This design comes from an exercise in tuning for small area and a short achievable clock period on the open sky130 flow, not from production work. Function was checked by simulation only, so behaviour that the tests miss may differ from the original. The series may have gaps, and a smaller design here may also do less where the tests do not look. No activity file was given, so power comes from the tool's default toggle rates.

Run 1, routed metal, one color a layer:
The bar under the picture is 100 um long. Only two layers are drawn.
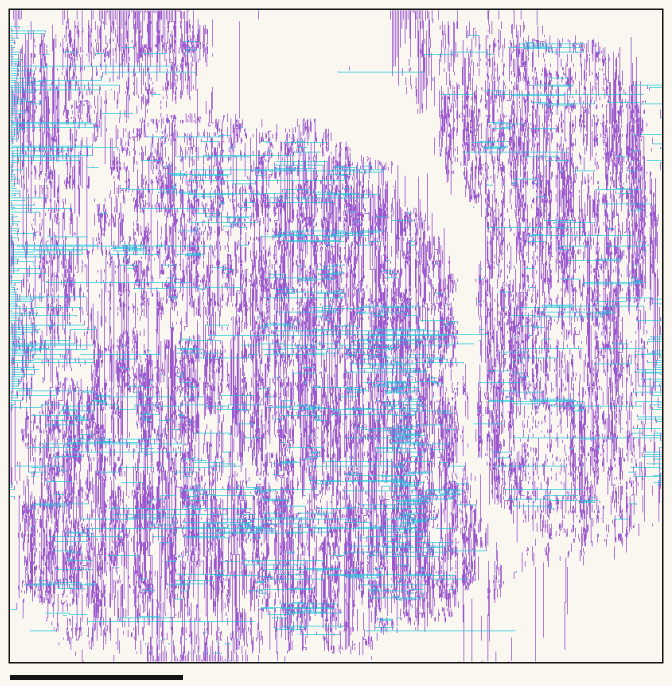
Run 1, placement by cell class:
The bar under the picture is 100 um long. Fill, decap, tap and diode cells in gray.
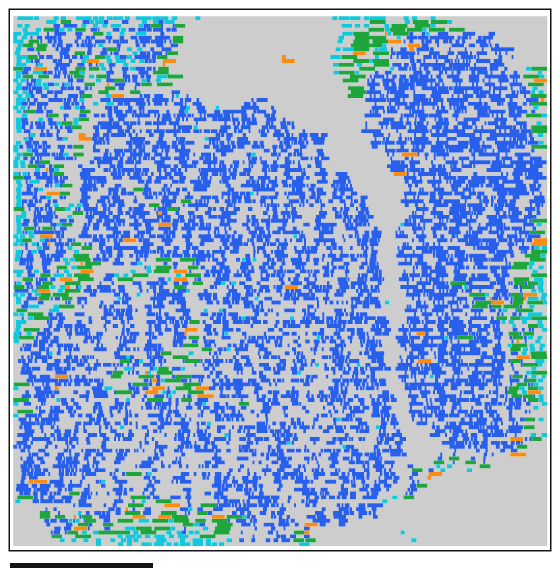
Run 1, gate-type map:
The bar under the picture is 100 um long.
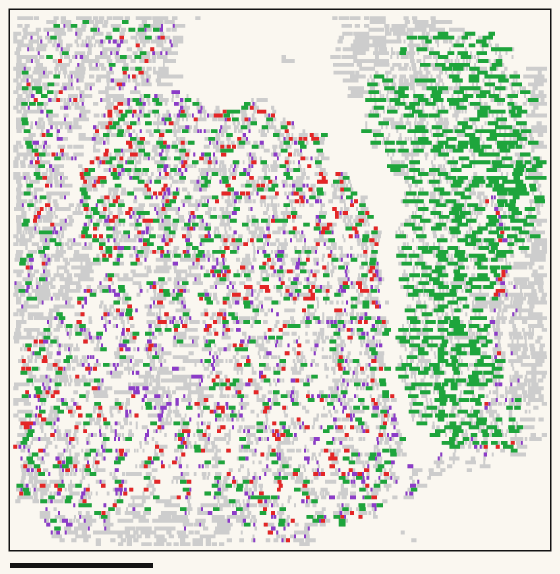
Run 1, floorplan with the power grid:
Pins as bars on the die edge. Tap cells in gray.
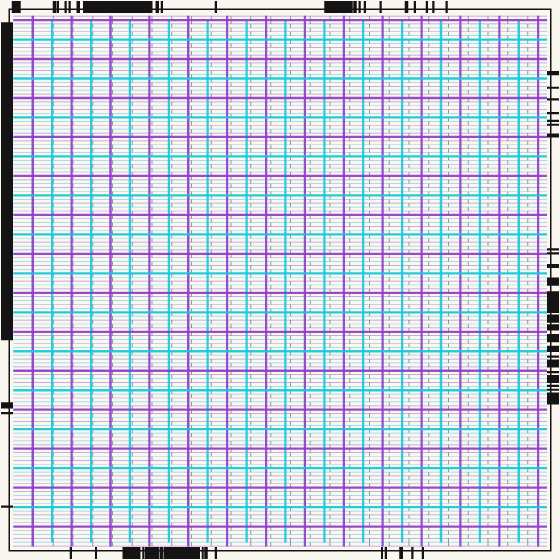
==> flow/design.v <==
package general_defines;
    parameter INT_DATA_W = 32;
    parameter POSIT_DATA_W = 8;
    parameter ROB_LENGTH = 16;
    parameter IQ_LENGTH = 8;
    parameter BYPASS_LENGTH = 3;
    parameter PHYS_REG_LENGTH = 64;
    parameter ARCH_REG_LENGTH = 32;
    parameter INSTR_MEM_LENGTH = 256;
    parameter DATA_MEM_LENGTH = 256;
    parameter FETCH_BUFFER_LENGTH = 8;
    parameter PHT_LENGTH = 256; 
    parameter BTB_LENGTH = 64;
    localparam ROB_IDX_W = (ROB_LENGTH > 1) ? $clog2(ROB_LENGTH) : 1;
    localparam IQ_IDX_W = (IQ_LENGTH > 1) ? $clog2(IQ_LENGTH) : 1;
    localparam BYPASS_IDX_W = (BYPASS_LENGTH > 1) ? $clog2(BYPASS_LENGTH) : 1;
    localparam PHYS_REG_IDX_W = (PHYS_REG_LENGTH > 1) ? $clog2(PHYS_REG_LENGTH) : 1;
    localparam ARCH_REG_IDX_W = (ARCH_REG_LENGTH > 1) ? $clog2(ARCH_REG_LENGTH) : 1;
    localparam INSTR_MEM_IDX_W = (INSTR_MEM_LENGTH > 1) ? $clog2(INSTR_MEM_LENGTH) : 1;
    localparam DATA_MEM_IDX_W = (DATA_MEM_LENGTH > 1) ? $clog2(DATA_MEM_LENGTH) : 1;
    localparam FETCH_BUFFER_IDX_W = (FETCH_BUFFER_LENGTH > 1) ? $clog2(FETCH_BUFFER_LENGTH) : 1;
    localparam PHT_IDX_W = (PHT_LENGTH> 1) ? $clog2(PHT_LENGTH) : 1;
    localparam BTB_IDX_W = (BTB_LENGTH > 1) ? $clog2(BTB_LENGTH) : 1;
    typedef struct packed{
        logic valid;
        logic [INSTR_MEM_IDX_W-1:0] pc;
        logic [ARCH_REG_IDX_W-1:0] logical_rd;
        logic [PHYS_REG_IDX_W-1:0] phys_rd;
        logic [PHYS_REG_IDX_W-1:0] old_phys_rd;   
        logic [INT_DATA_W-1:0] result;
        logic done;
        logic is_store;
        logic is_load;
        logic [6:0] opcode;
        logic [2:0] funct3;
        logic [6:0] funct7;
        logic is_branch;
        logic pred_taken;
        logic [INSTR_MEM_IDX_W-1:0] pred_target;
        logic branch_taken;                      
        logic [INSTR_MEM_IDX_W-1:0] branch_target;   
    } rob_entry_t;
    typedef struct packed {
        logic [6:0] opcode;
        logic [INSTR_MEM_IDX_W-1:0] pc;
        logic [PHYS_REG_IDX_W-1:0] phys_rd;
        logic [PHYS_REG_IDX_W-1:0] phys_rs1;
        logic [PHYS_REG_IDX_W-1:0] phys_rs2;
        logic [INT_DATA_W-1:0] imm;
        logic [2:0] fu_type;  
        logic rs1_ready;
        logic rs2_ready;
        logic [INT_DATA_W-1:0] rs1_value;  
        logic [INT_DATA_W-1:0] rs2_value;
        logic valid;
        logic [2:0] funct3;
        logic [6:0] funct7;
        logic [ROB_IDX_W-1:0] rob_idx;
    } iq_entry_t;
    typedef struct packed {
        logic valid;
        logic [PHYS_REG_IDX_W-1:0] phys_rd;
        logic [INT_DATA_W-1:0] result;
    } bypass_entry_t;
endpackage
/*verilator lint_off MULTITOP*/
import general_defines::*;
module adder(
    input clk,
    input rst,
    input logic [INT_DATA_W-1:0] a,
    input logic [INT_DATA_W-1:0] b,
    input logic valid_i,
    output logic [INT_DATA_W-1:0] result,
    output logic valid_o
);
always_ff @(posedge clk) begin
    if(rst) begin
        result <= 'b0;
        valid_o <= 1'b0;
    end
    else begin
        valid_o <= valid_i;
        if(valid_i) begin
            result <= a+b;
        end
    end
end
endmodule
module subtractor(
    input clk,
    input rst,
    input logic [INT_DATA_W-1:0] a,
    input logic [INT_DATA_W-1:0] b,
    input logic valid_i,
    output logic [INT_DATA_W-1:0] result,
    output logic valid_o
);
always_ff @(posedge clk) begin
    if(rst) begin
        result <= 'b0;
        valid_o <= 1'b0;
    end
    else begin
        valid_o <= valid_i;
        if(valid_i) begin
            result <= a-b;
        end
    end
end
endmodule
module multiplier(
    input clk,
    input rst,
    input logic [INT_DATA_W-1:0] a,
    input logic [INT_DATA_W-1:0] b,
    input logic valid_i,
    output logic [INT_DATA_W-1:0] result,
    output logic busy
);
logic [1:0] count_mul;
logic [INT_DATA_W-1:0] a_store,b_store ;  
always_ff @(posedge clk) begin
    if(rst) begin
        result <= 'b0;
        count_mul <= 'b0;
        busy <= 'b0;
    end
    else if (valid_i && !busy ) begin
        a_store <= a;  
        b_store <= b;
        busy <= 1'b1;
        count_mul <= 'b0;
    end
    else if(busy) begin
        if(count_mul == 2'b11) begin
            result <= a_store*b_store;
            busy <= 'b0;
            count_mul <= 'b0;
        end
        else begin
            count_mul <= count_mul+1;
        end
    end
end
endmodule
module divider(
    input clk,
    input rst,
    input logic [INT_DATA_W-1:0] a,
    input logic [INT_DATA_W-1:0] b,
    input logic valid_i,
    output logic [INT_DATA_W-1:0] result,
    output logic busy
);
logic [2:0] count_div;
logic [INT_DATA_W-1:0] a_store,b_store ;  
always_ff @(posedge clk) begin
    if(rst) begin
        result <= 'b0;
        count_div <= 'b0;
        busy <= 'b0;
    end
    else if (valid_i && !busy ) begin
        a_store <= a;  
        b_store <= b;
        busy <= 1'b1;
        count_div <= 'b0;
    end
    else if(busy) begin
        if(count_div == 3'b111) begin
            if(b_store == '0) begin
                result <= 'b0;  
                busy <= 'b0;
                count_div <= 'b0;
            end
            else begin
                result <= a_store/b_store;
                busy <= 'b0;
                count_div <= 'b0;
            end
        end
        else begin
            count_div <= count_div+1;
        end
    end
end
endmodule
/*verilator lint_on MULTITOP*/
import general_defines::*;
module int_fu (
    input  logic                  clk,
    input  logic                  rst,
    input  logic [INT_DATA_W-1:0] add_a,
    input  logic [INT_DATA_W-1:0] add_b,
    input  logic                  add_valid_i,
    output logic [INT_DATA_W-1:0] add_result,
    output logic                  add_valid_o,
    input  logic [INT_DATA_W-1:0] sub_a,
    input  logic [INT_DATA_W-1:0] sub_b,
    input  logic                  sub_valid_i,
    output logic [INT_DATA_W-1:0] sub_result,
    output logic                  sub_valid_o,
    input  logic [INT_DATA_W-1:0] mul_a,
    input  logic [INT_DATA_W-1:0] mul_b,
    input  logic                  mul_valid_i,
    output logic [INT_DATA_W-1:0] mul_result,
    output logic                  mul_busy,
    input  logic [INT_DATA_W-1:0] div_a,
    input  logic [INT_DATA_W-1:0] div_b,
    input  logic                  div_valid_i,
    output logic [INT_DATA_W-1:0] div_result,
    output logic                  div_busy
);
    adder int_adder (
        .clk(clk), .rst(rst), .a(add_a), .b(add_b), .valid_i(add_valid_i),
        .result(add_result), .valid_o(add_valid_o)
    );
    subtractor int_subtractor (
        .clk(clk), .rst(rst), .a(sub_a), .b(sub_b), .valid_i(sub_valid_i),
        .result(sub_result), .valid_o(sub_valid_o)
    );
    multiplier int_multiplier (
        .clk(clk), .rst(rst), .a(mul_a), .b(mul_b), .valid_i(mul_valid_i),
        .result(mul_result), .busy(mul_busy)
    );
    divider int_divider (
        .clk(clk), .rst(rst), .a(div_a), .b(div_b), .valid_i(div_valid_i),
        .result(div_result), .busy(div_busy)
    );
endmodule
==> flow/run.sh <==
#!/bin/bash
# synth_recipe.tcl (not shown) runs the flow's synth.tcl, then flattens the netlist and writes it again
# the make line also repeats each setting of config.mk as NAME=value (left out here)
make -C /OpenROAD-flow-scripts/flow DESIGN_CONFIG=/design/flow/config.mk WORK_HOME=/design/flow/orfs CLKGATE_MAP_FILE= SYNTH_SCRIPT=/design/flow/synth_recipe.tcl finish
==> flow/config.mk <==
export PLATFORM = sky130hd
export DESIGN_NAME = int_fu
export DESIGN_NICKNAME = int_fu
export VERILOG_FILES = /design/flow/design.v
export SDC_FILE = /design/flow/constraint.sdc
export NUM_CORES = 4
export LEC_CHECK = 0
export CAP_MARGIN = 20
export CORE_MARGIN = 2
export CORE_UTILIZATION = 40
export SLEW_MARGIN = 20
==> flow/constraint.sdc <==
create_clock -name core_clock -period 85.0 [get_ports {clk}]
set_input_delay 17.0000 -clock core_clock [delete_from_list [all_inputs] [get_ports {clk}]]
set_output_delay 17.0000 -clock core_clock [all_outputs]
set_load 0.01 [all_outputs]
==> results.txt, run 1 <==
- Die Width: 377 um
- Most common cell in the netlist: nand2_1
- Port-buffer cells: ~400
- Placed insts: just over 9000
- CP max stage delay: roughly 0.73 ns
- Die area: around 140000 um^2
- Commonest cells in the netlist: 915 x nand2_1, 717 x ha_1, 715 x inv_1
- # Max-Cap Violations: 0
- Final #Nets: about 8700
- Post-route cell area: 62900 um^2
- Slack of the critical path: 4.97 ns
- EDFF count, synth: ~130
- Final setup vio count: 0
- Antenna-violating nets left: 0
- Placed cell areas: around 61000 um^2
- Area leader, netlist: ha_1
- CTS sink count: ~270
- Minimum clock period: around 80 ns
- Reg clk slew, reported paths: roughly 0.060 ns
- Fin crit share: between 90% and 100%
- Sequential cell count: 265
- Fmax: 12.5 MHz
- Clkbuf count: 51
- Comb_multi_in: 5826
- Multi-input logic area: 45400 um^2
- Htree depth: 2
- Row count: between 100 and 150
- Mapped Nets: around 8500
- Via/cell ratio: roughly 5.8
- Worst path slowest cell: or4b_2
- CP endpoint kind: flip-flop
- Cell area after synthesis: approximately 56000 um^2
- Yosys top cell area share: approximately 16%
- Clock network area share: 2.10%
- Crit-path most repeated cell: ha_1
- Seq area share: approximately a tenth
- Gate Count Post-Synth: a little over 7000
- Global-route wire length before repair: 316000 um
- Seq/Total Area, Yosys: between 10% and 20%
- Initial Utilization: roughly 40%
- Largest net degree at the start of global routing: 60
- Hpwl dp: about 160000 um
- Vias in the first global route: ~53000
- Slew Limit Fails: 0
- Netlist cell types: slightly above 100
- #FFs+latches synth: between 200 and 300
- Area growth, synth to finish: 13.1%
- Delay-heaviest family, CP: compound AO/OA/AOI/OAI gates
- I/O pin count: approximately 400
- Setup Fix Bufs, Post-CTS: 0
- CTS tree: built
- DR WL/cell: between 20 and 25 um
- CP max FO: 40
- Top_reg_cell synth: dfxtp_1
- Register Area: 6590 um^2
- Status: timing/DRC/antenna clean
- NetSw: 795 uW
- # fillers: ~14000
- Worst Path Required: around 85 ns
- Gpl congestion: between 1 and 1.5
- Hold violation count in the final report: 0
- RSZ-0062 raised after global routing: false
- Switching share of power: slightly above 50%
- Gr ovfl total: 0
- # DRC: 0
- Type of origin of the critical path: flip-flop
- Mapped Avg Cell Area: 7.86 um^2
## Picture notes: 'routed metal, one color a layer'
layer	color	wire length
met2	purple	92.1 mm
met3	cyan	15200 um
WL final: 207000 um
Tot GR Track Use: 28.6%

## Picture notes: 'placement by cell class'
class	color	cells	share of their area
all other logic	blue	6541	79%
flip-flops	green	265	11%
clock drivers and dummy loads	orange	71	2.2%
other buffers and delay cells	cyan	493	7.7%

## Picture notes: 'gate-type map'
family	color	cells
adder and majority cells	green	1127
NOR gates	purple	899
AND-OR and OR-AND gates	red	472
commonest non-fill, non-tap cell in the layout: nand2_1
filler-free cell count of the finished design: 9164
multi-input combinational area share: 72.2%

## Picture notes: 'floorplan with the power grid'
net	color
VSS	purple
VDD	cyan
signal pins	394
met4 straps	27
met1 rails	137
met5 straps	27

-- run 1: through the flow --
stage	total power, uW	utilization (%)
2_1_floorplan	1030	-
3_3_place_gp	1380	44.6
3_5_place_dp	1390	44.6
4_1_cts	1580	45.6
5_1_grt	1710	45.6
6_report	1560	45.6
-- run 1: power by group through the flow --
stage / clock (uW) / sequential, uW / combinational [uW]
6_report: 174 / 148 / 1230
5_1_grt: 184 / 148 / 1380
4_1_cts: 181 / 148 / 1250
3_5_place_dp: 0 / 150 / 1240
3_3_place_gp: 0 / 150 / 1230
2_1_floorplan: 0 / 149 / 879
-- run 1: worst paths after layout --
kind	from	to	slack, ns	cells past startpoint
setup / recovery	int_divider.b_store[10]	int_divider.result[0]	4.97	293
setup reg to reg	int_divider.b_store[10]	int_divider.result[0]	4.97	293
hold / removal	int_multiplier.result[0]	int_multiplier.result[0]	0.45	2
hold reg to reg	int_multiplier.result[0]	int_multiplier.result[0]	0.45	2
-- run 1: cells in the final DEF (no fill, tap or decap), types with 82 or more instances in the layout --
master / instances
inv_1: 710
ha_1: 717
nor3_1: 161
edfxtp_1: 128
xnor2_1: 298
buf_4: 100
nand2_1: 914
o21a_1: 139
and2_1: 142
mux2i_1: 82
dfxtp_1: 137
a21o_1: 185
nand3_1: 97
o21ai_0: 261
xor2_1: 147
fa_1: 410
nor2_1: 582
a21oi_1: 464
clkdlybuf4s50_1: 390
-- run 1: flip-flops by register name, summed over array words and instances (netlist names), 2 cells and up --
signal and flops:
int_adder.result 32, int_divider.a_store 32, int_multiplier.result 32, int_multiplier.a_store 32, int_divider.count_div 3, int_multiplier.count_mul 2, int_multiplier.b_store 32, int_divider.b_store 32
int_subtractor.result 32, int_divider.result 32
-- run 1: cell families after synthesis --
| kind of cell | share of synthesized area, % |
|---|---|
| mux | 2.89 |
| fa+ha+maj | 30.9 |
| xor+xnor | 7.01 |
| flops | 11.8 |
| simple gates | 19.8 |
| compound gates | 20.6 |
| buf+inv | 6.91 |
-- run 1: layer usage --
layer | global-route usage, % | up-vias | share of wire (%)
met5 | 0 | - | 0.0063
met4 | 11.8 | 2 | 4.6
met3 | 4.67 | 394 | 7.3
met2 | 45.8 | 2050 | 44
met1 | 38.2 | 25800 | 44
li1 | - | 25100 | -
-- run 1: what timing repair did --
action / CTS / global route
setup endpoints to repair: 0 / 2
hold endpoints to repair: 0 / 0
gates resized for setup: 0 / 29
Run 1, wires after detailed routing:
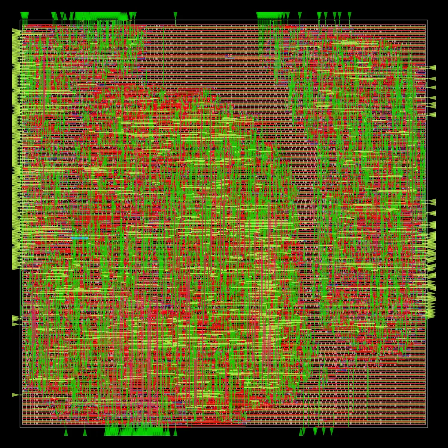

==> run 2: changes to the inputs <==
--- a/flow/design.v
+++ b/flow/design.v
@@ -118,29 +118,30 @@
     output logic [INT_DATA_W-1:0] result,
     output logic busy
 );
-logic [1:0] count_mul;
-logic [INT_DATA_W-1:0] a_store,b_store ;  
-always_ff @(posedge clk) begin
-    if(rst) begin
-        result <= 'b0;
-        count_mul <= 'b0;
+logic [1:0]  count_mul;
+logic [31:0] a_store;
+logic [23:0] hi;
+logic [31:0] t;
+assign t = {8'b0, hi} + a_store * result[7:0];
+always_ff @(posedge clk) begin
+    if (!busy) a_store <= a;
+    hi <= busy ? t[31:8] : 24'b0;
+    count_mul <= busy ? count_mul + 2'd1 : 2'd0;
+end
+always_ff @(posedge clk) begin
+    if(rst) begin
+        result <= 'b0;
         busy <= 'b0;
     end
-    else if (valid_i && !busy ) begin
-        a_store <= a;  
-        b_store <= b;
-        busy <= 1'b1;
-        count_mul <= 'b0;
-    end
-    else if(busy) begin
-        if(count_mul == 2'b11) begin
-            result <= a_store*b_store;
-            busy <= 'b0;
-            count_mul <= 'b0;
-        end
-        else begin
-            count_mul <= count_mul+1;
-        end
+    else if (!busy) begin
+        if (valid_i) begin
+            result <= b;
+            busy <= 1'b1;
+        end
+    end
+    else begin
+        result <= {t[7:0], result[31:8]};
+        if (count_mul == 2'b11) busy <= 1'b0;
     end
 end
 endmodule
@@ -153,36 +154,46 @@
     output logic [INT_DATA_W-1:0] result,
     output logic busy
 );
-logic [2:0] count_div;
-logic [INT_DATA_W-1:0] a_store,b_store ;  
-always_ff @(posedge clk) begin
-    if(rst) begin
-        result <= 'b0;
-        count_div <= 'b0;
+logic [2:0]  count_div;
+logic [31:0] d;
+logic [31:0] rem;
+logic        dnz;
+logic [31:0] r [0:4];
+logic [31:0] q [0:4];
+assign dnz = |d;
+always_comb begin
+    r[0] = rem;
+    q[0] = result;
+    for (int j = 0; j < 4; j++) begin
+        logic [32:0] s;
+        logic [33:0] diff;
+        logic ge;
+        s = {r[j], q[j][31]};
+        diff = {1'b0, s} - {2'b0, d};
+        ge = !diff[33] && dnz;
+        r[j+1] = ge ? diff[31:0] : s[31:0];
+        q[j+1] = {q[j][30:0], ge};
+    end
+end
+always_ff @(posedge clk) begin
+    if (!busy) d <= b;
+    rem <= busy ? r[4] : 32'b0;
+    count_div <= busy ? count_div + 3'd1 : 3'd0;
+end
+always_ff @(posedge clk) begin
+    if(rst) begin
+        result <= 'b0;
         busy <= 'b0;
     end
-    else if (valid_i && !busy ) begin
-        a_store <= a;  
-        b_store <= b;
-        busy <= 1'b1;
-        count_div <= 'b0;
-    end
-    else if(busy) begin
-        if(count_div == 3'b111) begin
-            if(b_store == '0) begin
-                result <= 'b0;  
-                busy <= 'b0;
-                count_div <= 'b0;
-            end
-            else begin
-                result <= a_store/b_store;
-                busy <= 'b0;
-                count_div <= 'b0;
-            end
-        end
-        else begin
-            count_div <= count_div+1;
-        end
+    else if (!busy) begin
+        if (valid_i) begin
+            result <= a;
+            busy <= 1'b1;
+        end
+    end
+    else begin
+        result <= q[4];
+        if (count_div == 3'b111) busy <= 1'b0;
     end
 end
 endmodule
Run 2, wires after detailed routing:
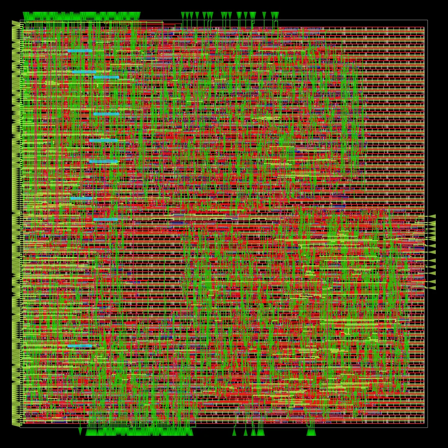
WL final: 87600 um
DR WL/cell: 20.0 um
met2 WL: 41400 um
DR WL met3: 5910 um
Vias: 23400

Run 2, routed metal, one color a layer:
The bar under the picture is 100 um long. Only two layers are drawn.
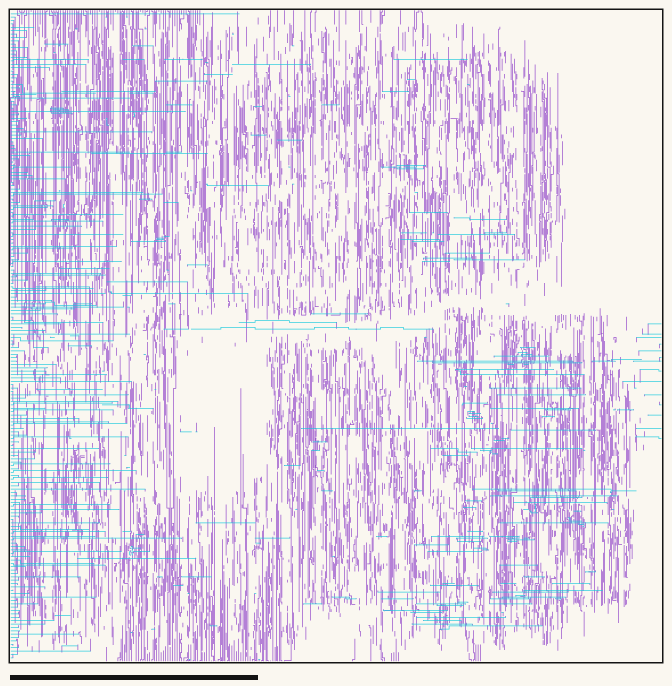
layer	color	wire length
met3	cyan	5910 um
met2	purple	41.4 mm
Tot GR Track Use: 25.2%

==> run 2 against run 1 <==
Worst hold slack worse by 0.019 ns. Clock skew is 0.012 ns lower. Area after synthesis is 52% lower. Utilization is 4.2 points higher. Register-to-register slack better by 64 ns. Via count is 56% lower. Critical endpoint is now int_subtractor.result[31]. Highest routed layer unchanged.
==> results.txt, run 2 <==
- EDFF count, synth: 64 (-50%)
- Worst path slowest cell: clkdlybuf4s50_1
- Critical Path, Cell by Cell: clkdlybuf4s50_1 -> inv_1 -> ha_1 -> or3_1 -> o32a_1 -> a211o_1 -> a21oi_1 -> o31ai_1 -> a41oi_1 -> a21oi_1 -> a41oi_1 -> a21oi_1 -> o311ai_0
- Row count: 94 (-31%)
- Static leakage: 0.0147 uW
- Combinational Power Share: roughly 77%
- Slew @ Worst Pin: 1.11 ns
- Htree depth: 2 (unchanged)
- Setup Fix Bufs, Post-CTS: 0 (unchanged)
- Via/cell ratio: 5.35 (-8.1%)
- Core area: 66100 um^2
- Filler-free cell count of the finished design: 4372 (-52%)
- Dominant cells by area after synthesis: dfxtp_1 14%, fa_1 14%, ha_1 11%
- Final #Nets: 4163 (-52%)
- Commonest cells in the netlist: 342 x inv_1, 302 x nor2_1, 257 x a21oi_1
- Number of hold buffers added after cts: 0
- Placed insts: 4299 (-53%)
- RSZ-0062 raised after global routing: false
- TNS Setup: 0 ns
- Reg clk slew, reported paths: 0.05 ns (about the same)
- Gpl congestion: 0.968 (-6.5%)
- Longest Clk Path Bufs: 3
- Commonest non-fill, non-tap cell in the layout: clkdlybuf4s50_1
- Yosys top cell area share: 14.4% (-1.7 points)
- CP max stage delay: 0.51 ns (-0.22 ns)
- Commonest non-fill, non-tap cells in the layout: 389 x clkdlybuf4s50_1, 340 x inv_1, 302 x nor2_1
- Cell area after synthesis: 26800 um^2 (-52%)
- #FFs+latches synth: 257 (-3.0%)
- Slew Limit Fails: 0 (unchanged)
- Minimum clock period: 20.09 ns (-59.95 ns)
- CP endpoint kind: flip-flop
- Mapped Nets: 3810 (-55%)
- Hold Path Class: flip-flop to flip-flop
- Worst EP arrival: slightly above 20 ns
- Fmax: 49.8 MHz (+300%)
- Crit-path most repeated cell: a21oi_1
- Port-buffer cells: 393 (unchanged)
- NetSw: 731 uW (-8.1%)
- CP max FO: 5 (-88%)
- Clock Power Share: 11.9%
- Final core occ: 49.9% (+4.2 points)
- Tot Pwr: 1460 uW (-6.1%)
- # fillers: 6415 (-53%)
- Largest net degree at the start of global routing: 88 (+47%)
- Global-route wire length before repair: 137000 um (-57%)
- Slack of the critical path: 64.91 ns (+59.95 ns)
- DR pass1 iterations: 5
- Most common cell in the netlist: inv_1
- Status: timing/DRC/antenna clean
- Hold violation count in the final report: 0 (unchanged)
- 1st-iter DRT viols: between 1000 and 1500
- Worst rel slew slack: approximately 25%
- Worst-Skew Late Latency: 0.58 ns
- Chip height: approximately 260 um
- VDD IR max: roughly 47 uV
- Hpwl dp: 69500 um (-58%)
- CP Class: input pin to flip-flop
- Worst Path Required: 85.46 ns (about the same)
- Initial antenna violation count: 15
- Antenna-violating nets left: 0 (unchanged)
- CTS resizes: 0 (unchanged)
- Type of origin of the critical path: input pin
- Vias in the first global route: 23800 (-55%)
- Warnings from Yosys: 6
- Gate Count Post-Synth: 3122 (-56%)
- Asr flop ratio synth: 0%
- # DRC: 0 (unchanged)
- Register-to-Register Path Depth: 47 (-84%)
- Internal power: between 700 and 800 uW
- TritonCTS buffer count: 38
- Fin crit share: 23.6% (-71 points)
- Area growth, synth to finish: 22.8%
- Area leader, netlist: dfxtp_1
- Final setup vio count: 0 (unchanged)
- Die Width: 263 um (-30%)
- Hold Path Depth: 1 (-1)
- I/O pin count: 394 (unchanged)
- Share of cells above drive strength 1: under 10%
- Switching share of power: 50.0% (-1.1 points)
- CTS tree: built
- Sequential Power Share: 11.0%
- Top_reg_cell synth: dfxtp_1
- CTS sink count: 257 (-3.0%)
- Netlist cell types: 96 (-5.9%)
- Die area: 69200 um^2 (-51%)
- # Max-Cap Violations: 0 (unchanged)
- Power Density: roughly 44 nW/um^2
- Initial Utilization: 40.6% (+0.23 points)
- Seq/Total Area, Yosys: 21.6% (+9.7 points)
- DP Worst Slack: ~64 ns
- Gr ovfl total: 0 (unchanged)
- Mapped Avg Cell Area: 8.59 um^2 (+9.3%)
- Final Skew: 0.0327 ns
- CTS root buf: clkbuf_16
Run 2, gate-type map:
The bar under the picture is 100 um long.
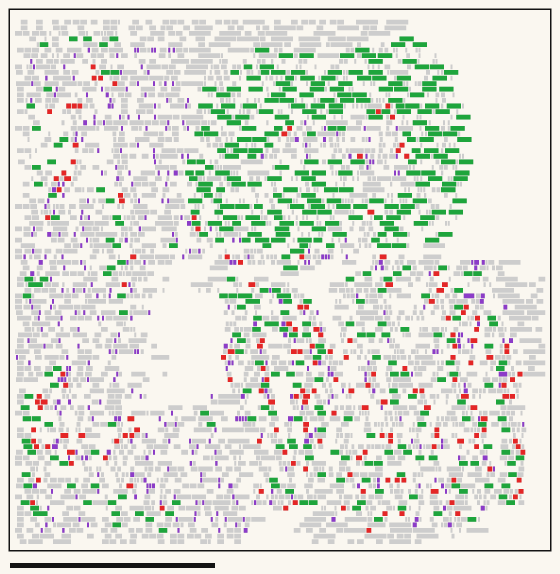
family	color	cells
AND-OR and OR-AND gates	red	168
adder and majority cells	green	426
NOR gates	purple	381

[run 2: cell types whose count changed after synthesis, sizes merged, moves of 124 or more]
cell / change
xnor2: -180
nand2: -672
a21oi: -208
nor3: -124
o21ai: -165
clkbuf: -149
ha: -476
fa: -225
nor2: -286
inv: -373
[run 2: power groups by stage]
stage / Clock [uW] / Combinational [uW] / Sequential (uW)
after floorplan: 0 / 874 / 160
after global placement: 0 / 1110 / 163
after detailed placement: 0 / 1110 / 163
after CTS: 179 / 1120 / 161
after global routing: 184 / 1250 / 163
final: 174 / 1130 / 161
[run 2: layer usage]
| metal | share of wire [%] | global-route usage, % | vias to the layer above |
|---|---|---|---|
| met4 | 2.9 | 7.64 | 18 |
| met1 | 43 | 31.7 | 11200 |
| li1 | - | - | 11500 |
| met3 | 6.7 | 6.04 | 118 |
| met2 | 47 | 42.5 | 576 |
| met5 | 0.15 | 0 | - |
[run 2: final timing paths]
path | start | end | slack (ns)
setup / recovery | sub_b[6] | int_subtractor.result[31] | 64.91
hold / removal | int_divider.count_div[0] | int_divider.count_div[0] | 0.43
setup reg to reg | int_divider.d[1] | int_divider.rem[0] | 69.26
hold reg to reg | int_divider.count_div[0] | int_divider.count_div[0] | 0.43
[run 2: worst max-delay path, delay by kind of cell]
family	cells	cell delay [ns]
adders and majority gates	1	0.22
AOI/OAI and AO/OA	9	2.34
buffers and inverters	2	0.57
and+or+nand+nor	1	0.41
[run 2: layout make-up]
cell class | instances | area, um^2 | area share [%]
sequential | 257 | 5790 | 17.6
clock inverter | 19 | 287 | 0.869
timing repair buffer | 415 | 4080 | 12.4
tap | 864 | 1080 | 3.28
clock buffer | 50 | 1090 | 3.30
antenna | 4 | 10.0 | 0.0304
multi-input combinational | 2421 | 19300 | 58.7
inverter | 342 | 1280 | 3.90
[run 2: kinds of logic after synthesis]
family	Yosys count	share of synthesized area (%)
buf+inv	444	6.43
simple gates	901	15.8
compound gates	737	18.4
mux	173	6.76
fa+ha+maj	426	25.0
flops	257	21.6
xor+xnor	184	6.01
[run 2: metrics by stage]
step | instance area [um^2] | hold WS [ns]
2_1_floorplan | 26800 | 0.390
3_3_place_gp | 31600 | 0.397
3_5_place_dp | 31600 | 0.407
4_1_cts | 32900 | 0.420
5_1_grt | 33000 | 0.461
6_report | 33000 | 0.433
==> run 3: a larger rewrite; changed files in full <==
removed: flow/run.sh
==> flow/design.v <==
package general_defines;
    parameter INT_DATA_W = 32;
    parameter POSIT_DATA_W = 8;
    parameter ROB_LENGTH = 16;
    parameter IQ_LENGTH = 8;
    parameter BYPASS_LENGTH = 3;
    parameter PHYS_REG_LENGTH = 64;
    parameter ARCH_REG_LENGTH = 32;
    parameter INSTR_MEM_LENGTH = 256;
    parameter DATA_MEM_LENGTH = 256;
    parameter FETCH_BUFFER_LENGTH = 8;
    parameter PHT_LENGTH = 256; 
    parameter BTB_LENGTH = 64;
    localparam ROB_IDX_W = (ROB_LENGTH > 1) ? $clog2(ROB_LENGTH) : 1;
    localparam IQ_IDX_W = (IQ_LENGTH > 1) ? $clog2(IQ_LENGTH) : 1;
    localparam BYPASS_IDX_W = (BYPASS_LENGTH > 1) ? $clog2(BYPASS_LENGTH) : 1;
    localparam PHYS_REG_IDX_W = (PHYS_REG_LENGTH > 1) ? $clog2(PHYS_REG_LENGTH) : 1;
    localparam ARCH_REG_IDX_W = (ARCH_REG_LENGTH > 1) ? $clog2(ARCH_REG_LENGTH) : 1;
    localparam INSTR_MEM_IDX_W = (INSTR_MEM_LENGTH > 1) ? $clog2(INSTR_MEM_LENGTH) : 1;
    localparam DATA_MEM_IDX_W = (DATA_MEM_LENGTH > 1) ? $clog2(DATA_MEM_LENGTH) : 1;
    localparam FETCH_BUFFER_IDX_W = (FETCH_BUFFER_LENGTH > 1) ? $clog2(FETCH_BUFFER_LENGTH) : 1;
    localparam PHT_IDX_W = (PHT_LENGTH> 1) ? $clog2(PHT_LENGTH) : 1;
    localparam BTB_IDX_W = (BTB_LENGTH > 1) ? $clog2(BTB_LENGTH) : 1;
    typedef struct packed{
        logic valid;
        logic [INSTR_MEM_IDX_W-1:0] pc;
        logic [ARCH_REG_IDX_W-1:0] logical_rd;
        logic [PHYS_REG_IDX_W-1:0] phys_rd;
        logic [PHYS_REG_IDX_W-1:0] old_phys_rd;   
        logic [INT_DATA_W-1:0] result;
        logic done;
        logic is_store;
        logic is_load;
        logic [6:0] opcode;
        logic [2:0] funct3;
        logic [6:0] funct7;
        logic is_branch;
        logic pred_taken;
        logic [INSTR_MEM_IDX_W-1:0] pred_target;
        logic branch_taken;                      
        logic [INSTR_MEM_IDX_W-1:0] branch_target;   
    } rob_entry_t;
    typedef struct packed {
        logic [6:0] opcode;
        logic [INSTR_MEM_IDX_W-1:0] pc;
        logic [PHYS_REG_IDX_W-1:0] phys_rd;
        logic [PHYS_REG_IDX_W-1:0] phys_rs1;
        logic [PHYS_REG_IDX_W-1:0] phys_rs2;
        logic [INT_DATA_W-1:0] imm;
        logic [2:0] fu_type;  
        logic rs1_ready;
        logic rs2_ready;
        logic [INT_DATA_W-1:0] rs1_value;  
        logic [INT_DATA_W-1:0] rs2_value;
        logic valid;
        logic [2:0] funct3;
        logic [6:0] funct7;
        logic [ROB_IDX_W-1:0] rob_idx;
    } iq_entry_t;
    typedef struct packed {
        logic valid;
        logic [PHYS_REG_IDX_W-1:0] phys_rd;
        logic [INT_DATA_W-1:0] result;
    } bypass_entry_t;
endpackage
/*verilator lint_off MULTITOP*/
import general_defines::*;
module adder(
    input clk,
    input rst,
    input logic [INT_DATA_W-1:0] a,
    input logic [INT_DATA_W-1:0] b,
    input logic valid_i,
    output logic [INT_DATA_W-1:0] result,
    output logic valid_o
);
always_ff @(posedge clk) begin
    if(rst) begin
        result <= 'b0;
        valid_o <= 1'b0;
    end
    else begin
        valid_o <= valid_i;
        if(valid_i) begin
            result <= a+b;
        end
    end
end
endmodule
module subtractor(
    input clk,
    input rst,
    input logic [INT_DATA_W-1:0] a,
    input logic [INT_DATA_W-1:0] b,
    input logic valid_i,
    output logic [INT_DATA_W-1:0] result,
    output logic valid_o
);
always_ff @(posedge clk) begin
    if(rst) begin
        result <= 'b0;
        valid_o <= 1'b0;
    end
    else begin
        valid_o <= valid_i;
        if(valid_i) begin
            result <= a-b;
        end
    end
end
endmodule
module multiplier(
    input clk,
    input rst,
    input logic [INT_DATA_W-1:0] a,
    input logic [INT_DATA_W-1:0] b,
    input logic valid_i,
    output logic [INT_DATA_W-1:0] result,
    output logic busy
);
localparam int K = 1;
localparam int PW = 4;
logic [1:0]  count_mul;
logic [31:0] a_store;
logic [31-K:0] hi;
logic [31:0] t;
logic [31:0] step;
logic pp1, pp2, pp3, pp4, pp5, pp6, pp7, pp8, pp9, pp10, pp11, pp12;
logic pp13, pp14, pp15, pp16, pp17, pp18, pp19, pp20, pp21, pp22, pp23, pp24;
logic pp25, pp26, pp27, pp28, pp29, pp30, pp31, pp32, pp33, pp34, pp35, pp36;
logic pp37, pp38, pp39, pp40, pp41, pp42, pp43, pp44, pp45, pp46, pp47, pp48;
logic pp49, pp50, pp51, pp52, pp53, pp54, pp55, pp56, pp57, pp58, pp59, pp60;
logic pp61, pp62, pp63, pp64, pp65, pp66, pp67, pp68, pp69, pp70, pp71, pp72;
logic pp73, pp74, pp75, pp76, pp77, pp78, pp79, pp80, pp81, pp82, pp83, pp84;
logic pp85, pp86, pp87, pp88, pp89, pp90, pp91, pp92, pp93, pp94, pp95, pp96;
logic pp97, pp98, pp99, pp100, pp101, pp102, pp103, pp104, pp105, pp106, pp107, pp108;
logic pp109, pp110, pp111, pp112, pp113, pp114, pp115, pp116, pp117, pp118, pp119, pp120;
logic pp121, pp122, pp123, pp124, pp125, pp126, pp127, pp128, pp129, pp130, pp131, pp132;
logic pp133, pp134, pp135, pp136, pp137, pp138, pp139, pp140, pp141, pp142, pp143, pp144;
logic s145, c146, s147, c148, s149, c150, s151, c152, s153, c154, s155, c156;
logic s157, c158, s159, c160, s161, c162, s163, c164, s165, c166, s167, c168;
logic s169, c170, s171, c172, s173, c174, s175, c176, s177, c178, s179, c180;
logic s181, c182, s183, c184, s185, c186, s187, s188, s189, s190, c191, s192;
logic c193, s194, c195, s196, c197, s198, c199, s200, c201, s202, c203, s204;
logic c205, s206, c207, s208, c209, s210, c211, s212, c213, s214, c215, s216;
logic c217, s218, c219, s220, c221, s222, c223, s224, c225, s226, c227, s228;
logic c229, s230, c231, s232, c233, s234, c235, s236, c237, s238, c239, s240;
logic c241, s242, c243, s244, c245, s246, c247, s248, c249, s250, c251, s252;
logic c253, s254, c255, s256, c257, s258, s259, s260, c261, s262, c263, s264;
logic c265, s266, c267, s268, c269, s270, c271, s272, c273, s274, c275, s276;
logic c277, s278, c279, s280, c281, s282, c283, s284, c285, s286, c287, s288;
logic c289, s290, c291, s292, c293, s294, c295, s296, c297, s298, c299, s300;
logic c301, s302, c303, s304, c305, s306, s307, c308, s309, c310, s311, c312;
logic s313, c314, s315, c316, s317, c318, s319, c320, s321, c322, s323, c324;
logic s325, c326, s327, c328, s329, c330, s331, c332, s333, c334, s335, c336;
logic s337, c338, s339, c340, s341, c342, s343, c344, s345, c346, s347, c348;
logic s349, c350, s351, c352, s353, c354, s355, c356, s357, c358, s359, c360;
logic s361, s362, c363, s364, c365, s366, c367, s368, c369, s370, c371, s372;
logic c373, s374, c375, s376, c377, s378, c379, s380, c381, s382, c383, s384;
logic c385, s386, c387, s388, c389, s390, c391, s392, c393, s394, c395, s396;
logic c397, s398, c399, s400, c401, s402, c403, s404, c405, s406, c407, s408;
logic c409, s410, c411, s412, c413, s414, c415, s416, c417, s418, c419, s420;
logic c421, s422, c423, s424;
assign pp1 = a_store[0] & result[0];
assign pp2 = a_store[1] & result[0];
assign pp3 = a_store[2] & result[0];
assign pp4 = a_store[3] & result[0];
assign pp5 = a_store[4] & result[0];
assign pp6 = a_store[5] & result[0];
assign pp7 = a_store[6] & result[0];
assign pp8 = a_store[7] & result[0];
assign pp9 = a_store[8] & result[0];
assign pp10 = a_store[9] & result[0];
assign pp11 = a_store[10] & result[0];
assign pp12 = a_store[11] & result[0];
assign pp13 = a_store[12] & result[0];
assign pp14 = a_store[13] & result[0];
assign pp15 = a_store[14] & result[0];
assign pp16 = a_store[15] & result[0];
assign pp17 = a_store[16] & result[0];
assign pp18 = a_store[17] & result[0];
assign pp19 = a_store[18] & result[0];
assign pp20 = a_store[19] & result[0];
assign pp21 = a_store[20] & result[0];
assign pp22 = a_store[21] & result[0];
assign pp23 = a_store[22] & result[0];
assign pp24 = a_store[23] & result[0];
assign pp25 = a_store[24] & result[0];
assign pp26 = a_store[25] & result[0];
assign pp27 = a_store[26] & result[0];
assign pp28 = a_store[27] & result[0];
assign pp29 = a_store[28] & result[0];
assign pp30 = a_store[29] & result[0];
assign pp31 = a_store[30] & result[0];
assign pp32 = a_store[31] & result[0];
assign pp33 = a_store[0] & result[4];
assign pp34 = a_store[1] & result[4];
assign pp35 = a_store[2] & result[4];
assign pp36 = a_store[3] & result[4];
assign pp37 = a_store[4] & result[4];
assign pp38 = a_store[5] & result[4];
assign pp39 = a_store[6] & result[4];
assign pp40 = a_store[7] & result[4];
assign pp41 = a_store[8] & result[4];
assign pp42 = a_store[9] & result[4];
assign pp43 = a_store[10] & result[4];
assign pp44 = a_store[11] & result[4];
assign pp45 = a_store[12] & result[4];
assign pp46 = a_store[13] & result[4];
assign pp47 = a_store[14] & result[4];
assign pp48 = a_store[15] & result[4];
assign pp49 = a_store[16] & result[4];
assign pp50 = a_store[17] & result[4];
assign pp51 = a_store[18] & result[4];
assign pp52 = a_store[19] & result[4];
assign pp53 = a_store[20] & result[4];
assign pp54 = a_store[21] & result[4];
assign pp55 = a_store[22] & result[4];
assign pp56 = a_store[23] & result[4];
assign pp57 = a_store[24] & result[4];
assign pp58 = a_store[25] & result[4];
assign pp59 = a_store[26] & result[4];
assign pp60 = a_store[27] & result[4];
assign pp61 = a_store[0] & result[8];
assign pp62 = a_store[1] & result[8];
assign pp63 = a_store[2] & result[8];
assign pp64 = a_store[3] & result[8];
assign pp65 = a_store[4] & result[8];
assign pp66 = a_store[5] & result[8];
assign pp67 = a_store[6] & result[8];
assign pp68 = a_store[7] & result[8];
assign pp69 = a_store[8] & result[8];
assign pp70 = a_store[9] & result[8];
assign pp71 = a_store[10] & result[8];
assign pp72 = a_store[11] & result[8];
assign pp73 = a_store[12] & result[8];
assign pp74 = a_store[13] & result[8];
assign pp75 = a_store[14] & result[8];
assign pp76 = a_store[15] & result[8];
assign pp77 = a_store[16] & result[8];
assign pp78 = a_store[17] & result[8];
assign pp79 = a_store[18] & result[8];
assign pp80 = a_store[19] & result[8];
assign pp81 = a_store[20] & result[8];
assign pp82 = a_store[21] & result[8];
assign pp83 = a_store[22] & result[8];
assign pp84 = a_store[23] & result[8];
assign pp85 = a_store[0] & result[12];
assign pp86 = a_store[1] & result[12];
assign pp87 = a_store[2] & result[12];
assign pp88 = a_store[3] & result[12];
assign pp89 = a_store[4] & result[12];
assign pp90 = a_store[5] & result[12];
assign pp91 = a_store[6] & result[12];
assign pp92 = a_store[7] & result[12];
assign pp93 = a_store[8] & result[12];
assign pp94 = a_store[9] & result[12];
assign pp95 = a_store[10] & result[12];
assign pp96 = a_store[11] & result[12];
assign pp97 = a_store[12] & result[12];
assign pp98 = a_store[13] & result[12];
assign pp99 = a_store[14] & result[12];
assign pp100 = a_store[15] & result[12];
assign pp101 = a_store[16] & result[12];
assign pp102 = a_store[17] & result[12];
assign pp103 = a_store[18] & result[12];
assign pp104 = a_store[19] & result[12];
assign pp105 = a_store[0] & result[16];
assign pp106 = a_store[1] & result[16];
assign pp107 = a_store[2] & result[16];
assign pp108 = a_store[3] & result[16];
assign pp109 = a_store[4] & result[16];
assign pp110 = a_store[5] & result[16];
assign pp111 = a_store[6] & result[16];
assign pp112 = a_store[7] & result[16];
assign pp113 = a_store[8] & result[16];
assign pp114 = a_store[9] & result[16];
assign pp115 = a_store[10] & result[16];
assign pp116 = a_store[11] & result[16];
assign pp117 = a_store[12] & result[16];
assign pp118 = a_store[13] & result[16];
assign pp119 = a_store[14] & result[16];
assign pp120 = a_store[15] & result[16];
assign pp121 = a_store[0] & result[20];
assign pp122 = a_store[1] & result[20];
assign pp123 = a_store[2] & result[20];
assign pp124 = a_store[3] & result[20];
assign pp125 = a_store[4] & result[20];
assign pp126 = a_store[5] & result[20];
assign pp127 = a_store[6] & result[20];
assign pp128 = a_store[7] & result[20];
assign pp129 = a_store[8] & result[20];
assign pp130 = a_store[9] & result[20];
assign pp131 = a_store[10] & result[20];
assign pp132 = a_store[11] & result[20];
assign pp133 = a_store[0] & result[24];
assign pp134 = a_store[1] & result[24];
assign pp135 = a_store[2] & result[24];
assign pp136 = a_store[3] & result[24];
assign pp137 = a_store[4] & result[24];
assign pp138 = a_store[5] & result[24];
assign pp139 = a_store[6] & result[24];
assign pp140 = a_store[7] & result[24];
assign pp141 = a_store[0] & result[28];
assign pp142 = a_store[1] & result[28];
assign pp143 = a_store[2] & result[28];
assign pp144 = a_store[3] & result[28];
assign s145 = pp21 ^ pp49;
assign c146 = pp21 & pp49;
assign s147 = pp22 ^ pp50 ^ pp74;
assign c148 = (pp22 & pp50) | (pp22 & pp74) | (pp50 & pp74);
assign s149 = pp23 ^ pp51 ^ pp75;
assign c150 = (pp23 & pp51) | (pp23 & pp75) | (pp51 & pp75);
assign s151 = pp24 ^ pp52 ^ pp76;
assign c152 = (pp24 & pp52) | (pp24 & pp76) | (pp52 & pp76);
assign s153 = pp25 ^ pp53 ^ pp77;
assign c154 = (pp25 & pp53) | (pp25 & pp77) | (pp53 & pp77);
assign s155 = pp97 ^ pp113;
assign c156 = pp97 & pp113;
assign s157 = pp26 ^ pp54 ^ pp78;
assign c158 = (pp26 & pp54) | (pp26 & pp78) | (pp54 & pp78);
assign s159 = pp98 ^ pp114 ^ pp126;
assign c160 = (pp98 & pp114) | (pp98 & pp126) | (pp114 & pp126);
assign s161 = pp27 ^ pp55 ^ pp79;
assign c162 = (pp27 & pp55) | (pp27 & pp79) | (pp55 & pp79);
assign s163 = pp99 ^ pp115 ^ pp127;
assign c164 = (pp99 & pp115) | (pp99 & pp127) | (pp115 & pp127);
assign s165 = pp28 ^ pp56 ^ pp80;
assign c166 = (pp28 & pp56) | (pp28 & pp80) | (pp56 & pp80);
assign s167 = pp100 ^ pp116 ^ pp128;
assign c168 = (pp100 & pp116) | (pp100 & pp128) | (pp116 & pp128);
assign s169 = pp29 ^ pp57 ^ pp81;
assign c170 = (pp29 & pp57) | (pp29 & pp81) | (pp57 & pp81);
assign s171 = pp101 ^ pp117 ^ pp129;
assign c172 = (pp101 & pp117) | (pp101 & pp129) | (pp117 & pp129);
assign s173 = pp137 ^ pp141;
assign c174 = pp137 & pp141;
assign s175 = pp30 ^ pp58 ^ pp82;
assign c176 = (pp30 & pp58) | (pp30 & pp82) | (pp58 & pp82);
assign s177 = pp102 ^ pp118 ^ pp130;
assign c178 = (pp102 & pp118) | (pp102 & pp130) | (pp118 & pp130);
assign s179 = pp138 ^ pp142 ^ hi[29];
assign c180 = (pp138 & pp142) | (pp138 & hi[29]) | (pp142 & hi[29]);
assign s181 = pp31 ^ pp59 ^ pp83;
assign c182 = (pp31 & pp59) | (pp31 & pp83) | (pp59 & pp83);
assign s183 = pp103 ^ pp119 ^ pp131;
assign c184 = (pp103 & pp119) | (pp103 & pp131) | (pp119 & pp131);
assign s185 = pp139 ^ pp143 ^ hi[30];
assign c186 = (pp139 & pp143) | (pp139 & hi[30]) | (pp143 & hi[30]);
assign s187 = pp32 ^ pp60 ^ pp84;
assign s188 = pp104 ^ pp120 ^ pp132;
assign s189 = pp140 ^ pp144;
assign s190 = pp13 ^ pp41;
assign c191 = pp13 & pp41;
assign s192 = pp14 ^ pp42 ^ pp66;
assign c193 = (pp14 & pp42) | (pp14 & pp66) | (pp42 & pp66);
assign s194 = pp15 ^ pp43 ^ pp67;
assign c195 = (pp15 & pp43) | (pp15 & pp67) | (pp43 & pp67);
assign s196 = pp16 ^ pp44 ^ pp68;
assign c197 = (pp16 & pp44) | (pp16 & pp68) | (pp44 & pp68);
assign s198 = pp17 ^ pp45 ^ pp69;
assign c199 = (pp17 & pp45) | (pp17 & pp69) | (pp45 & pp69);
assign s200 = pp89 ^ pp105;
assign c201 = pp89 & pp105;
assign s202 = pp18 ^ pp46 ^ pp70;
assign c203 = (pp18 & pp46) | (pp18 & pp70) | (pp46 & pp70);
assign s204 = pp90 ^ pp106 ^ hi[17];
assign c205 = (pp90 & pp106) | (pp90 & hi[17]) | (pp106 & hi[17]);
assign s206 = pp19 ^ pp47 ^ pp71;
assign c207 = (pp19 & pp47) | (pp19 & pp71) | (pp47 & pp71);
assign s208 = pp91 ^ pp107 ^ hi[18];
assign c209 = (pp91 & pp107) | (pp91 & hi[18]) | (pp107 & hi[18]);
assign s210 = pp20 ^ pp48 ^ pp72;
assign c211 = (pp20 & pp48) | (pp20 & pp72) | (pp48 & pp72);
assign s212 = pp92 ^ pp108 ^ hi[19];
assign c213 = (pp92 & pp108) | (pp92 & hi[19]) | (pp108 & hi[19]);
assign s214 = pp73 ^ pp93 ^ pp109;
assign c215 = (pp73 & pp93) | (pp73 & pp109) | (pp93 & pp109);
assign s216 = pp121 ^ hi[20] ^ s145;
assign c217 = (pp121 & hi[20]) | (pp121 & s145) | (hi[20] & s145);
assign s218 = pp94 ^ pp110 ^ pp122;
assign c219 = (pp94 & pp110) | (pp94 & pp122) | (pp110 & pp122);
assign s220 = hi[21] ^ s147 ^ c146;
assign c221 = (hi[21] & s147) | (hi[21] & c146) | (s147 & c146);
assign s222 = pp95 ^ pp111 ^ pp123;
assign c223 = (pp95 & pp111) | (pp95 & pp123) | (pp111 & pp123);
assign s224 = hi[22] ^ s149 ^ c148;
assign c225 = (hi[22] & s149) | (hi[22] & c148) | (s149 & c148);
assign s226 = pp96 ^ pp112 ^ pp124;
assign c227 = (pp96 & pp112) | (pp96 & pp124) | (pp112 & pp124);
assign s228 = hi[23] ^ s151 ^ c150;
assign c229 = (hi[23] & s151) | (hi[23] & c150) | (s151 & c150);
assign s230 = pp125 ^ pp133 ^ hi[24];
assign c231 = (pp125 & pp133) | (pp125 & hi[24]) | (pp133 & hi[24]);
assign s232 = s153 ^ s155 ^ c152;
assign c233 = (s153 & s155) | (s153 & c152) | (s155 & c152);
assign s234 = pp134 ^ hi[25] ^ s157;
assign c235 = (pp134 & hi[25]) | (pp134 & s157) | (hi[25] & s157);
assign s236 = s159 ^ c154 ^ c156;
assign c237 = (s159 & c154) | (s159 & c156) | (c154 & c156);
assign s238 = pp135 ^ hi[26] ^ s161;
assign c239 = (pp135 & hi[26]) | (pp135 & s161) | (hi[26] & s161);
assign s240 = s163 ^ c158 ^ c160;
assign c241 = (s163 & c158) | (s163 & c160) | (c158 & c160);
assign s242 = pp136 ^ hi[27] ^ s165;
assign c243 = (pp136 & hi[27]) | (pp136 & s165) | (hi[27] & s165);
assign s244 = s167 ^ c162 ^ c164;
assign c245 = (s167 & c162) | (s167 & c164) | (c162 & c164);
assign s246 = hi[28] ^ s169 ^ s171;
assign c247 = (hi[28] & s169) | (hi[28] & s171) | (s169 & s171);
assign s248 = s173 ^ c166 ^ c168;
assign c249 = (s173 & c166) | (s173 & c168) | (c166 & c168);
assign s250 = s175 ^ s177 ^ s179;
assign c251 = (s175 & s177) | (s175 & s179) | (s177 & s179);
assign s252 = c170 ^ c172 ^ c174;
assign c253 = (c170 & c172) | (c170 & c174) | (c172 & c174);
assign s254 = s181 ^ s183 ^ s185;
assign c255 = (s181 & s183) | (s181 & s185) | (s183 & s185);
assign s256 = c176 ^ c178 ^ c180;
assign c257 = (c176 & c178) | (c176 & c180) | (c178 & c180);
assign s258 = s187 ^ s188 ^ s189;
assign s259 = c182 ^ c184 ^ c186;
assign s260 = pp9 ^ pp37;
assign c261 = pp9 & pp37;
assign s262 = pp10 ^ pp38 ^ pp62;
assign c263 = (pp10 & pp38) | (pp10 & pp62) | (pp38 & pp62);
assign s264 = pp11 ^ pp39 ^ pp63;
assign c265 = (pp11 & pp39) | (pp11 & pp63) | (pp39 & pp63);
assign s266 = pp12 ^ pp40 ^ pp64;
assign c267 = (pp12 & pp40) | (pp12 & pp64) | (pp40 & pp64);
assign s268 = pp65 ^ pp85 ^ hi[12];
assign c269 = (pp65 & pp85) | (pp65 & hi[12]) | (pp85 & hi[12]);
assign s270 = pp86 ^ hi[13] ^ s192;
assign c271 = (pp86 & hi[13]) | (pp86 & s192) | (hi[13] & s192);
assign s272 = pp87 ^ hi[14] ^ s194;
assign c273 = (pp87 & hi[14]) | (pp87 & s194) | (hi[14] & s194);
assign s274 = pp88 ^ hi[15] ^ s196;
assign c275 = (pp88 & hi[15]) | (pp88 & s196) | (hi[15] & s196);
assign s276 = hi[16] ^ s198 ^ s200;
assign c277 = (hi[16] & s198) | (hi[16] & s200) | (s198 & s200);
assign s278 = s202 ^ s204 ^ c199;
assign c279 = (s202 & s204) | (s202 & c199) | (s204 & c199);
assign s280 = s206 ^ s208 ^ c203;
assign c281 = (s206 & s208) | (s206 & c203) | (s208 & c203);
assign s282 = s210 ^ s212 ^ c207;
assign c283 = (s210 & s212) | (s210 & c207) | (s212 & c207);
assign s284 = s214 ^ s216 ^ c211;
assign c285 = (s214 & s216) | (s214 & c211) | (s216 & c211);
assign s286 = s218 ^ s220 ^ c215;
assign c287 = (s218 & s220) | (s218 & c215) | (s220 & c215);
assign s288 = s222 ^ s224 ^ c219;
assign c289 = (s222 & s224) | (s222 & c219) | (s224 & c219);
assign s290 = s226 ^ s228 ^ c223;
assign c291 = (s226 & s228) | (s226 & c223) | (s228 & c223);
assign s292 = s230 ^ s232 ^ c227;
assign c293 = (s230 & s232) | (s230 & c227) | (s232 & c227);
assign s294 = s234 ^ s236 ^ c231;
assign c295 = (s234 & s236) | (s234 & c231) | (s236 & c231);
assign s296 = s238 ^ s240 ^ c235;
assign c297 = (s238 & s240) | (s238 & c235) | (s240 & c235);
assign s298 = s242 ^ s244 ^ c239;
assign c299 = (s242 & s244) | (s242 & c239) | (s244 & c239);
assign s300 = s246 ^ s248 ^ c243;
assign c301 = (s246 & s248) | (s246 & c243) | (s248 & c243);
assign s302 = s250 ^ s252 ^ c247;
assign c303 = (s250 & s252) | (s250 & c247) | (s252 & c247);
assign s304 = s254 ^ s256 ^ c251;
assign c305 = (s254 & s256) | (s254 & c251) | (s256 & c251);
assign s306 = s258 ^ s259 ^ c255;
assign s307 = pp5 ^ pp33;
assign c308 = pp5 & pp33;
assign s309 = pp6 ^ pp34 ^ hi[5];
assign c310 = (pp6 & pp34) | (pp6 & hi[5]) | (pp34 & hi[5]);
assign s311 = pp7 ^ pp35 ^ hi[6];
assign c312 = (pp7 & pp35) | (pp7 & hi[6]) | (pp35 & hi[6]);
assign s313 = pp8 ^ pp36 ^ hi[7];
assign c314 = (pp8 & pp36) | (pp8 & hi[7]) | (pp36 & hi[7]);
assign s315 = pp61 ^ hi[8] ^ s260;
assign c316 = (pp61 & hi[8]) | (pp61 & s260) | (hi[8] & s260);
assign s317 = hi[9] ^ s262 ^ c261;
assign c318 = (hi[9] & s262) | (hi[9] & c261) | (s262 & c261);
assign s319 = hi[10] ^ s264 ^ c263;
assign c320 = (hi[10] & s264) | (hi[10] & c263) | (s264 & c263);
assign s321 = hi[11] ^ s266 ^ c265;
assign c322 = (hi[11] & s266) | (hi[11] & c265) | (s266 & c265);
assign s323 = s190 ^ s268 ^ c267;
assign c324 = (s190 & s268) | (s190 & c267) | (s268 & c267);
assign s325 = c191 ^ s270 ^ c269;
assign c326 = (c191 & s270) | (c191 & c269) | (s270 & c269);
assign s327 = c193 ^ s272 ^ c271;
assign c328 = (c193 & s272) | (c193 & c271) | (s272 & c271);
assign s329 = c195 ^ s274 ^ c273;
assign c330 = (c195 & s274) | (c195 & c273) | (s274 & c273);
assign s331 = c197 ^ s276 ^ c275;
assign c332 = (c197 & s276) | (c197 & c275) | (s276 & c275);
assign s333 = c201 ^ s278 ^ c277;
assign c334 = (c201 & s278) | (c201 & c277) | (s278 & c277);
assign s335 = c205 ^ s280 ^ c279;
assign c336 = (c205 & s280) | (c205 & c279) | (s280 & c279);
assign s337 = c209 ^ s282 ^ c281;
assign c338 = (c209 & s282) | (c209 & c281) | (s282 & c281);
assign s339 = c213 ^ s284 ^ c283;
assign c340 = (c213 & s284) | (c213 & c283) | (s284 & c283);
assign s341 = c217 ^ s286 ^ c285;
assign c342 = (c217 & s286) | (c217 & c285) | (s286 & c285);
assign s343 = c221 ^ s288 ^ c287;
assign c344 = (c221 & s288) | (c221 & c287) | (s288 & c287);
assign s345 = c225 ^ s290 ^ c289;
assign c346 = (c225 & s290) | (c225 & c289) | (s290 & c289);
assign s347 = c229 ^ s292 ^ c291;
assign c348 = (c229 & s292) | (c229 & c291) | (s292 & c291);
assign s349 = c233 ^ s294 ^ c293;
assign c350 = (c233 & s294) | (c233 & c293) | (s294 & c293);
assign s351 = c237 ^ s296 ^ c295;
assign c352 = (c237 & s296) | (c237 & c295) | (s296 & c295);
assign s353 = c241 ^ s298 ^ c297;
assign c354 = (c241 & s298) | (c241 & c297) | (s298 & c297);
assign s355 = c245 ^ s300 ^ c299;
assign c356 = (c245 & s300) | (c245 & c299) | (s300 & c299);
assign s357 = c249 ^ s302 ^ c301;
assign c358 = (c249 & s302) | (c249 & c301) | (s302 & c301);
assign s359 = c253 ^ s304 ^ c303;
assign c360 = (c253 & s304) | (c253 & c303) | (s304 & c303);
assign s361 = c257 ^ s306 ^ c305;
assign s362 = pp1 ^ hi[0];
assign c363 = pp1 & hi[0];
assign s364 = pp2 ^ hi[1] ^ c363;
assign c365 = (pp2 & hi[1]) | (pp2 & c363) | (hi[1] & c363);
assign s366 = pp3 ^ hi[2] ^ c365;
assign c367 = (pp3 & hi[2]) | (pp3 & c365) | (hi[2] & c365);
assign s368 = pp4 ^ hi[3] ^ c367;
assign c369 = (pp4 & hi[3]) | (pp4 & c367) | (hi[3] & c367);
assign s370 = hi[4] ^ s307 ^ c369;
assign c371 = (hi[4] & s307) | (hi[4] & c369) | (s307 & c369);
assign s372 = s309 ^ c308 ^ c371;
assign c373 = (s309 & c308) | (s309 & c371) | (c308 & c371);
assign s374 = s311 ^ c310 ^ c373;
assign c375 = (s311 & c310) | (s311 & c373) | (c310 & c373);
assign s376 = s313 ^ c312 ^ c375;
assign c377 = (s313 & c312) | (s313 & c375) | (c312 & c375);
assign s378 = s315 ^ c314 ^ c377;
assign c379 = (s315 & c314) | (s315 & c377) | (c314 & c377);
assign s380 = s317 ^ c316 ^ c379;
assign c381 = (s317 & c316) | (s317 & c379) | (c316 & c379);
assign s382 = s319 ^ c318 ^ c381;
assign c383 = (s319 & c318) | (s319 & c381) | (c318 & c381);
assign s384 = s321 ^ c320 ^ c383;
assign c385 = (s321 & c320) | (s321 & c383) | (c320 & c383);
assign s386 = s323 ^ c322 ^ c385;
assign c387 = (s323 & c322) | (s323 & c385) | (c322 & c385);
assign s388 = s325 ^ c324 ^ c387;
assign c389 = (s325 & c324) | (s325 & c387) | (c324 & c387);
assign s390 = s327 ^ c326 ^ c389;
assign c391 = (s327 & c326) | (s327 & c389) | (c326 & c389);
assign s392 = s329 ^ c328 ^ c391;
assign c393 = (s329 & c328) | (s329 & c391) | (c328 & c391);
assign s394 = s331 ^ c330 ^ c393;
assign c395 = (s331 & c330) | (s331 & c393) | (c330 & c393);
assign s396 = s333 ^ c332 ^ c395;
assign c397 = (s333 & c332) | (s333 & c395) | (c332 & c395);
assign s398 = s335 ^ c334 ^ c397;
assign c399 = (s335 & c334) | (s335 & c397) | (c334 & c397);
assign s400 = s337 ^ c336 ^ c399;
assign c401 = (s337 & c336) | (s337 & c399) | (c336 & c399);
assign s402 = s339 ^ c338 ^ c401;
assign c403 = (s339 & c338) | (s339 & c401) | (c338 & c401);
assign s404 = s341 ^ c340 ^ c403;
assign c405 = (s341 & c340) | (s341 & c403) | (c340 & c403);
assign s406 = s343 ^ c342 ^ c405;
assign c407 = (s343 & c342) | (s343 & c405) | (c342 & c405);
assign s408 = s345 ^ c344 ^ c407;
assign c409 = (s345 & c344) | (s345 & c407) | (c344 & c407);
assign s410 = s347 ^ c346 ^ c409;
assign c411 = (s347 & c346) | (s347 & c409) | (c346 & c409);
assign s412 = s349 ^ c348 ^ c411;
assign c413 = (s349 & c348) | (s349 & c411) | (c348 & c411);
assign s414 = s351 ^ c350 ^ c413;
assign c415 = (s351 & c350) | (s351 & c413) | (c350 & c413);
assign s416 = s353 ^ c352 ^ c415;
assign c417 = (s353 & c352) | (s353 & c415) | (c352 & c415);
assign s418 = s355 ^ c354 ^ c417;
assign c419 = (s355 & c354) | (s355 & c417) | (c354 & c417);
assign s420 = s357 ^ c356 ^ c419;
assign c421 = (s357 & c356) | (s357 & c419) | (c356 & c419);
assign s422 = s359 ^ c358 ^ c421;
assign c423 = (s359 & c358) | (s359 & c421) | (c358 & c421);
assign s424 = s361 ^ c360 ^ c423;
assign t = {s424, s422, s420, s418, s416, s414, s412, s410, s408, s406, s404, s402, s400, s398, s396, s394, s392, s390, s388, s386, s384, s382, s380, s378, s376, s374, s372, s370, s368, s366, s364, s362};
always_comb begin
    step[PW-1:0] = {t[K-1:0], result[PW-1:K]};
    for (int i = PW; i < 32; i++)
        step[i] = (count_mul == 2'b11 || i % PW >= PW - K) ? t[K + i - PW] : result[i + K];
end
always_ff @(posedge clk) begin
    if (!busy) a_store <= a;
    hi <= busy ? t[31:K] : '0;
    count_mul <= busy ? count_mul + 2'd1 : 2'd0;
end
always_ff @(posedge clk) begin
    if(rst) begin
        result <= 'b0;
        busy <= 'b0;
    end
    else if (!busy) begin
        if (valid_i) begin
            result <= b;
            busy <= 1'b1;
        end
    end
    else begin
        result <= step;
        if (count_mul == 2'b11) busy <= 1'b0;
    end
end
endmodule
module divider(
    input clk,
    input rst,
    input logic [INT_DATA_W-1:0] a,
    input logic [INT_DATA_W-1:0] b,
    input logic valid_i,
    output logic [INT_DATA_W-1:0] result,
    output logic busy
);
logic [2:0]  count_div;
logic [31:0] nd;         
logic [31:0] rem;
logic        dnz;
logic [31:0] r [0:4];
logic [31:0] q [0:4];
assign dnz = ~&nd;
function automatic logic [32:0] div_step(input logic [32:0] s, input logic [31:0] nd);
    logic [31:0] g, p, pp, diff;
    logic ge;
    p = s[31:0] ^ nd;
    g = s[31:0] & nd;
    g[0] = s[0] | nd[0];       
    pp = p;
    for (int l = 0; l < 5; l++)
        for (int i = 0; i < 32; i++)
            if (i & (1 << l)) begin
                g[i] = g[i] | (pp[i] & g[((i >> l) << l) - 1]);
                pp[i] = pp[i] & pp[((i >> l) << l) - 1];
            end
    diff = p ^ {g[30:0], 1'b1};
    ge = s[32] | g[31];
    div_step = {ge, ge ? diff : s[31:0]};
endfunction
always_comb begin
    r[0] = rem;
    q[0] = result;
    for (int j = 0; j < 4; j++) begin
        logic [32:0] st;
        logic ge;
        st = div_step({r[j], q[j][31]}, nd);
        ge = st[32] & dnz;
        r[j+1] = ge ? st[31:0] : {r[j][30:0], q[j][31]};
        q[j+1] = {q[j][30:0], ge};
    end
end
always_ff @(posedge clk) begin
    if (!busy) nd <= ~b;
    rem <= busy ? r[4] : 32'b0;
    count_div <= busy ? count_div + 3'd1 : 3'd0;
end
always_ff @(posedge clk) begin
    if(rst) begin
        result <= 'b0;
        busy <= 'b0;
    end
    else if (!busy) begin
        if (valid_i) begin
            result <= a;
            busy <= 1'b1;
        end
    end
    else begin
        result <= q[4];
        if (count_div == 3'b111) busy <= 1'b0;
    end
end
endmodule
/*verilator lint_on MULTITOP*/
import general_defines::*;
module int_fu (
    input  logic                  clk,
    input  logic                  rst,
    input  logic [INT_DATA_W-1:0] add_a,
    input  logic [INT_DATA_W-1:0] add_b,
    input  logic                  add_valid_i,
    output logic [INT_DATA_W-1:0] add_result,
    output logic                  add_valid_o,
    input  logic [INT_DATA_W-1:0] sub_a,
    input  logic [INT_DATA_W-1:0] sub_b,
    input  logic                  sub_valid_i,
    output logic [INT_DATA_W-1:0] sub_result,
    output logic                  sub_valid_o,
    input  logic [INT_DATA_W-1:0] mul_a,
    input  logic [INT_DATA_W-1:0] mul_b,
    input  logic                  mul_valid_i,
    output logic [INT_DATA_W-1:0] mul_result,
    output logic                  mul_busy,
    input  logic [INT_DATA_W-1:0] div_a,
    input  logic [INT_DATA_W-1:0] div_b,
    input  logic                  div_valid_i,
    output logic [INT_DATA_W-1:0] div_result,
    output logic                  div_busy
);
    adder int_adder (
        .clk(clk), .rst(rst), .a(add_a), .b(add_b), .valid_i(add_valid_i),
        .result(add_result), .valid_o(add_valid_o)
    );
    subtractor int_subtractor (
        .clk(clk), .rst(rst), .a(sub_a), .b(sub_b), .valid_i(sub_valid_i),
        .result(sub_result), .valid_o(sub_valid_o)
    );
    multiplier int_multiplier (
        .clk(clk), .rst(rst), .a(mul_a), .b(mul_b), .valid_i(mul_valid_i),
        .result(mul_result), .busy(mul_busy)
    );
    divider int_divider (
        .clk(clk), .rst(rst), .a(div_a), .b(div_b), .valid_i(div_valid_i),
        .result(div_result), .busy(div_busy)
    );
endmodule
==> flow/flow/run.sh <==
#!/bin/bash
# The standard layout, with the smallest buffer cell on the ports in place of
# the one buffer_ports picks by default, a clock tree of smaller buffers
# without dummy loads, and timing repair asked to reach a setup slack of
# SETUP_SLACK_MARGIN ns.
set -euo pipefail
export BUFFER_PORTS_ARGS="-buffer_cell sky130_fd_sc_hd__buf_1"
export CTS_ARGS="-sink_clustering_enable -repair_clock_nets -dont_use_dummy_load -buf_list sky130_fd_sc_hd__clkbuf_8 -sink_clustering_size 16 -sink_clustering_max_diameter 80"
bash standard.sh SETUP_SLACK_MARGIN=66 > standard.log 2>&1
==> flow/standard.sh <==
#!/bin/bash
# synth_recipe.tcl (not shown) runs the flow's synth.tcl, then flattens the netlist and writes it again
# the make line also repeats each setting of config.mk as NAME=value (left out here)
make -C /OpenROAD-flow-scripts/flow DESIGN_CONFIG=/design/flow/config.mk WORK_HOME=/design/flow/orfs CLKGATE_MAP_FILE= SYNTH_SCRIPT=/design/flow/synth_recipe.tcl "${@:-finish}"
==> flow/config.mk <==
export PLATFORM = sky130hd
export DESIGN_NAME = int_fu
export DESIGN_NICKNAME = int_fu
export VERILOG_FILES = /design/flow/design.v
export SDC_FILE = /design/flow/constraint.sdc
export NUM_CORES = 4
export LEC_CHECK = 0
export CAP_MARGIN = 20
export CORE_MARGIN = 2
export CORE_UTILIZATION = 60
export SLEW_MARGIN = 20
Run 3, routed metal, one color a layer:
The bar under the picture is 50 um long. Only two layers are drawn.
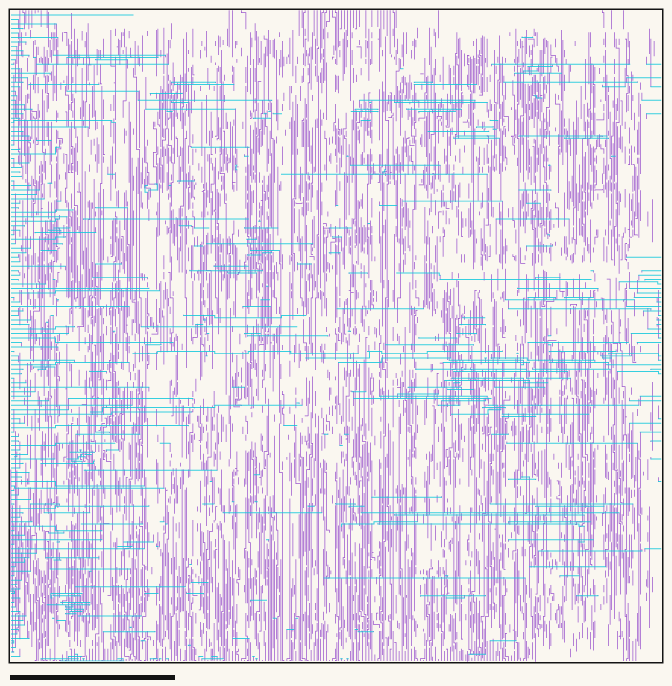
layer	color	wire length
met3	cyan	5010 um
met2	purple	31.4 mm

Run 3, floorplan with the power grid:
Pins as bars on the die edge. Tap cells in gray.
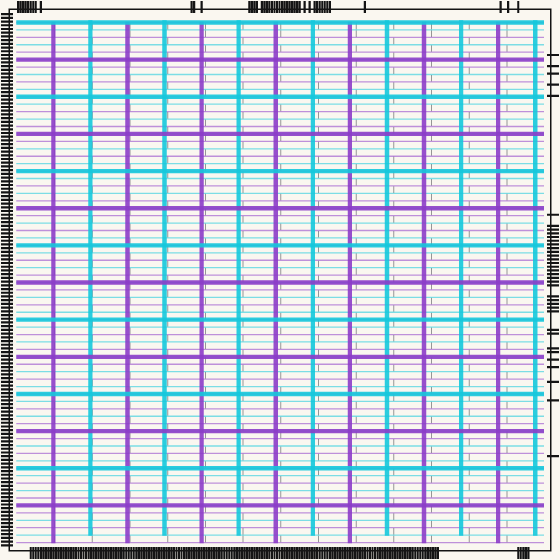
net	color
VSS	purple
VDD	cyan
signal pins	394
tap cells	468

==> run 3 against run 2 <==
Area after synthesis down 16%. Critical path depth up 4. Cell count down 23%. Combinational power down 13%. First-iteration DRC count down 17%. Highest routed layer unchanged.
==> results.txt, run 3 <==
- Hpwl dp: 50500 um (-27%)
- Share of cells above drive strength 1: 8.39% (+2.1 points)
- Commonest cells in the netlist: 249 x nor2_1, 247 x inv_1, 200 x dfxtp_1
- Initial Utilization: 61.2% (+21 points)
- Number of hold buffers added after cts: 0 (unchanged)
- Seq/Total Area, Yosys: 26.3% (+4.8 points)
- Tot Pwr: 1220 uW (-17%)
- CP startpoint: add_a[0]
- Fmax: 51.9 MHz (+4.3%)
- VDD IR max: 77.9 uV (+65%)
- Antenna-violating nets left: 0 (unchanged)
- Final Skew: 0.0571 ns (+0.0245 ns)
- Static leakage: 0.0114 uW (-22%)
- Tot GR Track Use: 33.7% (+8.6 points)
- CP endpoint kind: flip-flop
- Vias in the first global route: 19700 (-17%)
- Hold violation count in the final report: 0 (unchanged)
- Gate Count Post-Synth: 2490 (-20%)
- CP max FO: 3 (-2)
- CTS root buf: clkbuf_8
- 1st-iter DRT viols: 1017 (-17%)
- Htree depth: 1 (-1)
- DR pass1 iterations: 5 (unchanged)
- Worst-Skew Late Latency: 0.62 ns (+0.04 ns)
- Dominant cells by area after synthesis: dfxtp_1 18%, fa_1 13%, ha_1 11%
- Initial antenna violation count: 4 (-11)
- Core area: 36800 um^2 (-44%)
- Slew @ Worst Pin: 0.971 ns (-0.143 ns)
- Post-route cell area: 25600 um^2 (-22%)
- Vias: 19200 (-18%)
- Type of origin of the critical path: input pin
- Gr ovfl total: 0 (unchanged)
- Yosys top cell area share: 17.8% (+3.4 points)
- Row count: 70 (-26%)
- I/O pin count: 394 (unchanged)
- EDFF count, synth: 64 (unchanged)
- Fin crit share: 22.6% (-0.98 points)
- Minimum clock period: 19.25 ns (-0.837 ns)
- # Max-Cap Violations: 0 (unchanged)
- Cell area after synthesis: 22500 um^2 (-16%)
- TNS Setup: 0 ns (unchanged)
- Worst Path Required: 85.54 ns (+0.08 ns)
- Via/cell ratio: 5.73 (+7.0%)
- CP Class: input pin to flip-flop
- Placed cell areas: 24700 um^2 (-22%)
- Chip height: 198 um (-25%)
- Longest Clk Path Bufs: 3 (unchanged)
- Reg clk slew, reported paths: 0.11 ns (+0.06 ns)
- R2R Path Start: int_divider.nd[26]
- DR WL/cell: 19.6 um (-2.1%)
- Worst EP arrival: 19.79 ns (-0.76 ns)
- Port-buffer cells: 393 (unchanged)
- Most common cell in the netlist: nor2_1
- #FFs+latches synth: 264 (+2.7%)
- Largest net degree at the start of global routing: 87 (-1.1%)
- Area leader, netlist: dfxtp_1
- R2R Path End: int_divider.rem[4]
- Asr flop ratio synth: 0% (unchanged)
- Worst rel slew slack: 35.2% (+10 points)
- Hold Path Class: flip-flop to flip-flop
- Slew Limit Fails: 0 (unchanged)
- Status: timing/DRC/antenna clean
- Crit path to: int_adder.result[26]
- TritonCTS buffer count: 25 (-34%)
- Final #Nets: 3494 (-16%)
- Global-route wire length before repair: 104000 um (-24%)
- Warnings from Yosys: 7 (+1)
- Mapped Nets: 3099 (-19%)
- Mapped Avg Cell Area: 9.04 um^2 (+5.2%)
- CTS sink count: 264 (+2.7%)
- Die area: 39100 um^2 (-43%)
- Reg2reg setup slack: 70.13 ns (+0.87 ns)
- Final core occ: 69.7% (+20 points)
- Commonest non-fill, non-tap cells in the layout: 379 x buf_1, 246 x nor2_1, 241 x inv_1
Run 3, gate-type map:
The bar under the picture is 50 um long.
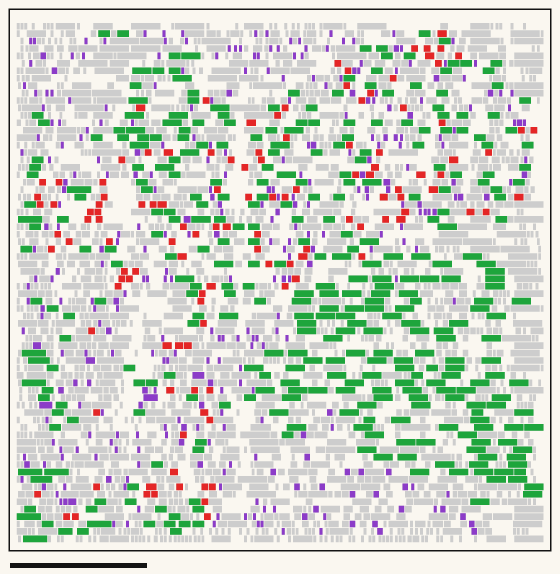
family	color	cells	where
adder and majority cells	green	347	widely spread
NOR gates	purple	334	widely spread
AND-OR and OR-AND gates	red	124	widely spread
commonest non-fill, non-tap cell in the layout: buf_1
filler-free cell count of the finished design: 3354
multi-input combinational area share: 61.5%

run 3: what timing repair did:
item	in CTS	in global routing
setup endpoints to repair	18	20
gates cloned	0	0
pin swaps	34	35
buffers inserted	33	12
gates resized for setup	33	37
run 3: cells by family after synthesis:
family	share of synthesized area, %
fa+ha+maj	24.3
flops	26.3
compound gates	15.3
xor+xnor	5.64
mux	7.38
simple gates	15.3
buf+inv	5.70
run 3: cell type report:
cell class / instances / area, um^2
diodes: 3 / 7.51
clock buffers: 25 / 344
fillers: 3048 / 11200
inverters: 248 / 956
multi-input cells: 1889 / 15800
flip-flops and latches: 264 / 5930
well taps: 468 / 586
repair buffers: 457 / 2050
run 3: routing by layer:
metal,part of all wire (%),vias to the layer above,global-route usage (%)
met5,0.020,-,0
met4,3.7,2,11.3
met3,7.6,136,6.85
met2,48,656,58.0
met1,41,9153,42.4
li1,-,9275,-
run 3: power by group:
group / internal, uW / switching (uW) / total, uW
clock network: 26.1 / 44.1 / 70.2
logic: 437 / 545 / 982
registers: 151 / 16.2 / 167
run 3: worst max-delay path, stage by stage:
cell and delay, ns:
buf_6 0.07, ha_4 0.13, inv_2 0.03, fa_2 0.36, nor2b_2 0.18, o21ai_2 0.09
a21boi_2 0.19, o2111ai_2 0.15, a32oi_2 0.31, a221oi_2 0.12, o21a_1 0.24, o31ai_4 0.23
o41ai_2 0.11, buf_4 0.15, buf_4 0.13, xor2_2 0.14, a211oi_2 0.16
run 3: worst min-delay path by stage:
stage | slack (ns) | start | depth (start not counted) | to
final | 0.44 | int_multiplier.count_mul[0] | 1 | int_multiplier.count_mul[0]
after global routing | 0.45 | int_multiplier.count_mul[0] | 1 | int_multiplier.count_mul[0]
after CTS | 0.43 | int_multiplier.count_mul[0] | 1 | int_multiplier.count_mul[0]
after detailed placement | 0.42 | int_multiplier.count_mul[0] | 1 | int_multiplier.count_mul[0]
after global placement | 0.41 | int_multiplier.count_mul[0] | 1 | int_multiplier.count_mul[0]
after floorplan | 0.40 | int_divider.count_div[0] | 1 | int_divider.count_div[0]
run 3: stage by stage:
| stage | setup slack (ns) | instances | hold WS [ns] |
|---|---|---|---|
| final | 65.75 | 3354 | 0.436 |
| after global routing | 65.61 | 3354 | 0.450 |
| after CTS | 65.81 | 3339 | 0.433 |
| after detailed placement | 64.92 | 3281 | 0.419 |
| after global placement | 64.98 | 3281 | 0.414 |
| after floorplan | 65.46 | 2490 | 0.399 |
==> run 4: changes to the inputs <==
--- a/flow/config.mk
+++ b/flow/config.mk
@@ -9,3 +9,4 @@
 export CORE_MARGIN = 2
 export CORE_UTILIZATION = 60
 export SLEW_MARGIN = 20
+export SYNTH_HIERARCHICAL = 1
==> run 4 against run 3 <==
Design area increased by 1.3%. Sequential share of layout area decreased by 0.29 points. Sequential power about the same. Worst setup slack improved by 0.47 ns. Clock power decreased by 1%. Still clean. Non-clock buffer count decreased by 47. Global-route usage decreased by 0.50 points. Synthesized cell count increased by 6.5%. Largest cell class unchanged. First-iteration DRC count increased by 54%. Sequential cell count unchanged.
==> results.txt, run 4 <==
- Core area: 38800 um^2 (+5.6%)
- Vias: 20700 (+7.8%)
- WL final: roughly 70000 um
- Gate Count Post-Synth: 2653 (+6.5%)
- Vias in the first global route: 20700 (+5.2%)
- EDFF count, synth: 64 (unchanged)
- Seq/Total Area, Yosys: 24.9% (-1.4 points)
- Worst Path Required: 85.49 ns (-0.05 ns)
- DR WL/cell: 19.8 um (+0.83%)
- Commonest cells in the netlist: 254 x inv_1, 201 x a21oi_1, 200 x dfxtp_1
- Yosys top cell area share: 16.9% (-0.93 points)
- Post-route cell area: 26000 um^2 (+1.3%)
- Initial Utilization: 61.2% (about the same)
- CP Class: input pin to flip-flop
- 1st-iter DRT viols: 1570 (+54%)
- Final Skew: 0.0457 ns (-0.0114 ns)
- Mapped Nets: 3262 (+5.3%)
- Mapped Avg Cell Area: 8.96 um^2 (-0.94%)
- TNS Setup: 0 ns (unchanged)
- Hpwl dp: 53900 um (+6.9%)
- Port-buffer cells: 393 (unchanged)
- Setup Fix Bufs, Post-CTS: 0 (-100%)
- Power Density: roughly 45 nW/um^2
- DR pass1 iterations: 6 (+1)
- Final setup vio count: 0
- #FFs+latches synth: 264 (unchanged)
- Area leader, netlist: dfxtp_1
- Share of cells above drive strength 1: 5.52% (-2.9 points)
- Gpl congestion: 0.937
- # DRC: 0
- Commonest non-fill, non-tap cells in the layout: 389 x buf_1, 254 x inv_1, 201 x a21oi_1
- Gr ovfl total: 0 (unchanged)
- Area growth, synth to finish: 9.26%
- Global-route wire length before repair: 109000 um (+5.1%)
- Static leakage: 0.0112 uW (-1.9%)
- I/O pin count: 394 (unchanged)
- Worst-Skew Late Latency: 0.61 ns (about the same)
- Row count: 72 (+2.9%)
- CP max FO: 4 (+1)
- M1 GR Usage: 44.2% (+1.7 points)
- Antenna-violating nets left: 0 (unchanged)
- Minimum clock period: 18.78 ns (-0.471 ns)
- CTS sink count: 264 (unchanged)
- Met2 Track Usage GR: 56.4% (-1.6 points)
- Final #Nets: 3599 (+3.0%)
- TritonCTS buffer count: 24 (-4.0%)
- Most Crowded Layer GR: met2
- Worst rel slew slack: 29.1% (-6.1 points)
- Commonest non-fill, non-tap cell in the layout: buf_1
- Die Width: between 200 and 250 um
- Asr flop ratio synth: 0% (unchanged)
- Slew Limit Fails: 0 (unchanged)
- Hold Path Class: flip-flop to flip-flop
- Cell area after synthesis: 23800 um^2 (+5.5%)
- CTS resizes: 0 (-100%)
- VDD IR max: 48.0 uV (-38%)
- Warnings from Yosys: 13 (+6)
- Largest net degree at the start of global routing: 84 (-3.4%)
- Final core occ: 66.9% (-2.8 points)
- Htree depth: 1 (unchanged)
- Fmax: 53.2 MHz (+2.5%)
- Most common cell in the netlist: inv_1
- Status: timing/DRC/antenna clean
- Longest Clk Path Bufs: 3 (unchanged)
- Number of hold buffers added after cts: 0 (unchanged)
- CTS tree: built
- Slew @ Worst Pin: 1.06 ns (+0.0920 ns)
- Worst EP arrival: 19.27 ns (-0.52 ns)
- Type of origin of the critical path: input pin
- GR Util met3: 4.37% (-2.5 points)
- Chip height: 203 um (+2.7%)
- CTS root buf: clkbuf_8
- Netlist cell types: a little under 100
- Hold violation count in the final report: 0 (unchanged)
- Fin crit share: 22.1% (-0.55 points)
- Die area: 41200 um^2 (+5.4%)
- # Max-Cap Violations: 0 (unchanged)
- Via/cell ratio: 5.91 (+3.1%)
- CP endpoint kind: flip-flop
- Placed cell areas: 25600 um^2 (+3.9%)
- Dominant cells by area after synthesis: dfxtp_1 17%, fa_1 13%, ha_1 10%
- RSZ-0062 raised after global routing: false
- Top_reg_cell synth: dfxtp_1
- Initial antenna violation count: 2 (-2)
- Reg clk slew, reported paths: 0.10 ns (about the same)
==> run 4: logic make-up after synthesis <==
logic type	count (synthesis)	synth area share [%]
xor+xnor	150	5.59
simple gates	752	15.9
buf+inv	356	5.92
mux	144	6.56
flops	264	24.9
compound gates	640	18.0
fa+ha+maj	347	23.0
==> run 4: routing by layer <==
layer,routed length [um],up-vias
met4,2120,2
met2,32200,857
li1,-,9908
met5,13,-
met3,5590,126
met1,29500,9819
==> run 4: metrics by stage <==
| stage | setup WS [ns] | power (uW) | std cells | hold slack (ns) |
|---|---|---|---|---|
| after detailed placement | 65.61 | 1090 | 3482 | 0.411 |
| final | 66.22 | 1180 | 3507 | 0.426 |
| after global routing | 66.03 | 1280 | 3506 | 0.432 |
| after CTS | 66.26 | 1170 | 3506 | 0.426 |
| after global placement | 65.67 | 1070 | 3482 | 0.400 |
| after floorplan | 65.99 | 895 | 2653 | 0.390 |
==> run 4: per-module statistics from Yosys (local to each module, per instance), a selection <==
module,times used,flip-flops and latches
subtractor,1,33
multiplier,1,98
divider,1,100
adder,1,33
==> run 4: power breakdown <==
part / internal, uW / leakage (uW) / switching [uW]
clock: 25.2 / 0.000173 / 44.3
sequential: 150 / 0.00230 / 16.6
combinational: 402 / 0.00874 / 540
total: 576 / 0.0112 / 601
==> run 4: worst paths after layout <==
check / startpoint / endpoint / slack (ns) / depth (start not counted)
setup / recovery: add_b[0] / int_adder.result[26] / 66.22 / 11
hold / removal: int_divider.count_div[0] / int_divider.count_div[0] / 0.43 / 1
setup reg to reg: int_multiplier.a_store[0] / int_multiplier.hi[30] / 69.38 / 39
hold reg to reg: int_divider.count_div[0] / int_divider.count_div[0] / 0.43 / 1
==> run 4: worst max-delay path, cell delays in order <==
cell and delay, ns:
buf_1 0.10, ha_4 0.18, fa_2 0.39, a211oi_2 0.23, o21ai_1 0.13, a211oi_2 0.40
o21ai_2 0.15, a31oi_4 0.19, o21ai_2 0.07, nor4bb_1 0.12, or3_1 0.31
==> run 4: final cells by class <==
cell class              instances  area, um^2
multi-input cells            2033       16500
fillers                      3358       12900
flip-flops and latches        264        5930
repair buffers                410        1610
inverters                     257         965
well taps                     518         648
clock buffers                  24         330
diodes                          1        2.50
Run 4, gate-type map:
The bar under the picture is 50 um long.
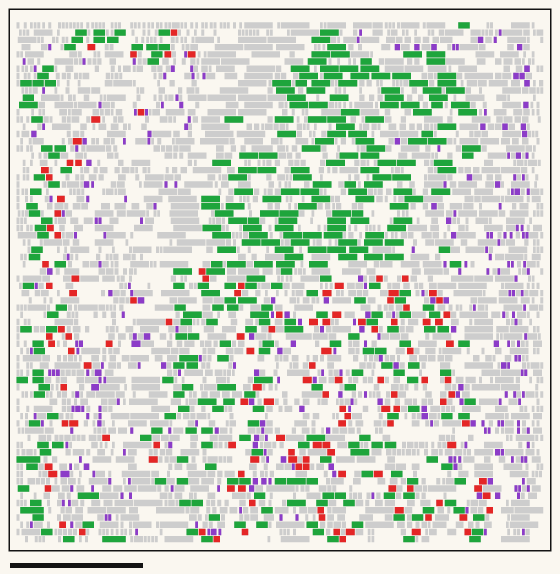
family	color	cells
adder and majority cells	green	347
AND-OR and OR-AND gates	red	127
NOR gates	purple	293
filler-free cell count of the finished design: 3507
multi-input combinational area share: 63.5%

Run 4, floorplan with the power grid:
Pins as bars on the die edge. Tap cells in gray.
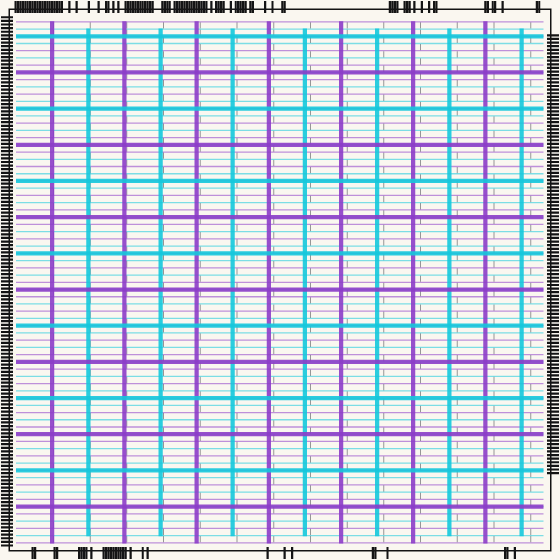
net	color
VDD	cyan
VSS	purple
tap cells	518
met4 straps	14
met1 rails	73
rows	72
met5 straps	14

Run 4, wires after detailed routing:
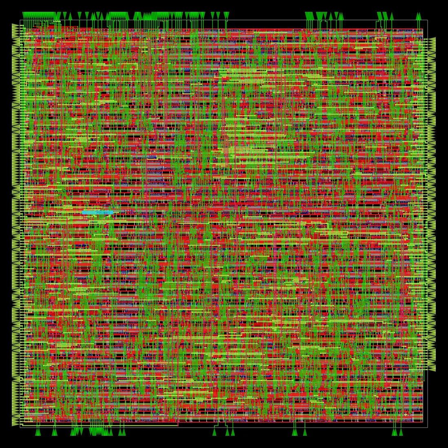
met2 WL: 32200 um
DRT met1 WL: 29500 um
Tot GR Track Use: 33.2%
Top Layer Used: met5

==> run 5: changes to the inputs <==
--- a/flow/design.v
+++ b/flow/design.v
@@ -65,6 +65,20 @@
 endpackage
 /*verilator lint_off MULTITOP*/
 import general_defines::*;
+function automatic logic [31:0] add32(input logic [31:0] a, input logic [31:0] b, input logic cin);
+    logic [31:0] g, p, pp;
+    p = a ^ b;
+    g = a & b;
+    g[0] = g[0] | (p[0] & cin);
+    pp = p;
+    for (int l = 0; l < 5; l++)
+        for (int i = 0; i < 32; i++)
+            if (i & (1 << l)) begin
+                g[i] = g[i] | (pp[i] & g[((i >> l) << l) - 1]);
+                pp[i] = pp[i] & pp[((i >> l) << l) - 1];
+            end
+    add32 = p ^ {g[30:0], cin};
+endfunction
 module adder(
     input clk,
     input rst,
@@ -82,7 +96,7 @@
     else begin
         valid_o <= valid_i;
         if(valid_i) begin
-            result <= a+b;
+            result <= add32(a, b, 1'b0);
         end
     end
 end
@@ -104,7 +118,7 @@
     else begin
         valid_o <= valid_i;
         if(valid_i) begin
-            result <= a-b;
+            result <= add32(a, ~b, 1'b1);
         end
     end
 end
@@ -644,7 +658,7 @@
             end
     diff = p ^ {g[30:0], 1'b1};
     ge = s[32] | g[31];
-    div_step = {ge, ge ? diff : s[31:0]};
+    div_step = {ge, diff};
 endfunction
 always_comb begin
     r[0] = rem;
Run 5, sequential cells colored by netlist name:
Other sequential cells in the stronger gray, the rest of the logic in the fainter gray.
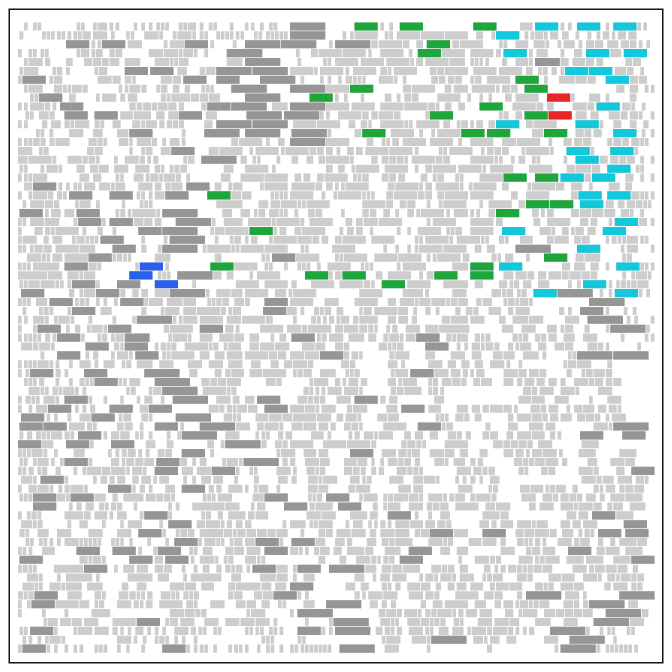
name in the netlist	color	sequential cells
int_divider.count_div	blue	3
int_multiplier.count_mul	red	2
int_multiplier.hi	green	31
int_multiplier.result	cyan	32
final core occ: 67.2%
seq pwr: 164 uW
Register Area: 5930 um^2
Seq area share: 23.4%

Run 5, gate-type map:
The bar under the picture is 50 um long.
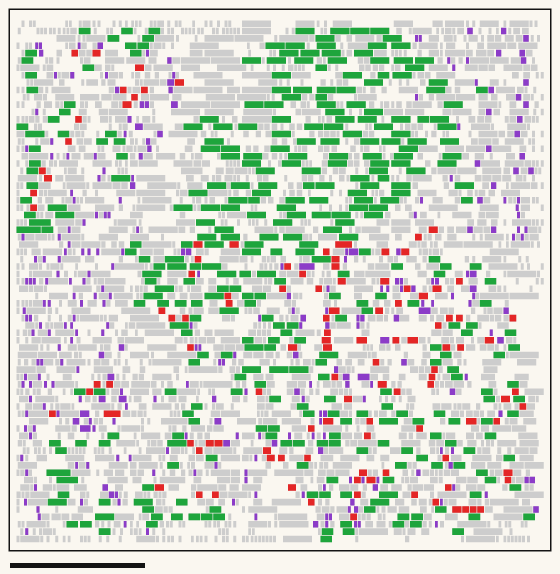
family	color	cells
AND-OR and OR-AND gates	red	113
adder and majority cells	green	353
NOR gates	purple	290
filler-free cell count of the finished design: 3345
multi-input combinational area share: 62.2%

==> run 5 against run 4 <==
Worst hold slack got worse by 0.0036 ns. Routed wire length fell by 6.9%. Clock skew grew 0.048 ns. Register-to-register slack improved by 1.5 ns.
==> results.txt, run 5 <==
- Status: timing/DRC/antenna clean
- Gate Count Post-Synth: 2477 (-6.6%)
- Power Density: 38.4 nW/um^2 (-15%)
- Met2 Track Usage GR: 54.5% (-1.9 points)
- Hold EP: int_multiplier.count_mul[0]
- M1 GR Usage: 43.5% (-0.70 points)
- Minimum clock period: 18.93 ns (+0.152 ns)
- Final #Nets: 3447 (-4.2%)
- Area leader, netlist: dfxtp_1
- Vias: 19300 (-6.6%)
- Fin Hold WS: 0.422 ns (-0.00360 ns)
- Initial Utilization: 60.9% (-0.29 points)
- Main combinational cell family by area after synthesis: adder cells
- Antenna-violating nets left: 0 (unchanged)
- CTS root buf: clkbuf_8
- Gpl congestion: 0.940 (+0.38%)
- Longest Clk Path Bufs: 3 (unchanged)
- # DRC: 0 (unchanged)
- Min-delay src: int_multiplier.count_mul[0]
- Seq/Total Area, Yosys: 25.8% (+0.89 points)
- Die area: 39800 um^2 (-3.4%)
- Via/cell ratio: 5.78 (-2.1%)
- Slew @ Worst Pin: 1.11 ns (+0.0492 ns)
- Synth Area in Adders: 24.4% (+1.4 points)
- Commonest cells in the netlist: 265 x inv_1, 200 x dfxtp_1, 199 x nor2_1
- Most Crowded Layer GR: met2
- R2R Path Start: int_divider.nd[2]
- WL final: 64600 um (-6.9%)
- CP Class: input pin to flip-flop
- VDD IR max: 27.5 uV (-43%)
- CP startpoint: sub_a[0]
- Gr ovfl total: 0 (unchanged)
- CTS sink count: 264 (unchanged)
- Worst EP arrival: 19.50 ns (+0.23 ns)
- Complex-gate fraction of the synthesized area: 17.6% (-0.48 points)
- DR WL/cell: 19.3 um (-2.4%)
- Final Skew: 0.0936 ns (+0.0479 ns)
- Reg clk slew, reported paths: 0.10 ns (about the same)
- Register-to-Register Path Depth: 41 (+5.1%)
- Commonest non-fill, non-tap cell in the layout: buf_1
- Most common cell in the netlist: inv_1
- Hold Path Class: flip-flop to flip-flop
- 1st-iter DRT viols: 1077 (-31%)
- TritonCTS buffer count: 25 (+4.2%)
- Dominant cells by area after synthesis: dfxtp_1 17%, fa_1 14%, ha_1 11%
- Synth Area in Simple Gates: 14.9% (-1.0 points)
- Fin crit share: 22.3% (+0.18 points)
- Yosys top cell area share: 17.5% (+0.60 points)
- Combinational Power Share: 75.7% (-4.3 points)
- CP endpoint kind: flip-flop
- Top_reg_cell synth: dfxtp_1
- Tot GR Track Use: 32.4% (-0.80 points)
- Type of origin of the critical path: input pin
- Vias in the first global route: 18900 (-8.6%)
- Fmax: 52.8 MHz (-0.80%)
- DR pass1 iterations: 5 (-1)
- R2R Path End: int_divider.rem[31]
- #FFs+latches synth: 264 (unchanged)
- RSZ-0062 raised after global routing: false
- Slew Limit Fails: 0 (unchanged)
- Internal power: 486 uW (-16%)
- Warnings from Yosys: 13 (unchanged)
- Worst Path Required: 85.57 ns (+0.08 ns)
- Top power group: combinational logic
- Static leakage: 0.0110 uW (-1.7%)
- I/O pin count: 394 (unchanged)
- # Max-Cap Violations: 0 (unchanged)
- Area growth, synth to finish: 10.3%
- Global-route wire length before repair: 101000 um (-7.1%)
- Largest net degree at the start of global routing: 83 (-1.2%)
- Hold violation count in the final report: 0 (unchanged)
- Final setup vio count: 0 (unchanged)
- Worst-Skew Late Latency: 0.64 ns (+0.03 ns)
- CP max FO: 4 (unchanged)
- TNS Setup: 0 ns (unchanged)
- Reg2reg setup slack: 70.90 ns (+1.52 ns)
- Netlist cell types: 105 (+7.1%)
- Port-buffer cells: 393 (unchanged)
- Mux contribution to synthesized area: 6.11% (-0.45 points)
- Hold Path Depth: 1 (unchanged)
- Clock Power Share: 7.4% (+1.5 points)
- GR Util met3: 5.55% (+1.2 points)
- Hpwl dp: 50400 um (-6.6%)
- Commonest non-fill, non-tap cells in the layout: 388 x buf_1, 262 x inv_1, 198 x nor2_1, 198 x dfxtp_1, 193 x ha_1
- Comb. pwr: 736 uW (-22%)
- Initial antenna violation count: 5 (+3)
- Mapped Avg Cell Area: 9.26 um^2 (+3.4%)
- Sequential Power Share: 16.9% (+2.8 points)
- Htree depth: 1 (unchanged)
- Cell area after synthesis: 22900 um^2 (-3.4%)
- Asr flop ratio synth: 0% (unchanged)
- Row count: 71 (-1.4%)
Run 5, floorplan with the power grid:
Pins as bars on the die edge. Tap cells in gray.
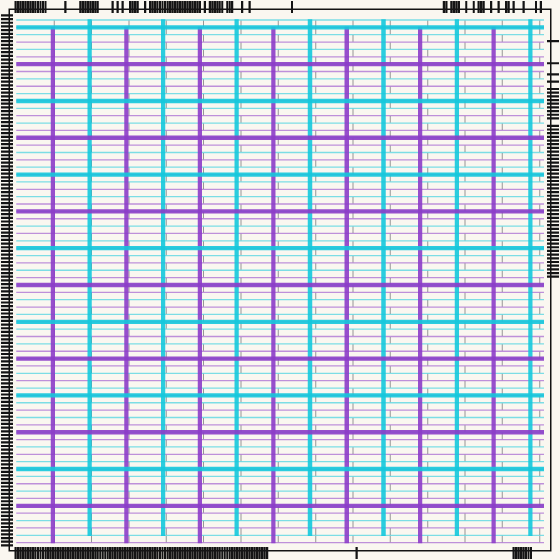
net	color
VSS	purple
VDD	cyan
met4 straps	14
tap cells	511
rows	71
met1 rails	72
core area: 37700 um^2
chip height: 200 um

[run 5: changes by cell type after synthesis, sizes merged, moves of 14 or more]
cell / before / now
o21ai: 116 / 87
a31o: 18 / 4
nand2: 178 / 152
o2bb2ai: 0 / 24
nand3: 40 / 25
a21oi: 204 / 158
nor4: 22 / 7
clkbuf: 69 / 49
[run 5: worst max-delay path by stage]
stage | to | slack [ns] | cells past startpoint
after global placement | int_subtractor.result[27] | 65.36 | 13
after CTS | int_subtractor.result[27] | 66.03 | 13
after floorplan | int_subtractor.result[27] | 65.77 | 12
after global routing | int_subtractor.result[27] | 65.98 | 13
final | int_subtractor.result[27] | 66.07 | 13
after detailed placement | int_subtractor.result[27] | 65.31 | 13
[run 5: area by class of cell]
class,count,area (um^2)
Antenna cell,4,10.0
Timing Repair Buffer,414,1640
Multi-Input combinational cell,1861,15700
Tap cell,511,639
Fill cell,3251,12400
Inverter,266,1010
Clock buffer,25,344
Sequential cell,264,5930
[run 5: per-stage QoR]
step                instance area, um^2  total power, uW  util, %  setup WS (ns)  instances
floorplan                         23000              735        -          65.77       2477
global placement                  24900              866     66.1          65.36       3310
detailed placement                24900              893     66.1          65.31       3310
CTS                               25200              969     67.0          66.03       3335
global route                      25300             1060     67.2          65.98       3344
finish                            25300              973     67.2          66.07       3345
[run 5: per-layer routing]
layer / share of wire, % / vias up / wire, um
li1: - / 9275 / -
met3: 6.1 / 88 / 3910
met2: 47 / 584 / 30400
met1: 44 / 9386 / 28600
met4: 2.6 / 2 / 1650
met5: 0.017 / - / 11
[run 5: Yosys stat by module (local to each module, per instance), excerpt]
module / cells inside / flip-flops and latches / copies in the design / cell area (um^2)
subtractor: 297 / 33 / 1 / 2580
divider: 1190 / 100 / 1 / 10300
multiplier: 706 / 98 / 1 / 7580
adder: 284 / 33 / 1 / 2440
[run 5: timing repair]
action,in CTS,in global routing
resized for setup,0,4
buffers inserted,0,6
pin swaps,1,4
endpoints found under the setup margin,1,8
[run 5: critical path: stages]
cell and delay, ns:
clkbuf_2 0.14, inv_8 0.03, ha_4 0.15, fa_2 0.35, nand2b_4 0.16, a21oi_4 0.18
o211ai_4 0.12, o311ai_4 0.36, a41oi_4 0.21, nor2b_2 0.18, a311oi_1 0.11, or3b_1 0.38
a21oi_2 0.12
==> run 6: changes to the inputs <==
==> flow/flow/run.sh (replaced) <==
#!/bin/bash
# The standard layout, with the smallest buffer cell on the ports in place of
# the one buffer_ports picks by default, a clock tree of smaller buffers
# without dummy loads, and timing repair asked to reach a setup slack of
# SETUP_SLACK_MARGIN ns.
set -euo pipefail
export BUFFER_PORTS_ARGS="-buffer_cell sky130_fd_sc_hd__buf_1"
export CTS_ARGS="-sink_clustering_enable -repair_clock_nets -dont_use_dummy_load -buf_list sky130_fd_sc_hd__clkbuf_16 -sink_clustering_size 30 -sink_clustering_max_diameter 100"
bash standard.sh SETUP_SLACK_MARGIN=66 > standard.log 2>&1
--- a/flow/config.mk
+++ b/flow/config.mk
@@ -7,6 +7,6 @@
 export LEC_CHECK = 0
 export CAP_MARGIN = 20
 export CORE_MARGIN = 2
-export CORE_UTILIZATION = 60
+export CORE_UTILIZATION = 70
 export SLEW_MARGIN = 20
 export SYNTH_HIERARCHICAL = 1
Run 6, routed metal, one color a layer:
The bar under the picture is 50 um long. Only two layers are drawn.
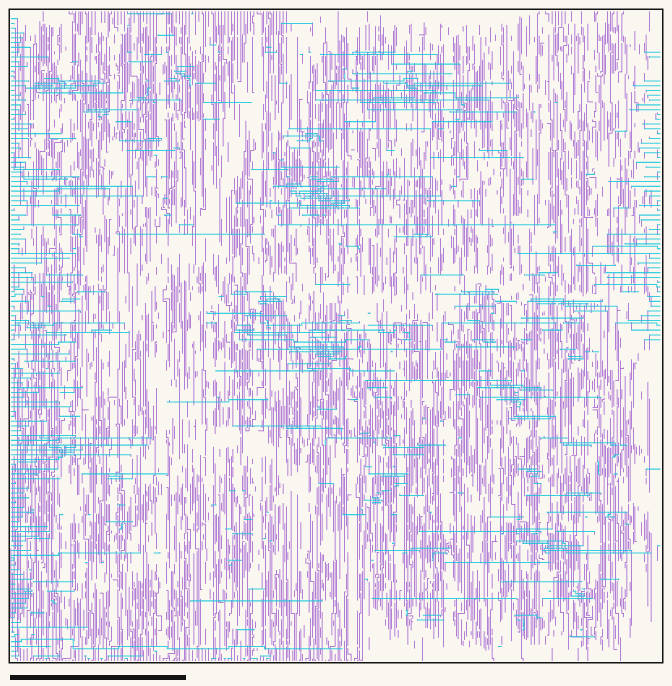
layer	color	wire length
met2	purple	29.7 mm
met3	cyan	4460 um
Vias: 19800
WL final: 63200 um
Tot GR Track Use: 36.5%
DR WL/cell: 19.3 um

Run 6, gate-type map:
The bar under the picture is 50 um long.
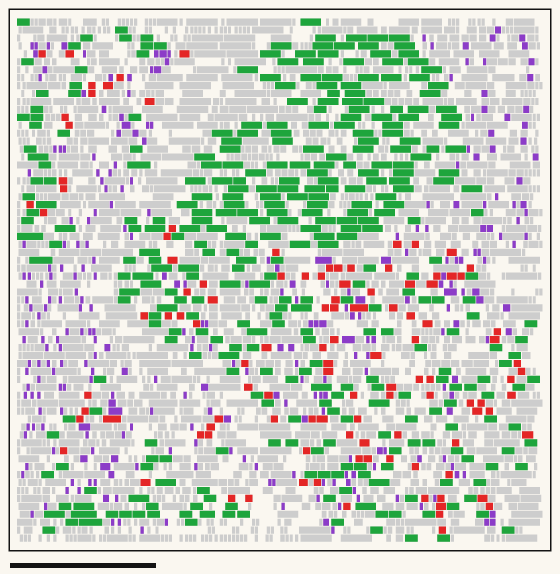
family	color	cells
NOR gates	purple	290
AND-OR and OR-AND gates	red	113
adder and majority cells	green	353

Run 6, wires after detailed routing:
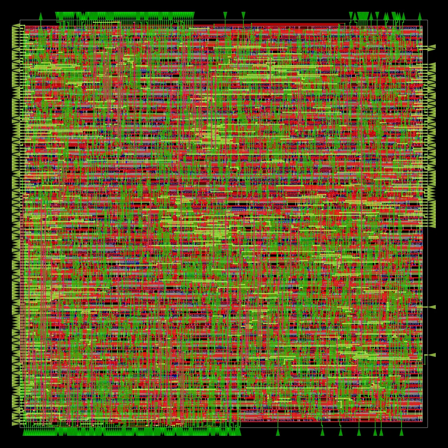
Top Layer Used: met4
met2 WL: 29700 um
DR WL met3: 4460 um
DRT met1 WL: 26100 um

==> run 6 against run 5 <==
Critical path depth is 2 lower. Sequential share of layout area hardly changed. Sequential cell count stayed put. Cell count is 2.3% lower. Clock power is 1% lower. Worst setup slack worse by 0.073 ns. Non-clock buffer count is 3 higher. Synthesized cell count stayed put. Via count is 2.4% higher. Global-route usage is 4.0 points higher. Utilization is 11 points higher. Total power is 0.72% higher. Critical path type unchanged. Largest power group unchanged. Highest routed layer is now met4.
==> results.txt, run 6 <==
- Status: timing/DRC/antenna clean
- Row count: 66 (-7.0%)
- Gate Count Post-Synth: 2477 (unchanged)
- CP max stage delay: 0.41 ns (+0.03 ns)
- Cell area after synthesis: 22900 um^2 (unchanged)
- #FFs+latches synth: 264 (unchanged)
- Hold violation count in the final report: 0 (unchanged)
- Reg clk slew, reported paths: 0.11 ns (about the same)
- Most common cell in the netlist: inv_1
- Post-route cell area: 25300 um^2 (about the same)
- Crit path to: int_adder.result[29]
- # DRC: 0 (unchanged)
- VDD IR max: 33.3 uV (+21%)
- Warnings from Yosys: 13 (unchanged)
- Worst EP arrival: 19.47 ns (-0.03 ns)
- Seq/Total Area, Yosys: 25.8% (unchanged)
- Fin crit share: 22.4% (+0.086 points)
- Worst path slowest cell: or4_1
- Hpwl dp: 49100 um (-2.6%)
- Slew @ Worst Pin: 1.12 ns (+0.00699 ns)
- Top_reg_cell synth: dfxtp_1
- TNS Setup: 0 ns (unchanged)
- R2R Path End: int_multiplier.hi[30]
- Core area: 32400 um^2 (-14%)
- CP endpoint kind: flip-flop
- Initial Utilization: 70.9% (+10 points)
- Die Width: between 150 and 200 um
- CP Class: input pin to flip-flop
- Final core occ: 78.2% (+11 points)
- Crit-path most repeated cell: a211oi_4
- Commonest cells in the netlist: 265 x inv_1, 200 x dfxtp_1, 199 x nor2_1
- Longest Clk Path Bufs: 3 (unchanged)
- Share of cells above drive strength 1: 5.78%
- Mapped Avg Cell Area: 9.26 um^2 (unchanged)
- Die area: 34200 um^2 (-14%)
- Yosys top cell area share: 17.5% (unchanged)
- Worst Path Required: 85.47 ns (-0.10 ns)
- Multi-input logic area: 15800 um^2 (+0.29%)
- Asr flop ratio synth: 0% (unchanged)
- Port-buffer cells: 393 (unchanged)
- Register Area: 5930 um^2 (unchanged)
- Number of hold buffers added after cts: 0
- Reg2reg setup slack: 71.22 ns (+0.32 ns)
- Fmax: 52.6 MHz (-0.38%)
- TritonCTS buffer count: 14 (-44%)
- EDFF count, synth: 64
- Register-to-Register Path Depth: 39 (-4.9%)
- CTS root buf: clkbuf_16
- R2R Path Start: int_multiplier.a_store[0]
- Via/cell ratio: 6.06 (+4.8%)
- Static leakage: 0.0111 uW (+0.32%)
- Minimum clock period: 19.01 ns (+0.0728 ns)
- Commonest non-fill, non-tap cell in the layout: buf_1
- 1st-iter DRT viols: 1383 (+28%)
- Gr ovfl total: 0 (unchanged)
- Gpl congestion: 0.981 (+4.3%)
- Area leader, netlist: dfxtp_1
- Power Density: 38.7 nW/um^2 (+0.65%)
- Final #Nets: 3439 (-0.23%)
- Worst-Skew Late Latency: 0.52 ns (-0.12 ns)
- Mapped Nets: a little over 3000
- Initial antenna violation count: 4 (-1)
- Area growth, synth to finish: 10.4% (about the same)
- Final setup vio count: 0 (unchanged)
- CTS tree: built
- Chip height: 185 um (-7.3%)
- # fillers: 2370 (-27%)
- Hold Path Class: flip-flop to flip-flop
- Global-route wire length before repair: 99200 um (-2.0%)
- Antenna-violating nets left: 0 (unchanged)
- Commonest non-fill, non-tap cells in the layout: 386 x buf_1, 263 x inv_1, 199 x nor2_1
- DR pass1 iterations: 5 (unchanged)
- Type of origin of the critical path: input pin
- Vias in the first global route: 19600 (+3.3%)
- Critical Path, Cell by Cell: buf_8 -> ha_4 -> fa_2 -> a211oi_4 -> o211ai_2 -> a211oi_4 -> buf_4 -> nand4b_1 -> a211oi_2 -> or4_1 -> nand3_1
- CP max FO: 4 (unchanged)
- Final Skew: 0.0629 ns (-0.0307 ns)
- Largest net degree at the start of global routing: 84 (+1.2%)
- Htree depth: 1 (unchanged)
- RSZ-0062 raised after global routing: true
- CTS sink count: 264 (unchanged)
- Netlist cell types: 105 (unchanged)
- CP startpoint: add_b[0]
- Slew Limit Fails: 0 (unchanged)
- I/O pin count: 394 (unchanged)
- # Max-Cap Violations: 0 (unchanged)
- Placed cell areas: 24800 um^2 (-0.35%)
- Worst rel slew slack: roughly 25%
- Dominant cells by area after synthesis: dfxtp_1 17%, fa_1 14%, ha_1 11%
## run 6: cell counts after synthesis
Identical to the previous run, type by type.
## run 6: cell type report
| cell class | instances | share of cell area, % |
|---|---|---|
| tap | 442 | 2.18 |
| inverter | 266 | 3.97 |
| multi-input combinational | 1861 | 62.3 |
| clock buffer | 14 | 1.38 |
| sequential | 264 | 23.4 |
| antenna | 4 | 0.0395 |
| timing repair buffer | 417 | 6.69 |
## run 6: timing repair
item,CTS,global route
setup buffers,3,6
resized for setup,5,20
endpoints found under the setup margin,9,14
pin swaps,2,14
## run 6: cells by family (layout without fill, tap and decap cells)
kind of cell	after synthesis	count (layout)	share of synthesized area (%)
DFF	264	264	25.8
AOI/OAI and AO/OA	560	560	17.6
buffers and inverters	352	697	6.03
xor gates and xnor gates	132	132	5.13
and+or+nand+nor	681	681	14.9
muxes	135	135	6.11
other	0	4	0
adders and majority gates	353	353	24.4
## run 6: worst min-delay path by stage
stage,start,end,slack (ns),cells past startpoint
detailed placement,int_multiplier.count_mul[0],int_multiplier.count_mul[0],0.41,1
global route,int_multiplier.count_mul[0],int_multiplier.count_mul[0],0.45,1
finish,int_multiplier.count_mul[0],int_multiplier.count_mul[0],0.43,1
CTS,int_multiplier.count_mul[0],int_multiplier.count_mul[0],0.43,1
floorplan,int_divider.count_div[0],int_divider.count_div[0],0.39,1
global placement,int_multiplier.count_mul[0],int_multiplier.count_mul[0],0.40,1
## run 6: report_power, final
group          internal (uW)  switching (uW)
combinational            313             431
sequential               148            15.9
clock                   29.8            42.0
## run 6: through the flow
stage	instances	setup WS, ns	power (uW)	hold WS, ns
after global placement	3241	65.38	858	0.400
after detailed placement	3241	65.28	890	0.410
after global routing	3268	65.90	1060	0.446
final	3268	65.99	980	0.426
after CTS	3258	66.01	967	0.427
after floorplan	2477	65.77	735	0.390
## run 6: routing by layer
metal  routed length, um  vias to the layer above  track usage (%)
li1                    -                     9246                -
met1               26100                     9523             47.4
met2               29700                      829             60.5
met3                4460                      200             6.27
met4                2990                        0             15.0
met5                   0                        -                0
## run 6: critical path, delay by kind of cell
family          cells  cell delay, ns
simple gates        3            0.69
fa+ha+maj           2            0.55
compound gates      4            0.92
buf+inv             2            0.29
## run 6: Yosys stat by module, one instance, submodules excluded, a selection
module	copies in the design	cell area, um^2	flip-flops and latches
multiplier	1	7580	98
adder	1	2440	33
subtractor	1	2580	33
divider	1	10300	100
==> run 7: changes to the inputs <==
==> flow/flow/run.sh (replaced) <==
#!/bin/bash
# The standard layout, with the smallest buffer cell on the ports in place of
# the one buffer_ports picks by default, a clock tree of smaller buffers
# without dummy loads, and timing repair asked to reach a setup slack of
# SETUP_SLACK_MARGIN ns.
set -euo pipefail
export BUFFER_PORTS_ARGS="-buffer_cell sky130_fd_sc_hd__buf_1"
export CTS_ARGS="-sink_clustering_enable -repair_clock_nets -dont_use_dummy_load -buf_list sky130_fd_sc_hd__clkbuf_8 -sink_clustering_size 12 -sink_clustering_max_diameter 60"
bash standard.sh SETUP_SLACK_MARGIN=66.3 > standard.log 2>&1
Run 7, wires after detailed routing:
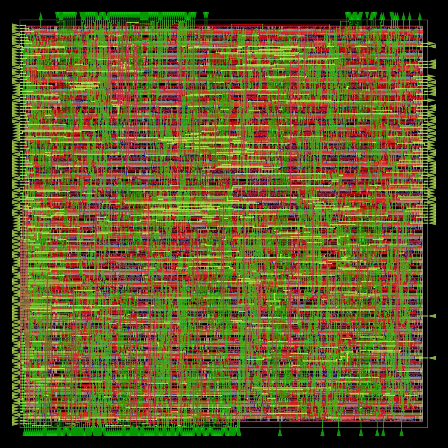
DR WL met3: 5150 um
Vias: 20000

Run 7, routed metal, one color a layer:
The bar under the picture is 50 um long. Only two layers are drawn.
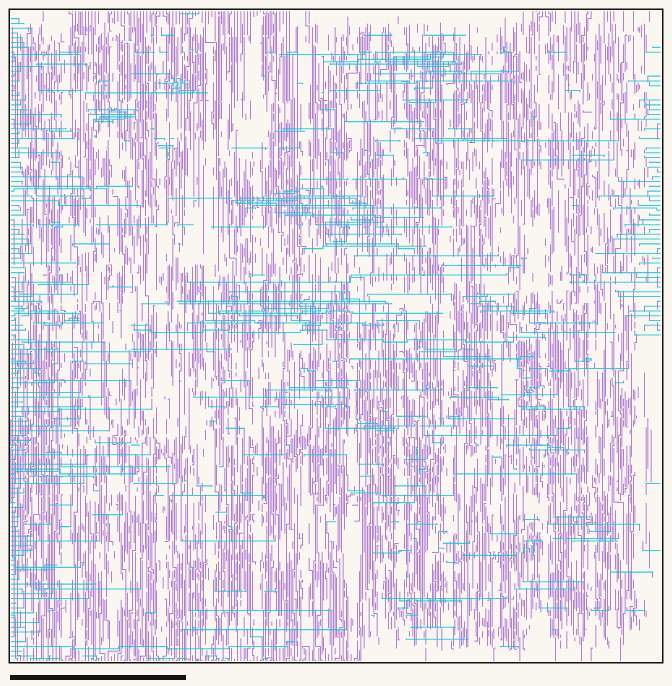
layer	color	wire length
met3	cyan	5150 um
met2	purple	30.9 mm
WL final: 64800 um
Tot GR Track Use: 37.2%

==> run 7 against run 6 <==
Still clean. Sequential power barely moved. Design area rose by 1.5%. Die area did not move. Clock skew rose by 0.0017 ns. Register-to-register slack got worse by 0.07 ns. Sequential share of layout area fell by 0.33 points. Critical endpoint is now int_subtractor.result[27].
==> results.txt, run 7 <==
- Tot Pwr: 989 uW (+0.98%)
- Global-route wire length before repair: 101000 um (+1.7%)
- CTS sink count: 264 (unchanged)
- CP endpoint kind: flip-flop
- CTS root buf: clkbuf_8
- Power Density: 38.5 nW/um^2 (-0.48%)
- Xor/xnor share of the synthesized area: 5.13% (unchanged)
- Warnings from Yosys: 13 (unchanged)
- Gpl congestion: 0.970 (-1.1%)
- Synth Area in Adders: 24.4% (unchanged)
- Dominant cells by area after synthesis: dfxtp_1 17%, fa_1 14%, ha_1 11%
- Main combinational cell family by area after synthesis: adder cells
- Number of hold buffers added after cts: 0 (unchanged)
- Yosys top cell area share: 17.5% (unchanged)
- Vias in the first global route: 19900 (+1.6%)
- Longest Clk Path Bufs: 3 (unchanged)
- Core area: 32400 um^2 (unchanged)
- Synth Area in Simple Gates: 14.9% (unchanged)
- Worst-Skew Late Latency: 0.65 ns (+0.13 ns)
- VDD IR max: 52.1 uV (+57%)
- Initial Utilization: 70.9% (unchanged)
- DR pass1 iterations: 5 (unchanged)
- # Max-Cap Violations: 0 (unchanged)
- Via/cell ratio: 6.06 (about the same)
- Gate Count Post-Synth: 2477 (unchanged)
- Initial antenna violation count: 6 (+2)
- 1st-iter DRT viols: 1298 (-6.1%)
- Htree depth: 1 (unchanged)
- CTS tree: built
- TritonCTS buffer count: 31 (+17)
- CTS resizes: 25 (+20)
- CP max FO: 4 (unchanged)
- Seq/Total Area, Yosys: 25.8% (unchanged)
- Type of origin of the critical path: input pin
- # DRC: 0 (unchanged)
- Top_reg_cell synth: dfxtp_1
- EDFF count, synth: 64 (unchanged)
- Mapped Nets: 3092 (unchanged)
- Hold violation count in the final report: 0 (unchanged)
- Reg clk slew, reported paths: 0.08 ns (-0.03 ns)
- Complex-gate fraction of the synthesized area: 17.6% (unchanged)
- Minimum clock period: 18.83 ns (-0.178 ns)
- Commonest non-fill, non-tap cell in the layout: buf_1
- Fmax: 53.1 MHz (+0.95%)
- Commonest non-fill, non-tap cells in the layout: 385 x buf_1, 263 x inv_1, 197 x nor2_1, 197 x dfxtp_1, 189 x ha_1
- Port-buffer cells: 393 (unchanged)
- Share of cells above drive strength 1: 7.64% (+1.9 points)
- Mux contribution to synthesized area: 6.11% (unchanged)
- # fillers: 2276 (-4.0%)
- Worst EP arrival: 19.40 ns (-0.07 ns)
- Slew Limit Fails: 0 (unchanged)
- Commonest cells in the netlist: 265 x inv_1, 200 x dfxtp_1, 199 x nor2_1
- Die Width: 185 um (unchanged)
- Netlist cell types: 105 (unchanged)
- Chip height: 185 um (unchanged)
- RSZ-0062 raised after global routing: true
- Most common cell in the netlist: inv_1
- Die area: 34200 um^2 (unchanged)
- Mapped Avg Cell Area: 9.26 um^2 (unchanged)
- Worst Path Required: 85.57 ns (+0.10 ns)
- Setup Fix Bufs, Post-CTS: 12 (+9)
- Final Skew: 0.0646 ns (+0.00170 ns)
- Hpwl dp: 49600 um (+1.0%)
- #FFs+latches synth: 264 (unchanged)
- I/O pin count: 394 (unchanged)
- Static leakage: 0.0112 uW (+1.4%)
- Status: timing/DRC/antenna clean
- CP Class: input pin to flip-flop
- Asr flop ratio synth: 0% (unchanged)
- Hold Path Class: flip-flop to flip-flop
- Slew @ Worst Pin: 1.10 ns (-0.0146 ns)
- Final #Nets: 3471 (+0.93%)
- Area leader, netlist: dfxtp_1
- Worst rel slew slack: 26.3% (+0.97 points)
- Row count: 66 (unchanged)
- Fin crit share: 22.1% (-0.21 points)
- Cell area after synthesis: 22900 um^2 (unchanged)
- DR WL/cell: 19.6 um (+1.5%)
- Gr ovfl total: 0 (unchanged)
- Area growth, synth to finish: 12.0%
- TNS Setup: 0 ns (unchanged)
- Largest net degree at the start of global routing: 89 (+6.0%)
- Antenna-violating nets left: 0 (unchanged)
- Final setup vio count: 0 (unchanged)
Run 7, sequential cells colored by netlist name:
Other sequential cells in the stronger gray, the rest of the logic in the fainter gray.
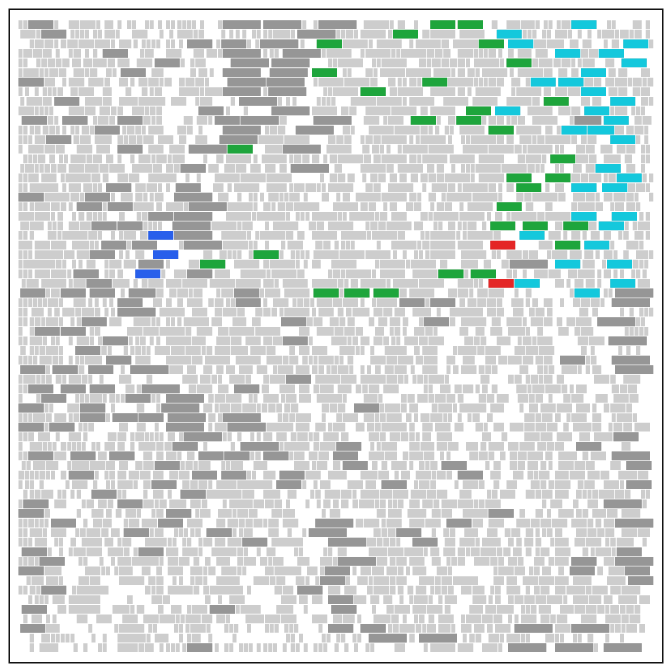
name in the netlist	color	sequential cells
int_multiplier.result	cyan	32
int_divider.count_div	blue	3
int_multiplier.hi	green	31
int_multiplier.count_mul	red	2
not colored	196
final core occ: 79.4%
Register Area: 5930 um^2
Seq area share: 23.1%

-- run 7: critical path: stages --
cell	delay [ns]
buf_8	0.08
inv_8	0.03
ha_4	0.15
fa_2	0.35
nand2b_4	0.16
a21oi_4	0.19
o211ai_4	0.12
o311ai_4	0.35
a41oi_4	0.20
nor2b_2	0.17
a311oi_1	0.09
or3b_1	0.37
a21oi_2	0.13
-- run 7: power breakdown --
group	internal, uW	switching, uW
clock network	32.1	45.8
logic	315	433
registers	149	15.4
total	495	494
-- run 7: cell families (layout without fill, tap and decap cells) --
logic type | after synthesis | after routing
xor gates and xnor gates | 132 | 132
adders and majority gates | 353 | 353
muxes | 135 | 135
buffers and inverters | 352 | 729
AOI/OAI and AO/OA | 560 | 560
other | 0 | 7
and+or+nand+nor | 681 | 681
DFF | 264 | 264
-- run 7: stage by stage --
stage	instance area [um^2]	worst slack (ns)	util, %	hold slack, ns	cells
floorplan	23000	65.77	-	0.390	2477
CTS	25400	66.23	78.6	0.418	3285
global placement	24800	65.39	76.7	0.400	3242
global route	25700	66.10	79.3	0.434	3302
detailed placement	24800	65.28	76.7	0.406	3242
finish	25700	66.17	79.4	0.418	3303
-- run 7: layout make-up --
class / count / area (um^2) / area share, %
Multi-Input combinational cell: 1861 / 15900 / 62.0
Inverter: 266 / 1010 / 3.92
Antenna cell: 7 / 17.5 / 0.0682
Clock buffer: 31 / 427 / 1.66
Tap cell: 442 / 553 / 2.15
Timing Repair Buffer: 432 / 1820 / 7.10
Sequential cell: 264 / 5930 / 23.1
-- run 7: routing by layer --
| metal | track usage [%] | share of wire, % | wire length (um) |
|---|---|---|---|
| met4 | 16.5 | 4.7 | 3050 |
| met1 | 46.8 | 40 | 25700 |
| met2 | 62.5 | 48 | 30900 |
| met3 | 6.94 | 7.9 | 5150 |
| met5 | 0 | 0 | 0 |
-- run 7: final timing paths --
path / from / to / depth (start not counted) / slack [ns]
hold reg to reg: int_multiplier.count_mul[0] / int_multiplier.count_mul[0] / 1 / 0.42
setup reg to reg: int_multiplier.a_store[0] / int_multiplier.hi[30] / 39 / 71.15
setup / recovery: sub_a[0] / int_subtractor.result[27] / 13 / 66.17
hold / removal: int_multiplier.count_mul[0] / int_multiplier.count_mul[0] / 1 / 0.42

## Gallery

Floorplan with the power grid.
Pins as bars on the die edge. Tap cells in gray.
Plate I
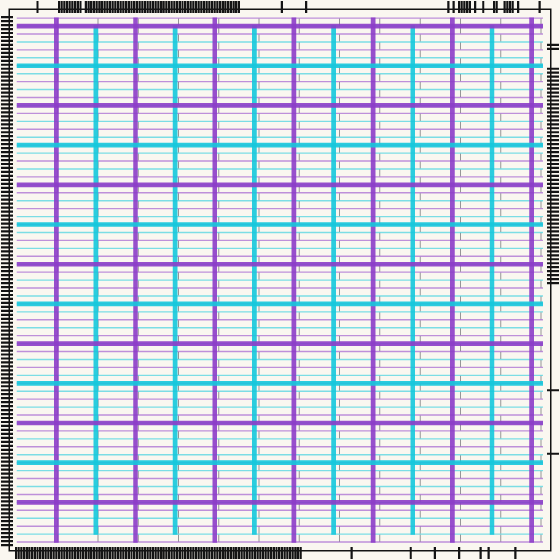
Plate II
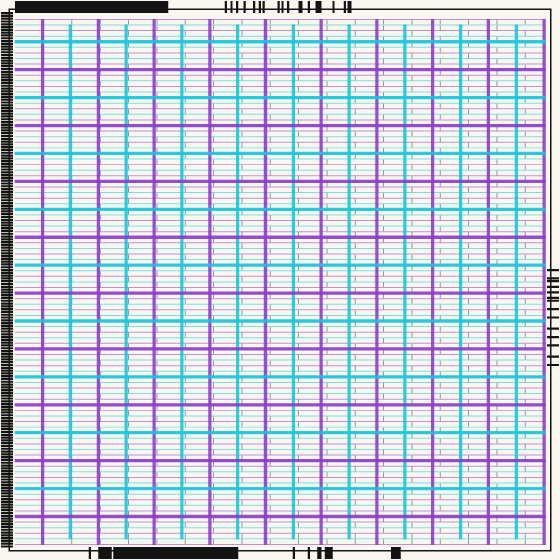
run 2: Plate II
run 6: Plate I
The one with the largest die is Plate II.

Key to Plate II:
net	color
VDD	cyan
VSS	purple
signal pins	394
tap cells	864
met4 straps	19
rows	94


==> layout pictures side by side <==
Sequential cells colored by netlist name.
Other sequential cells in the stronger gray, the rest of the logic in the fainter gray.
(a)
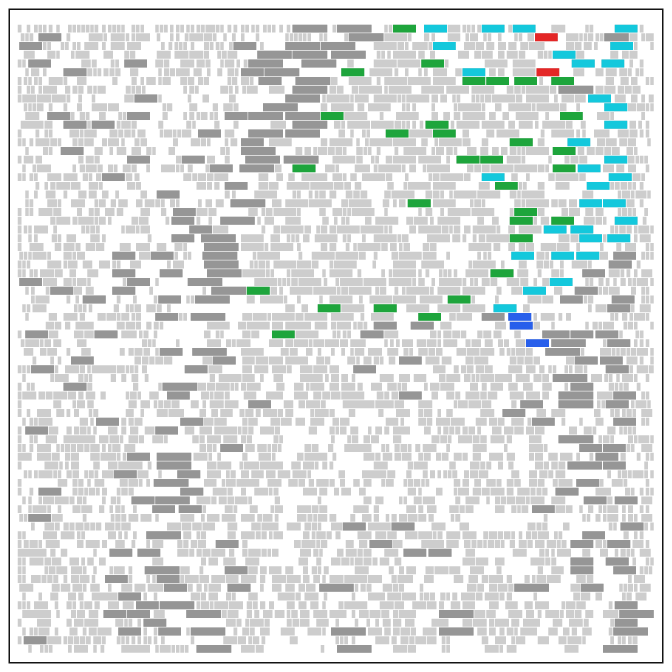
(b)
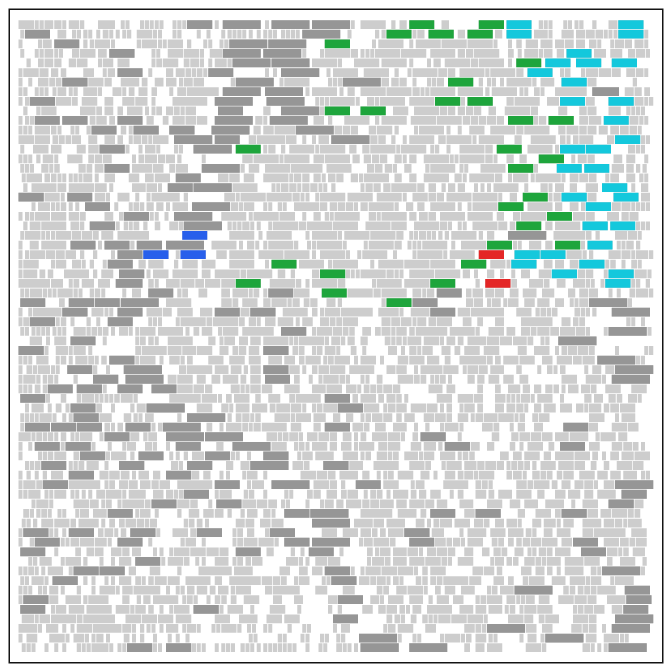
(c)
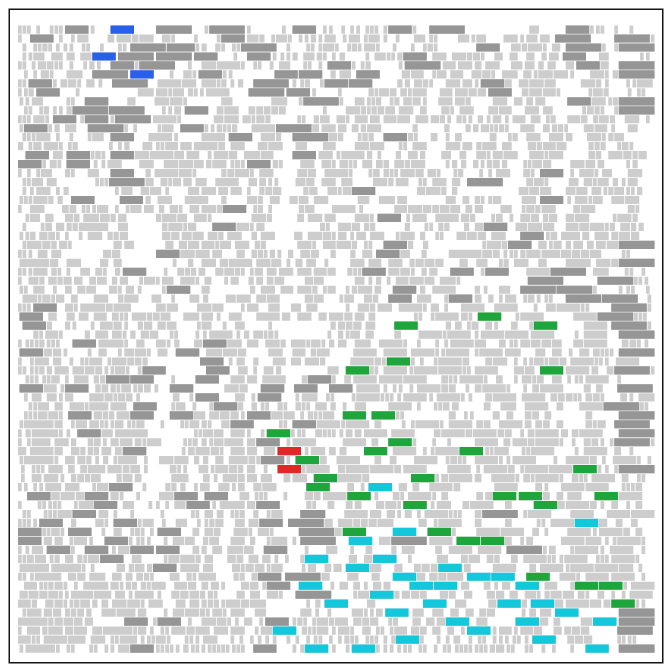
run 6: (b)
run 4: (a)
run 3: (c)

Key to (a):
name in the netlist	color	sequential cells
int_multiplier.result	cyan	32
int_multiplier.count_mul	red	2
int_multiplier.hi	green	31
int_divider.count_div	blue	3
not colored	196

re-timing with driven ports:
How much do the figures lean on ideal ports? The routed layouts below were timed once more, with nothing changed but the port constraints. Step 1 (the two cells are an assumption about what drives the block):
set clk [get_ports {clk}]
set_driving_cell -lib_cell sky130_fd_sc_hd__clkbuf_16 $clk
set_driving_cell -lib_cell sky130_fd_sc_hd__buf_2 [delete_from_list [all_inputs] $clk]
Step 2 adds t to the input delays and takes it off the output delays; t is the mean of the earliest and latest rising clock arrival at the registers after step 1. Input paths then give back, and output paths get back, about the clock's delay inside the block. Slacks: ideal / step 1 / step 2; pairs: ideal / step 1.
run	t (ns)	setup slack, ns	worst hold slack (ns)	worst register clock-pin slew, ns
run 1	0.691	4.966 / 4.966 / 4.966	0.452 / 0.452 / 0.452	0.06 / 0.06
run 2	0.633	64.913 / 64.935 / 64.302	0.433 / 0.433 / 0.433	0.06 / 0.06
run 3	0.644	65.749 / 65.766 / 65.122	0.436 / 0.436 / 0.436	0.11 / 0.11
run 4	0.643	66.220 / 66.126 / 65.484	0.426 / 0.426 / 0.426	0.11 / 0.11
run 5	0.652	66.068 / 66.092 / 65.440	0.422 / 0.422 / 0.422	0.12 / 0.12
run 6	0.548	65.995 / 66.012 / 65.464	0.426 / 0.426 / 0.426	0.12 / 0.12
run 7	0.672	66.173 / 66.175 / 65.502	0.418 / 0.418 / 0.418	0.09 / 0.09
After both steps setup and hold are still met in every run listed. For run 4, which loses most, drivers alone change the setup slack by -0.094 ns; drivers and shift together by -0.736 ns.
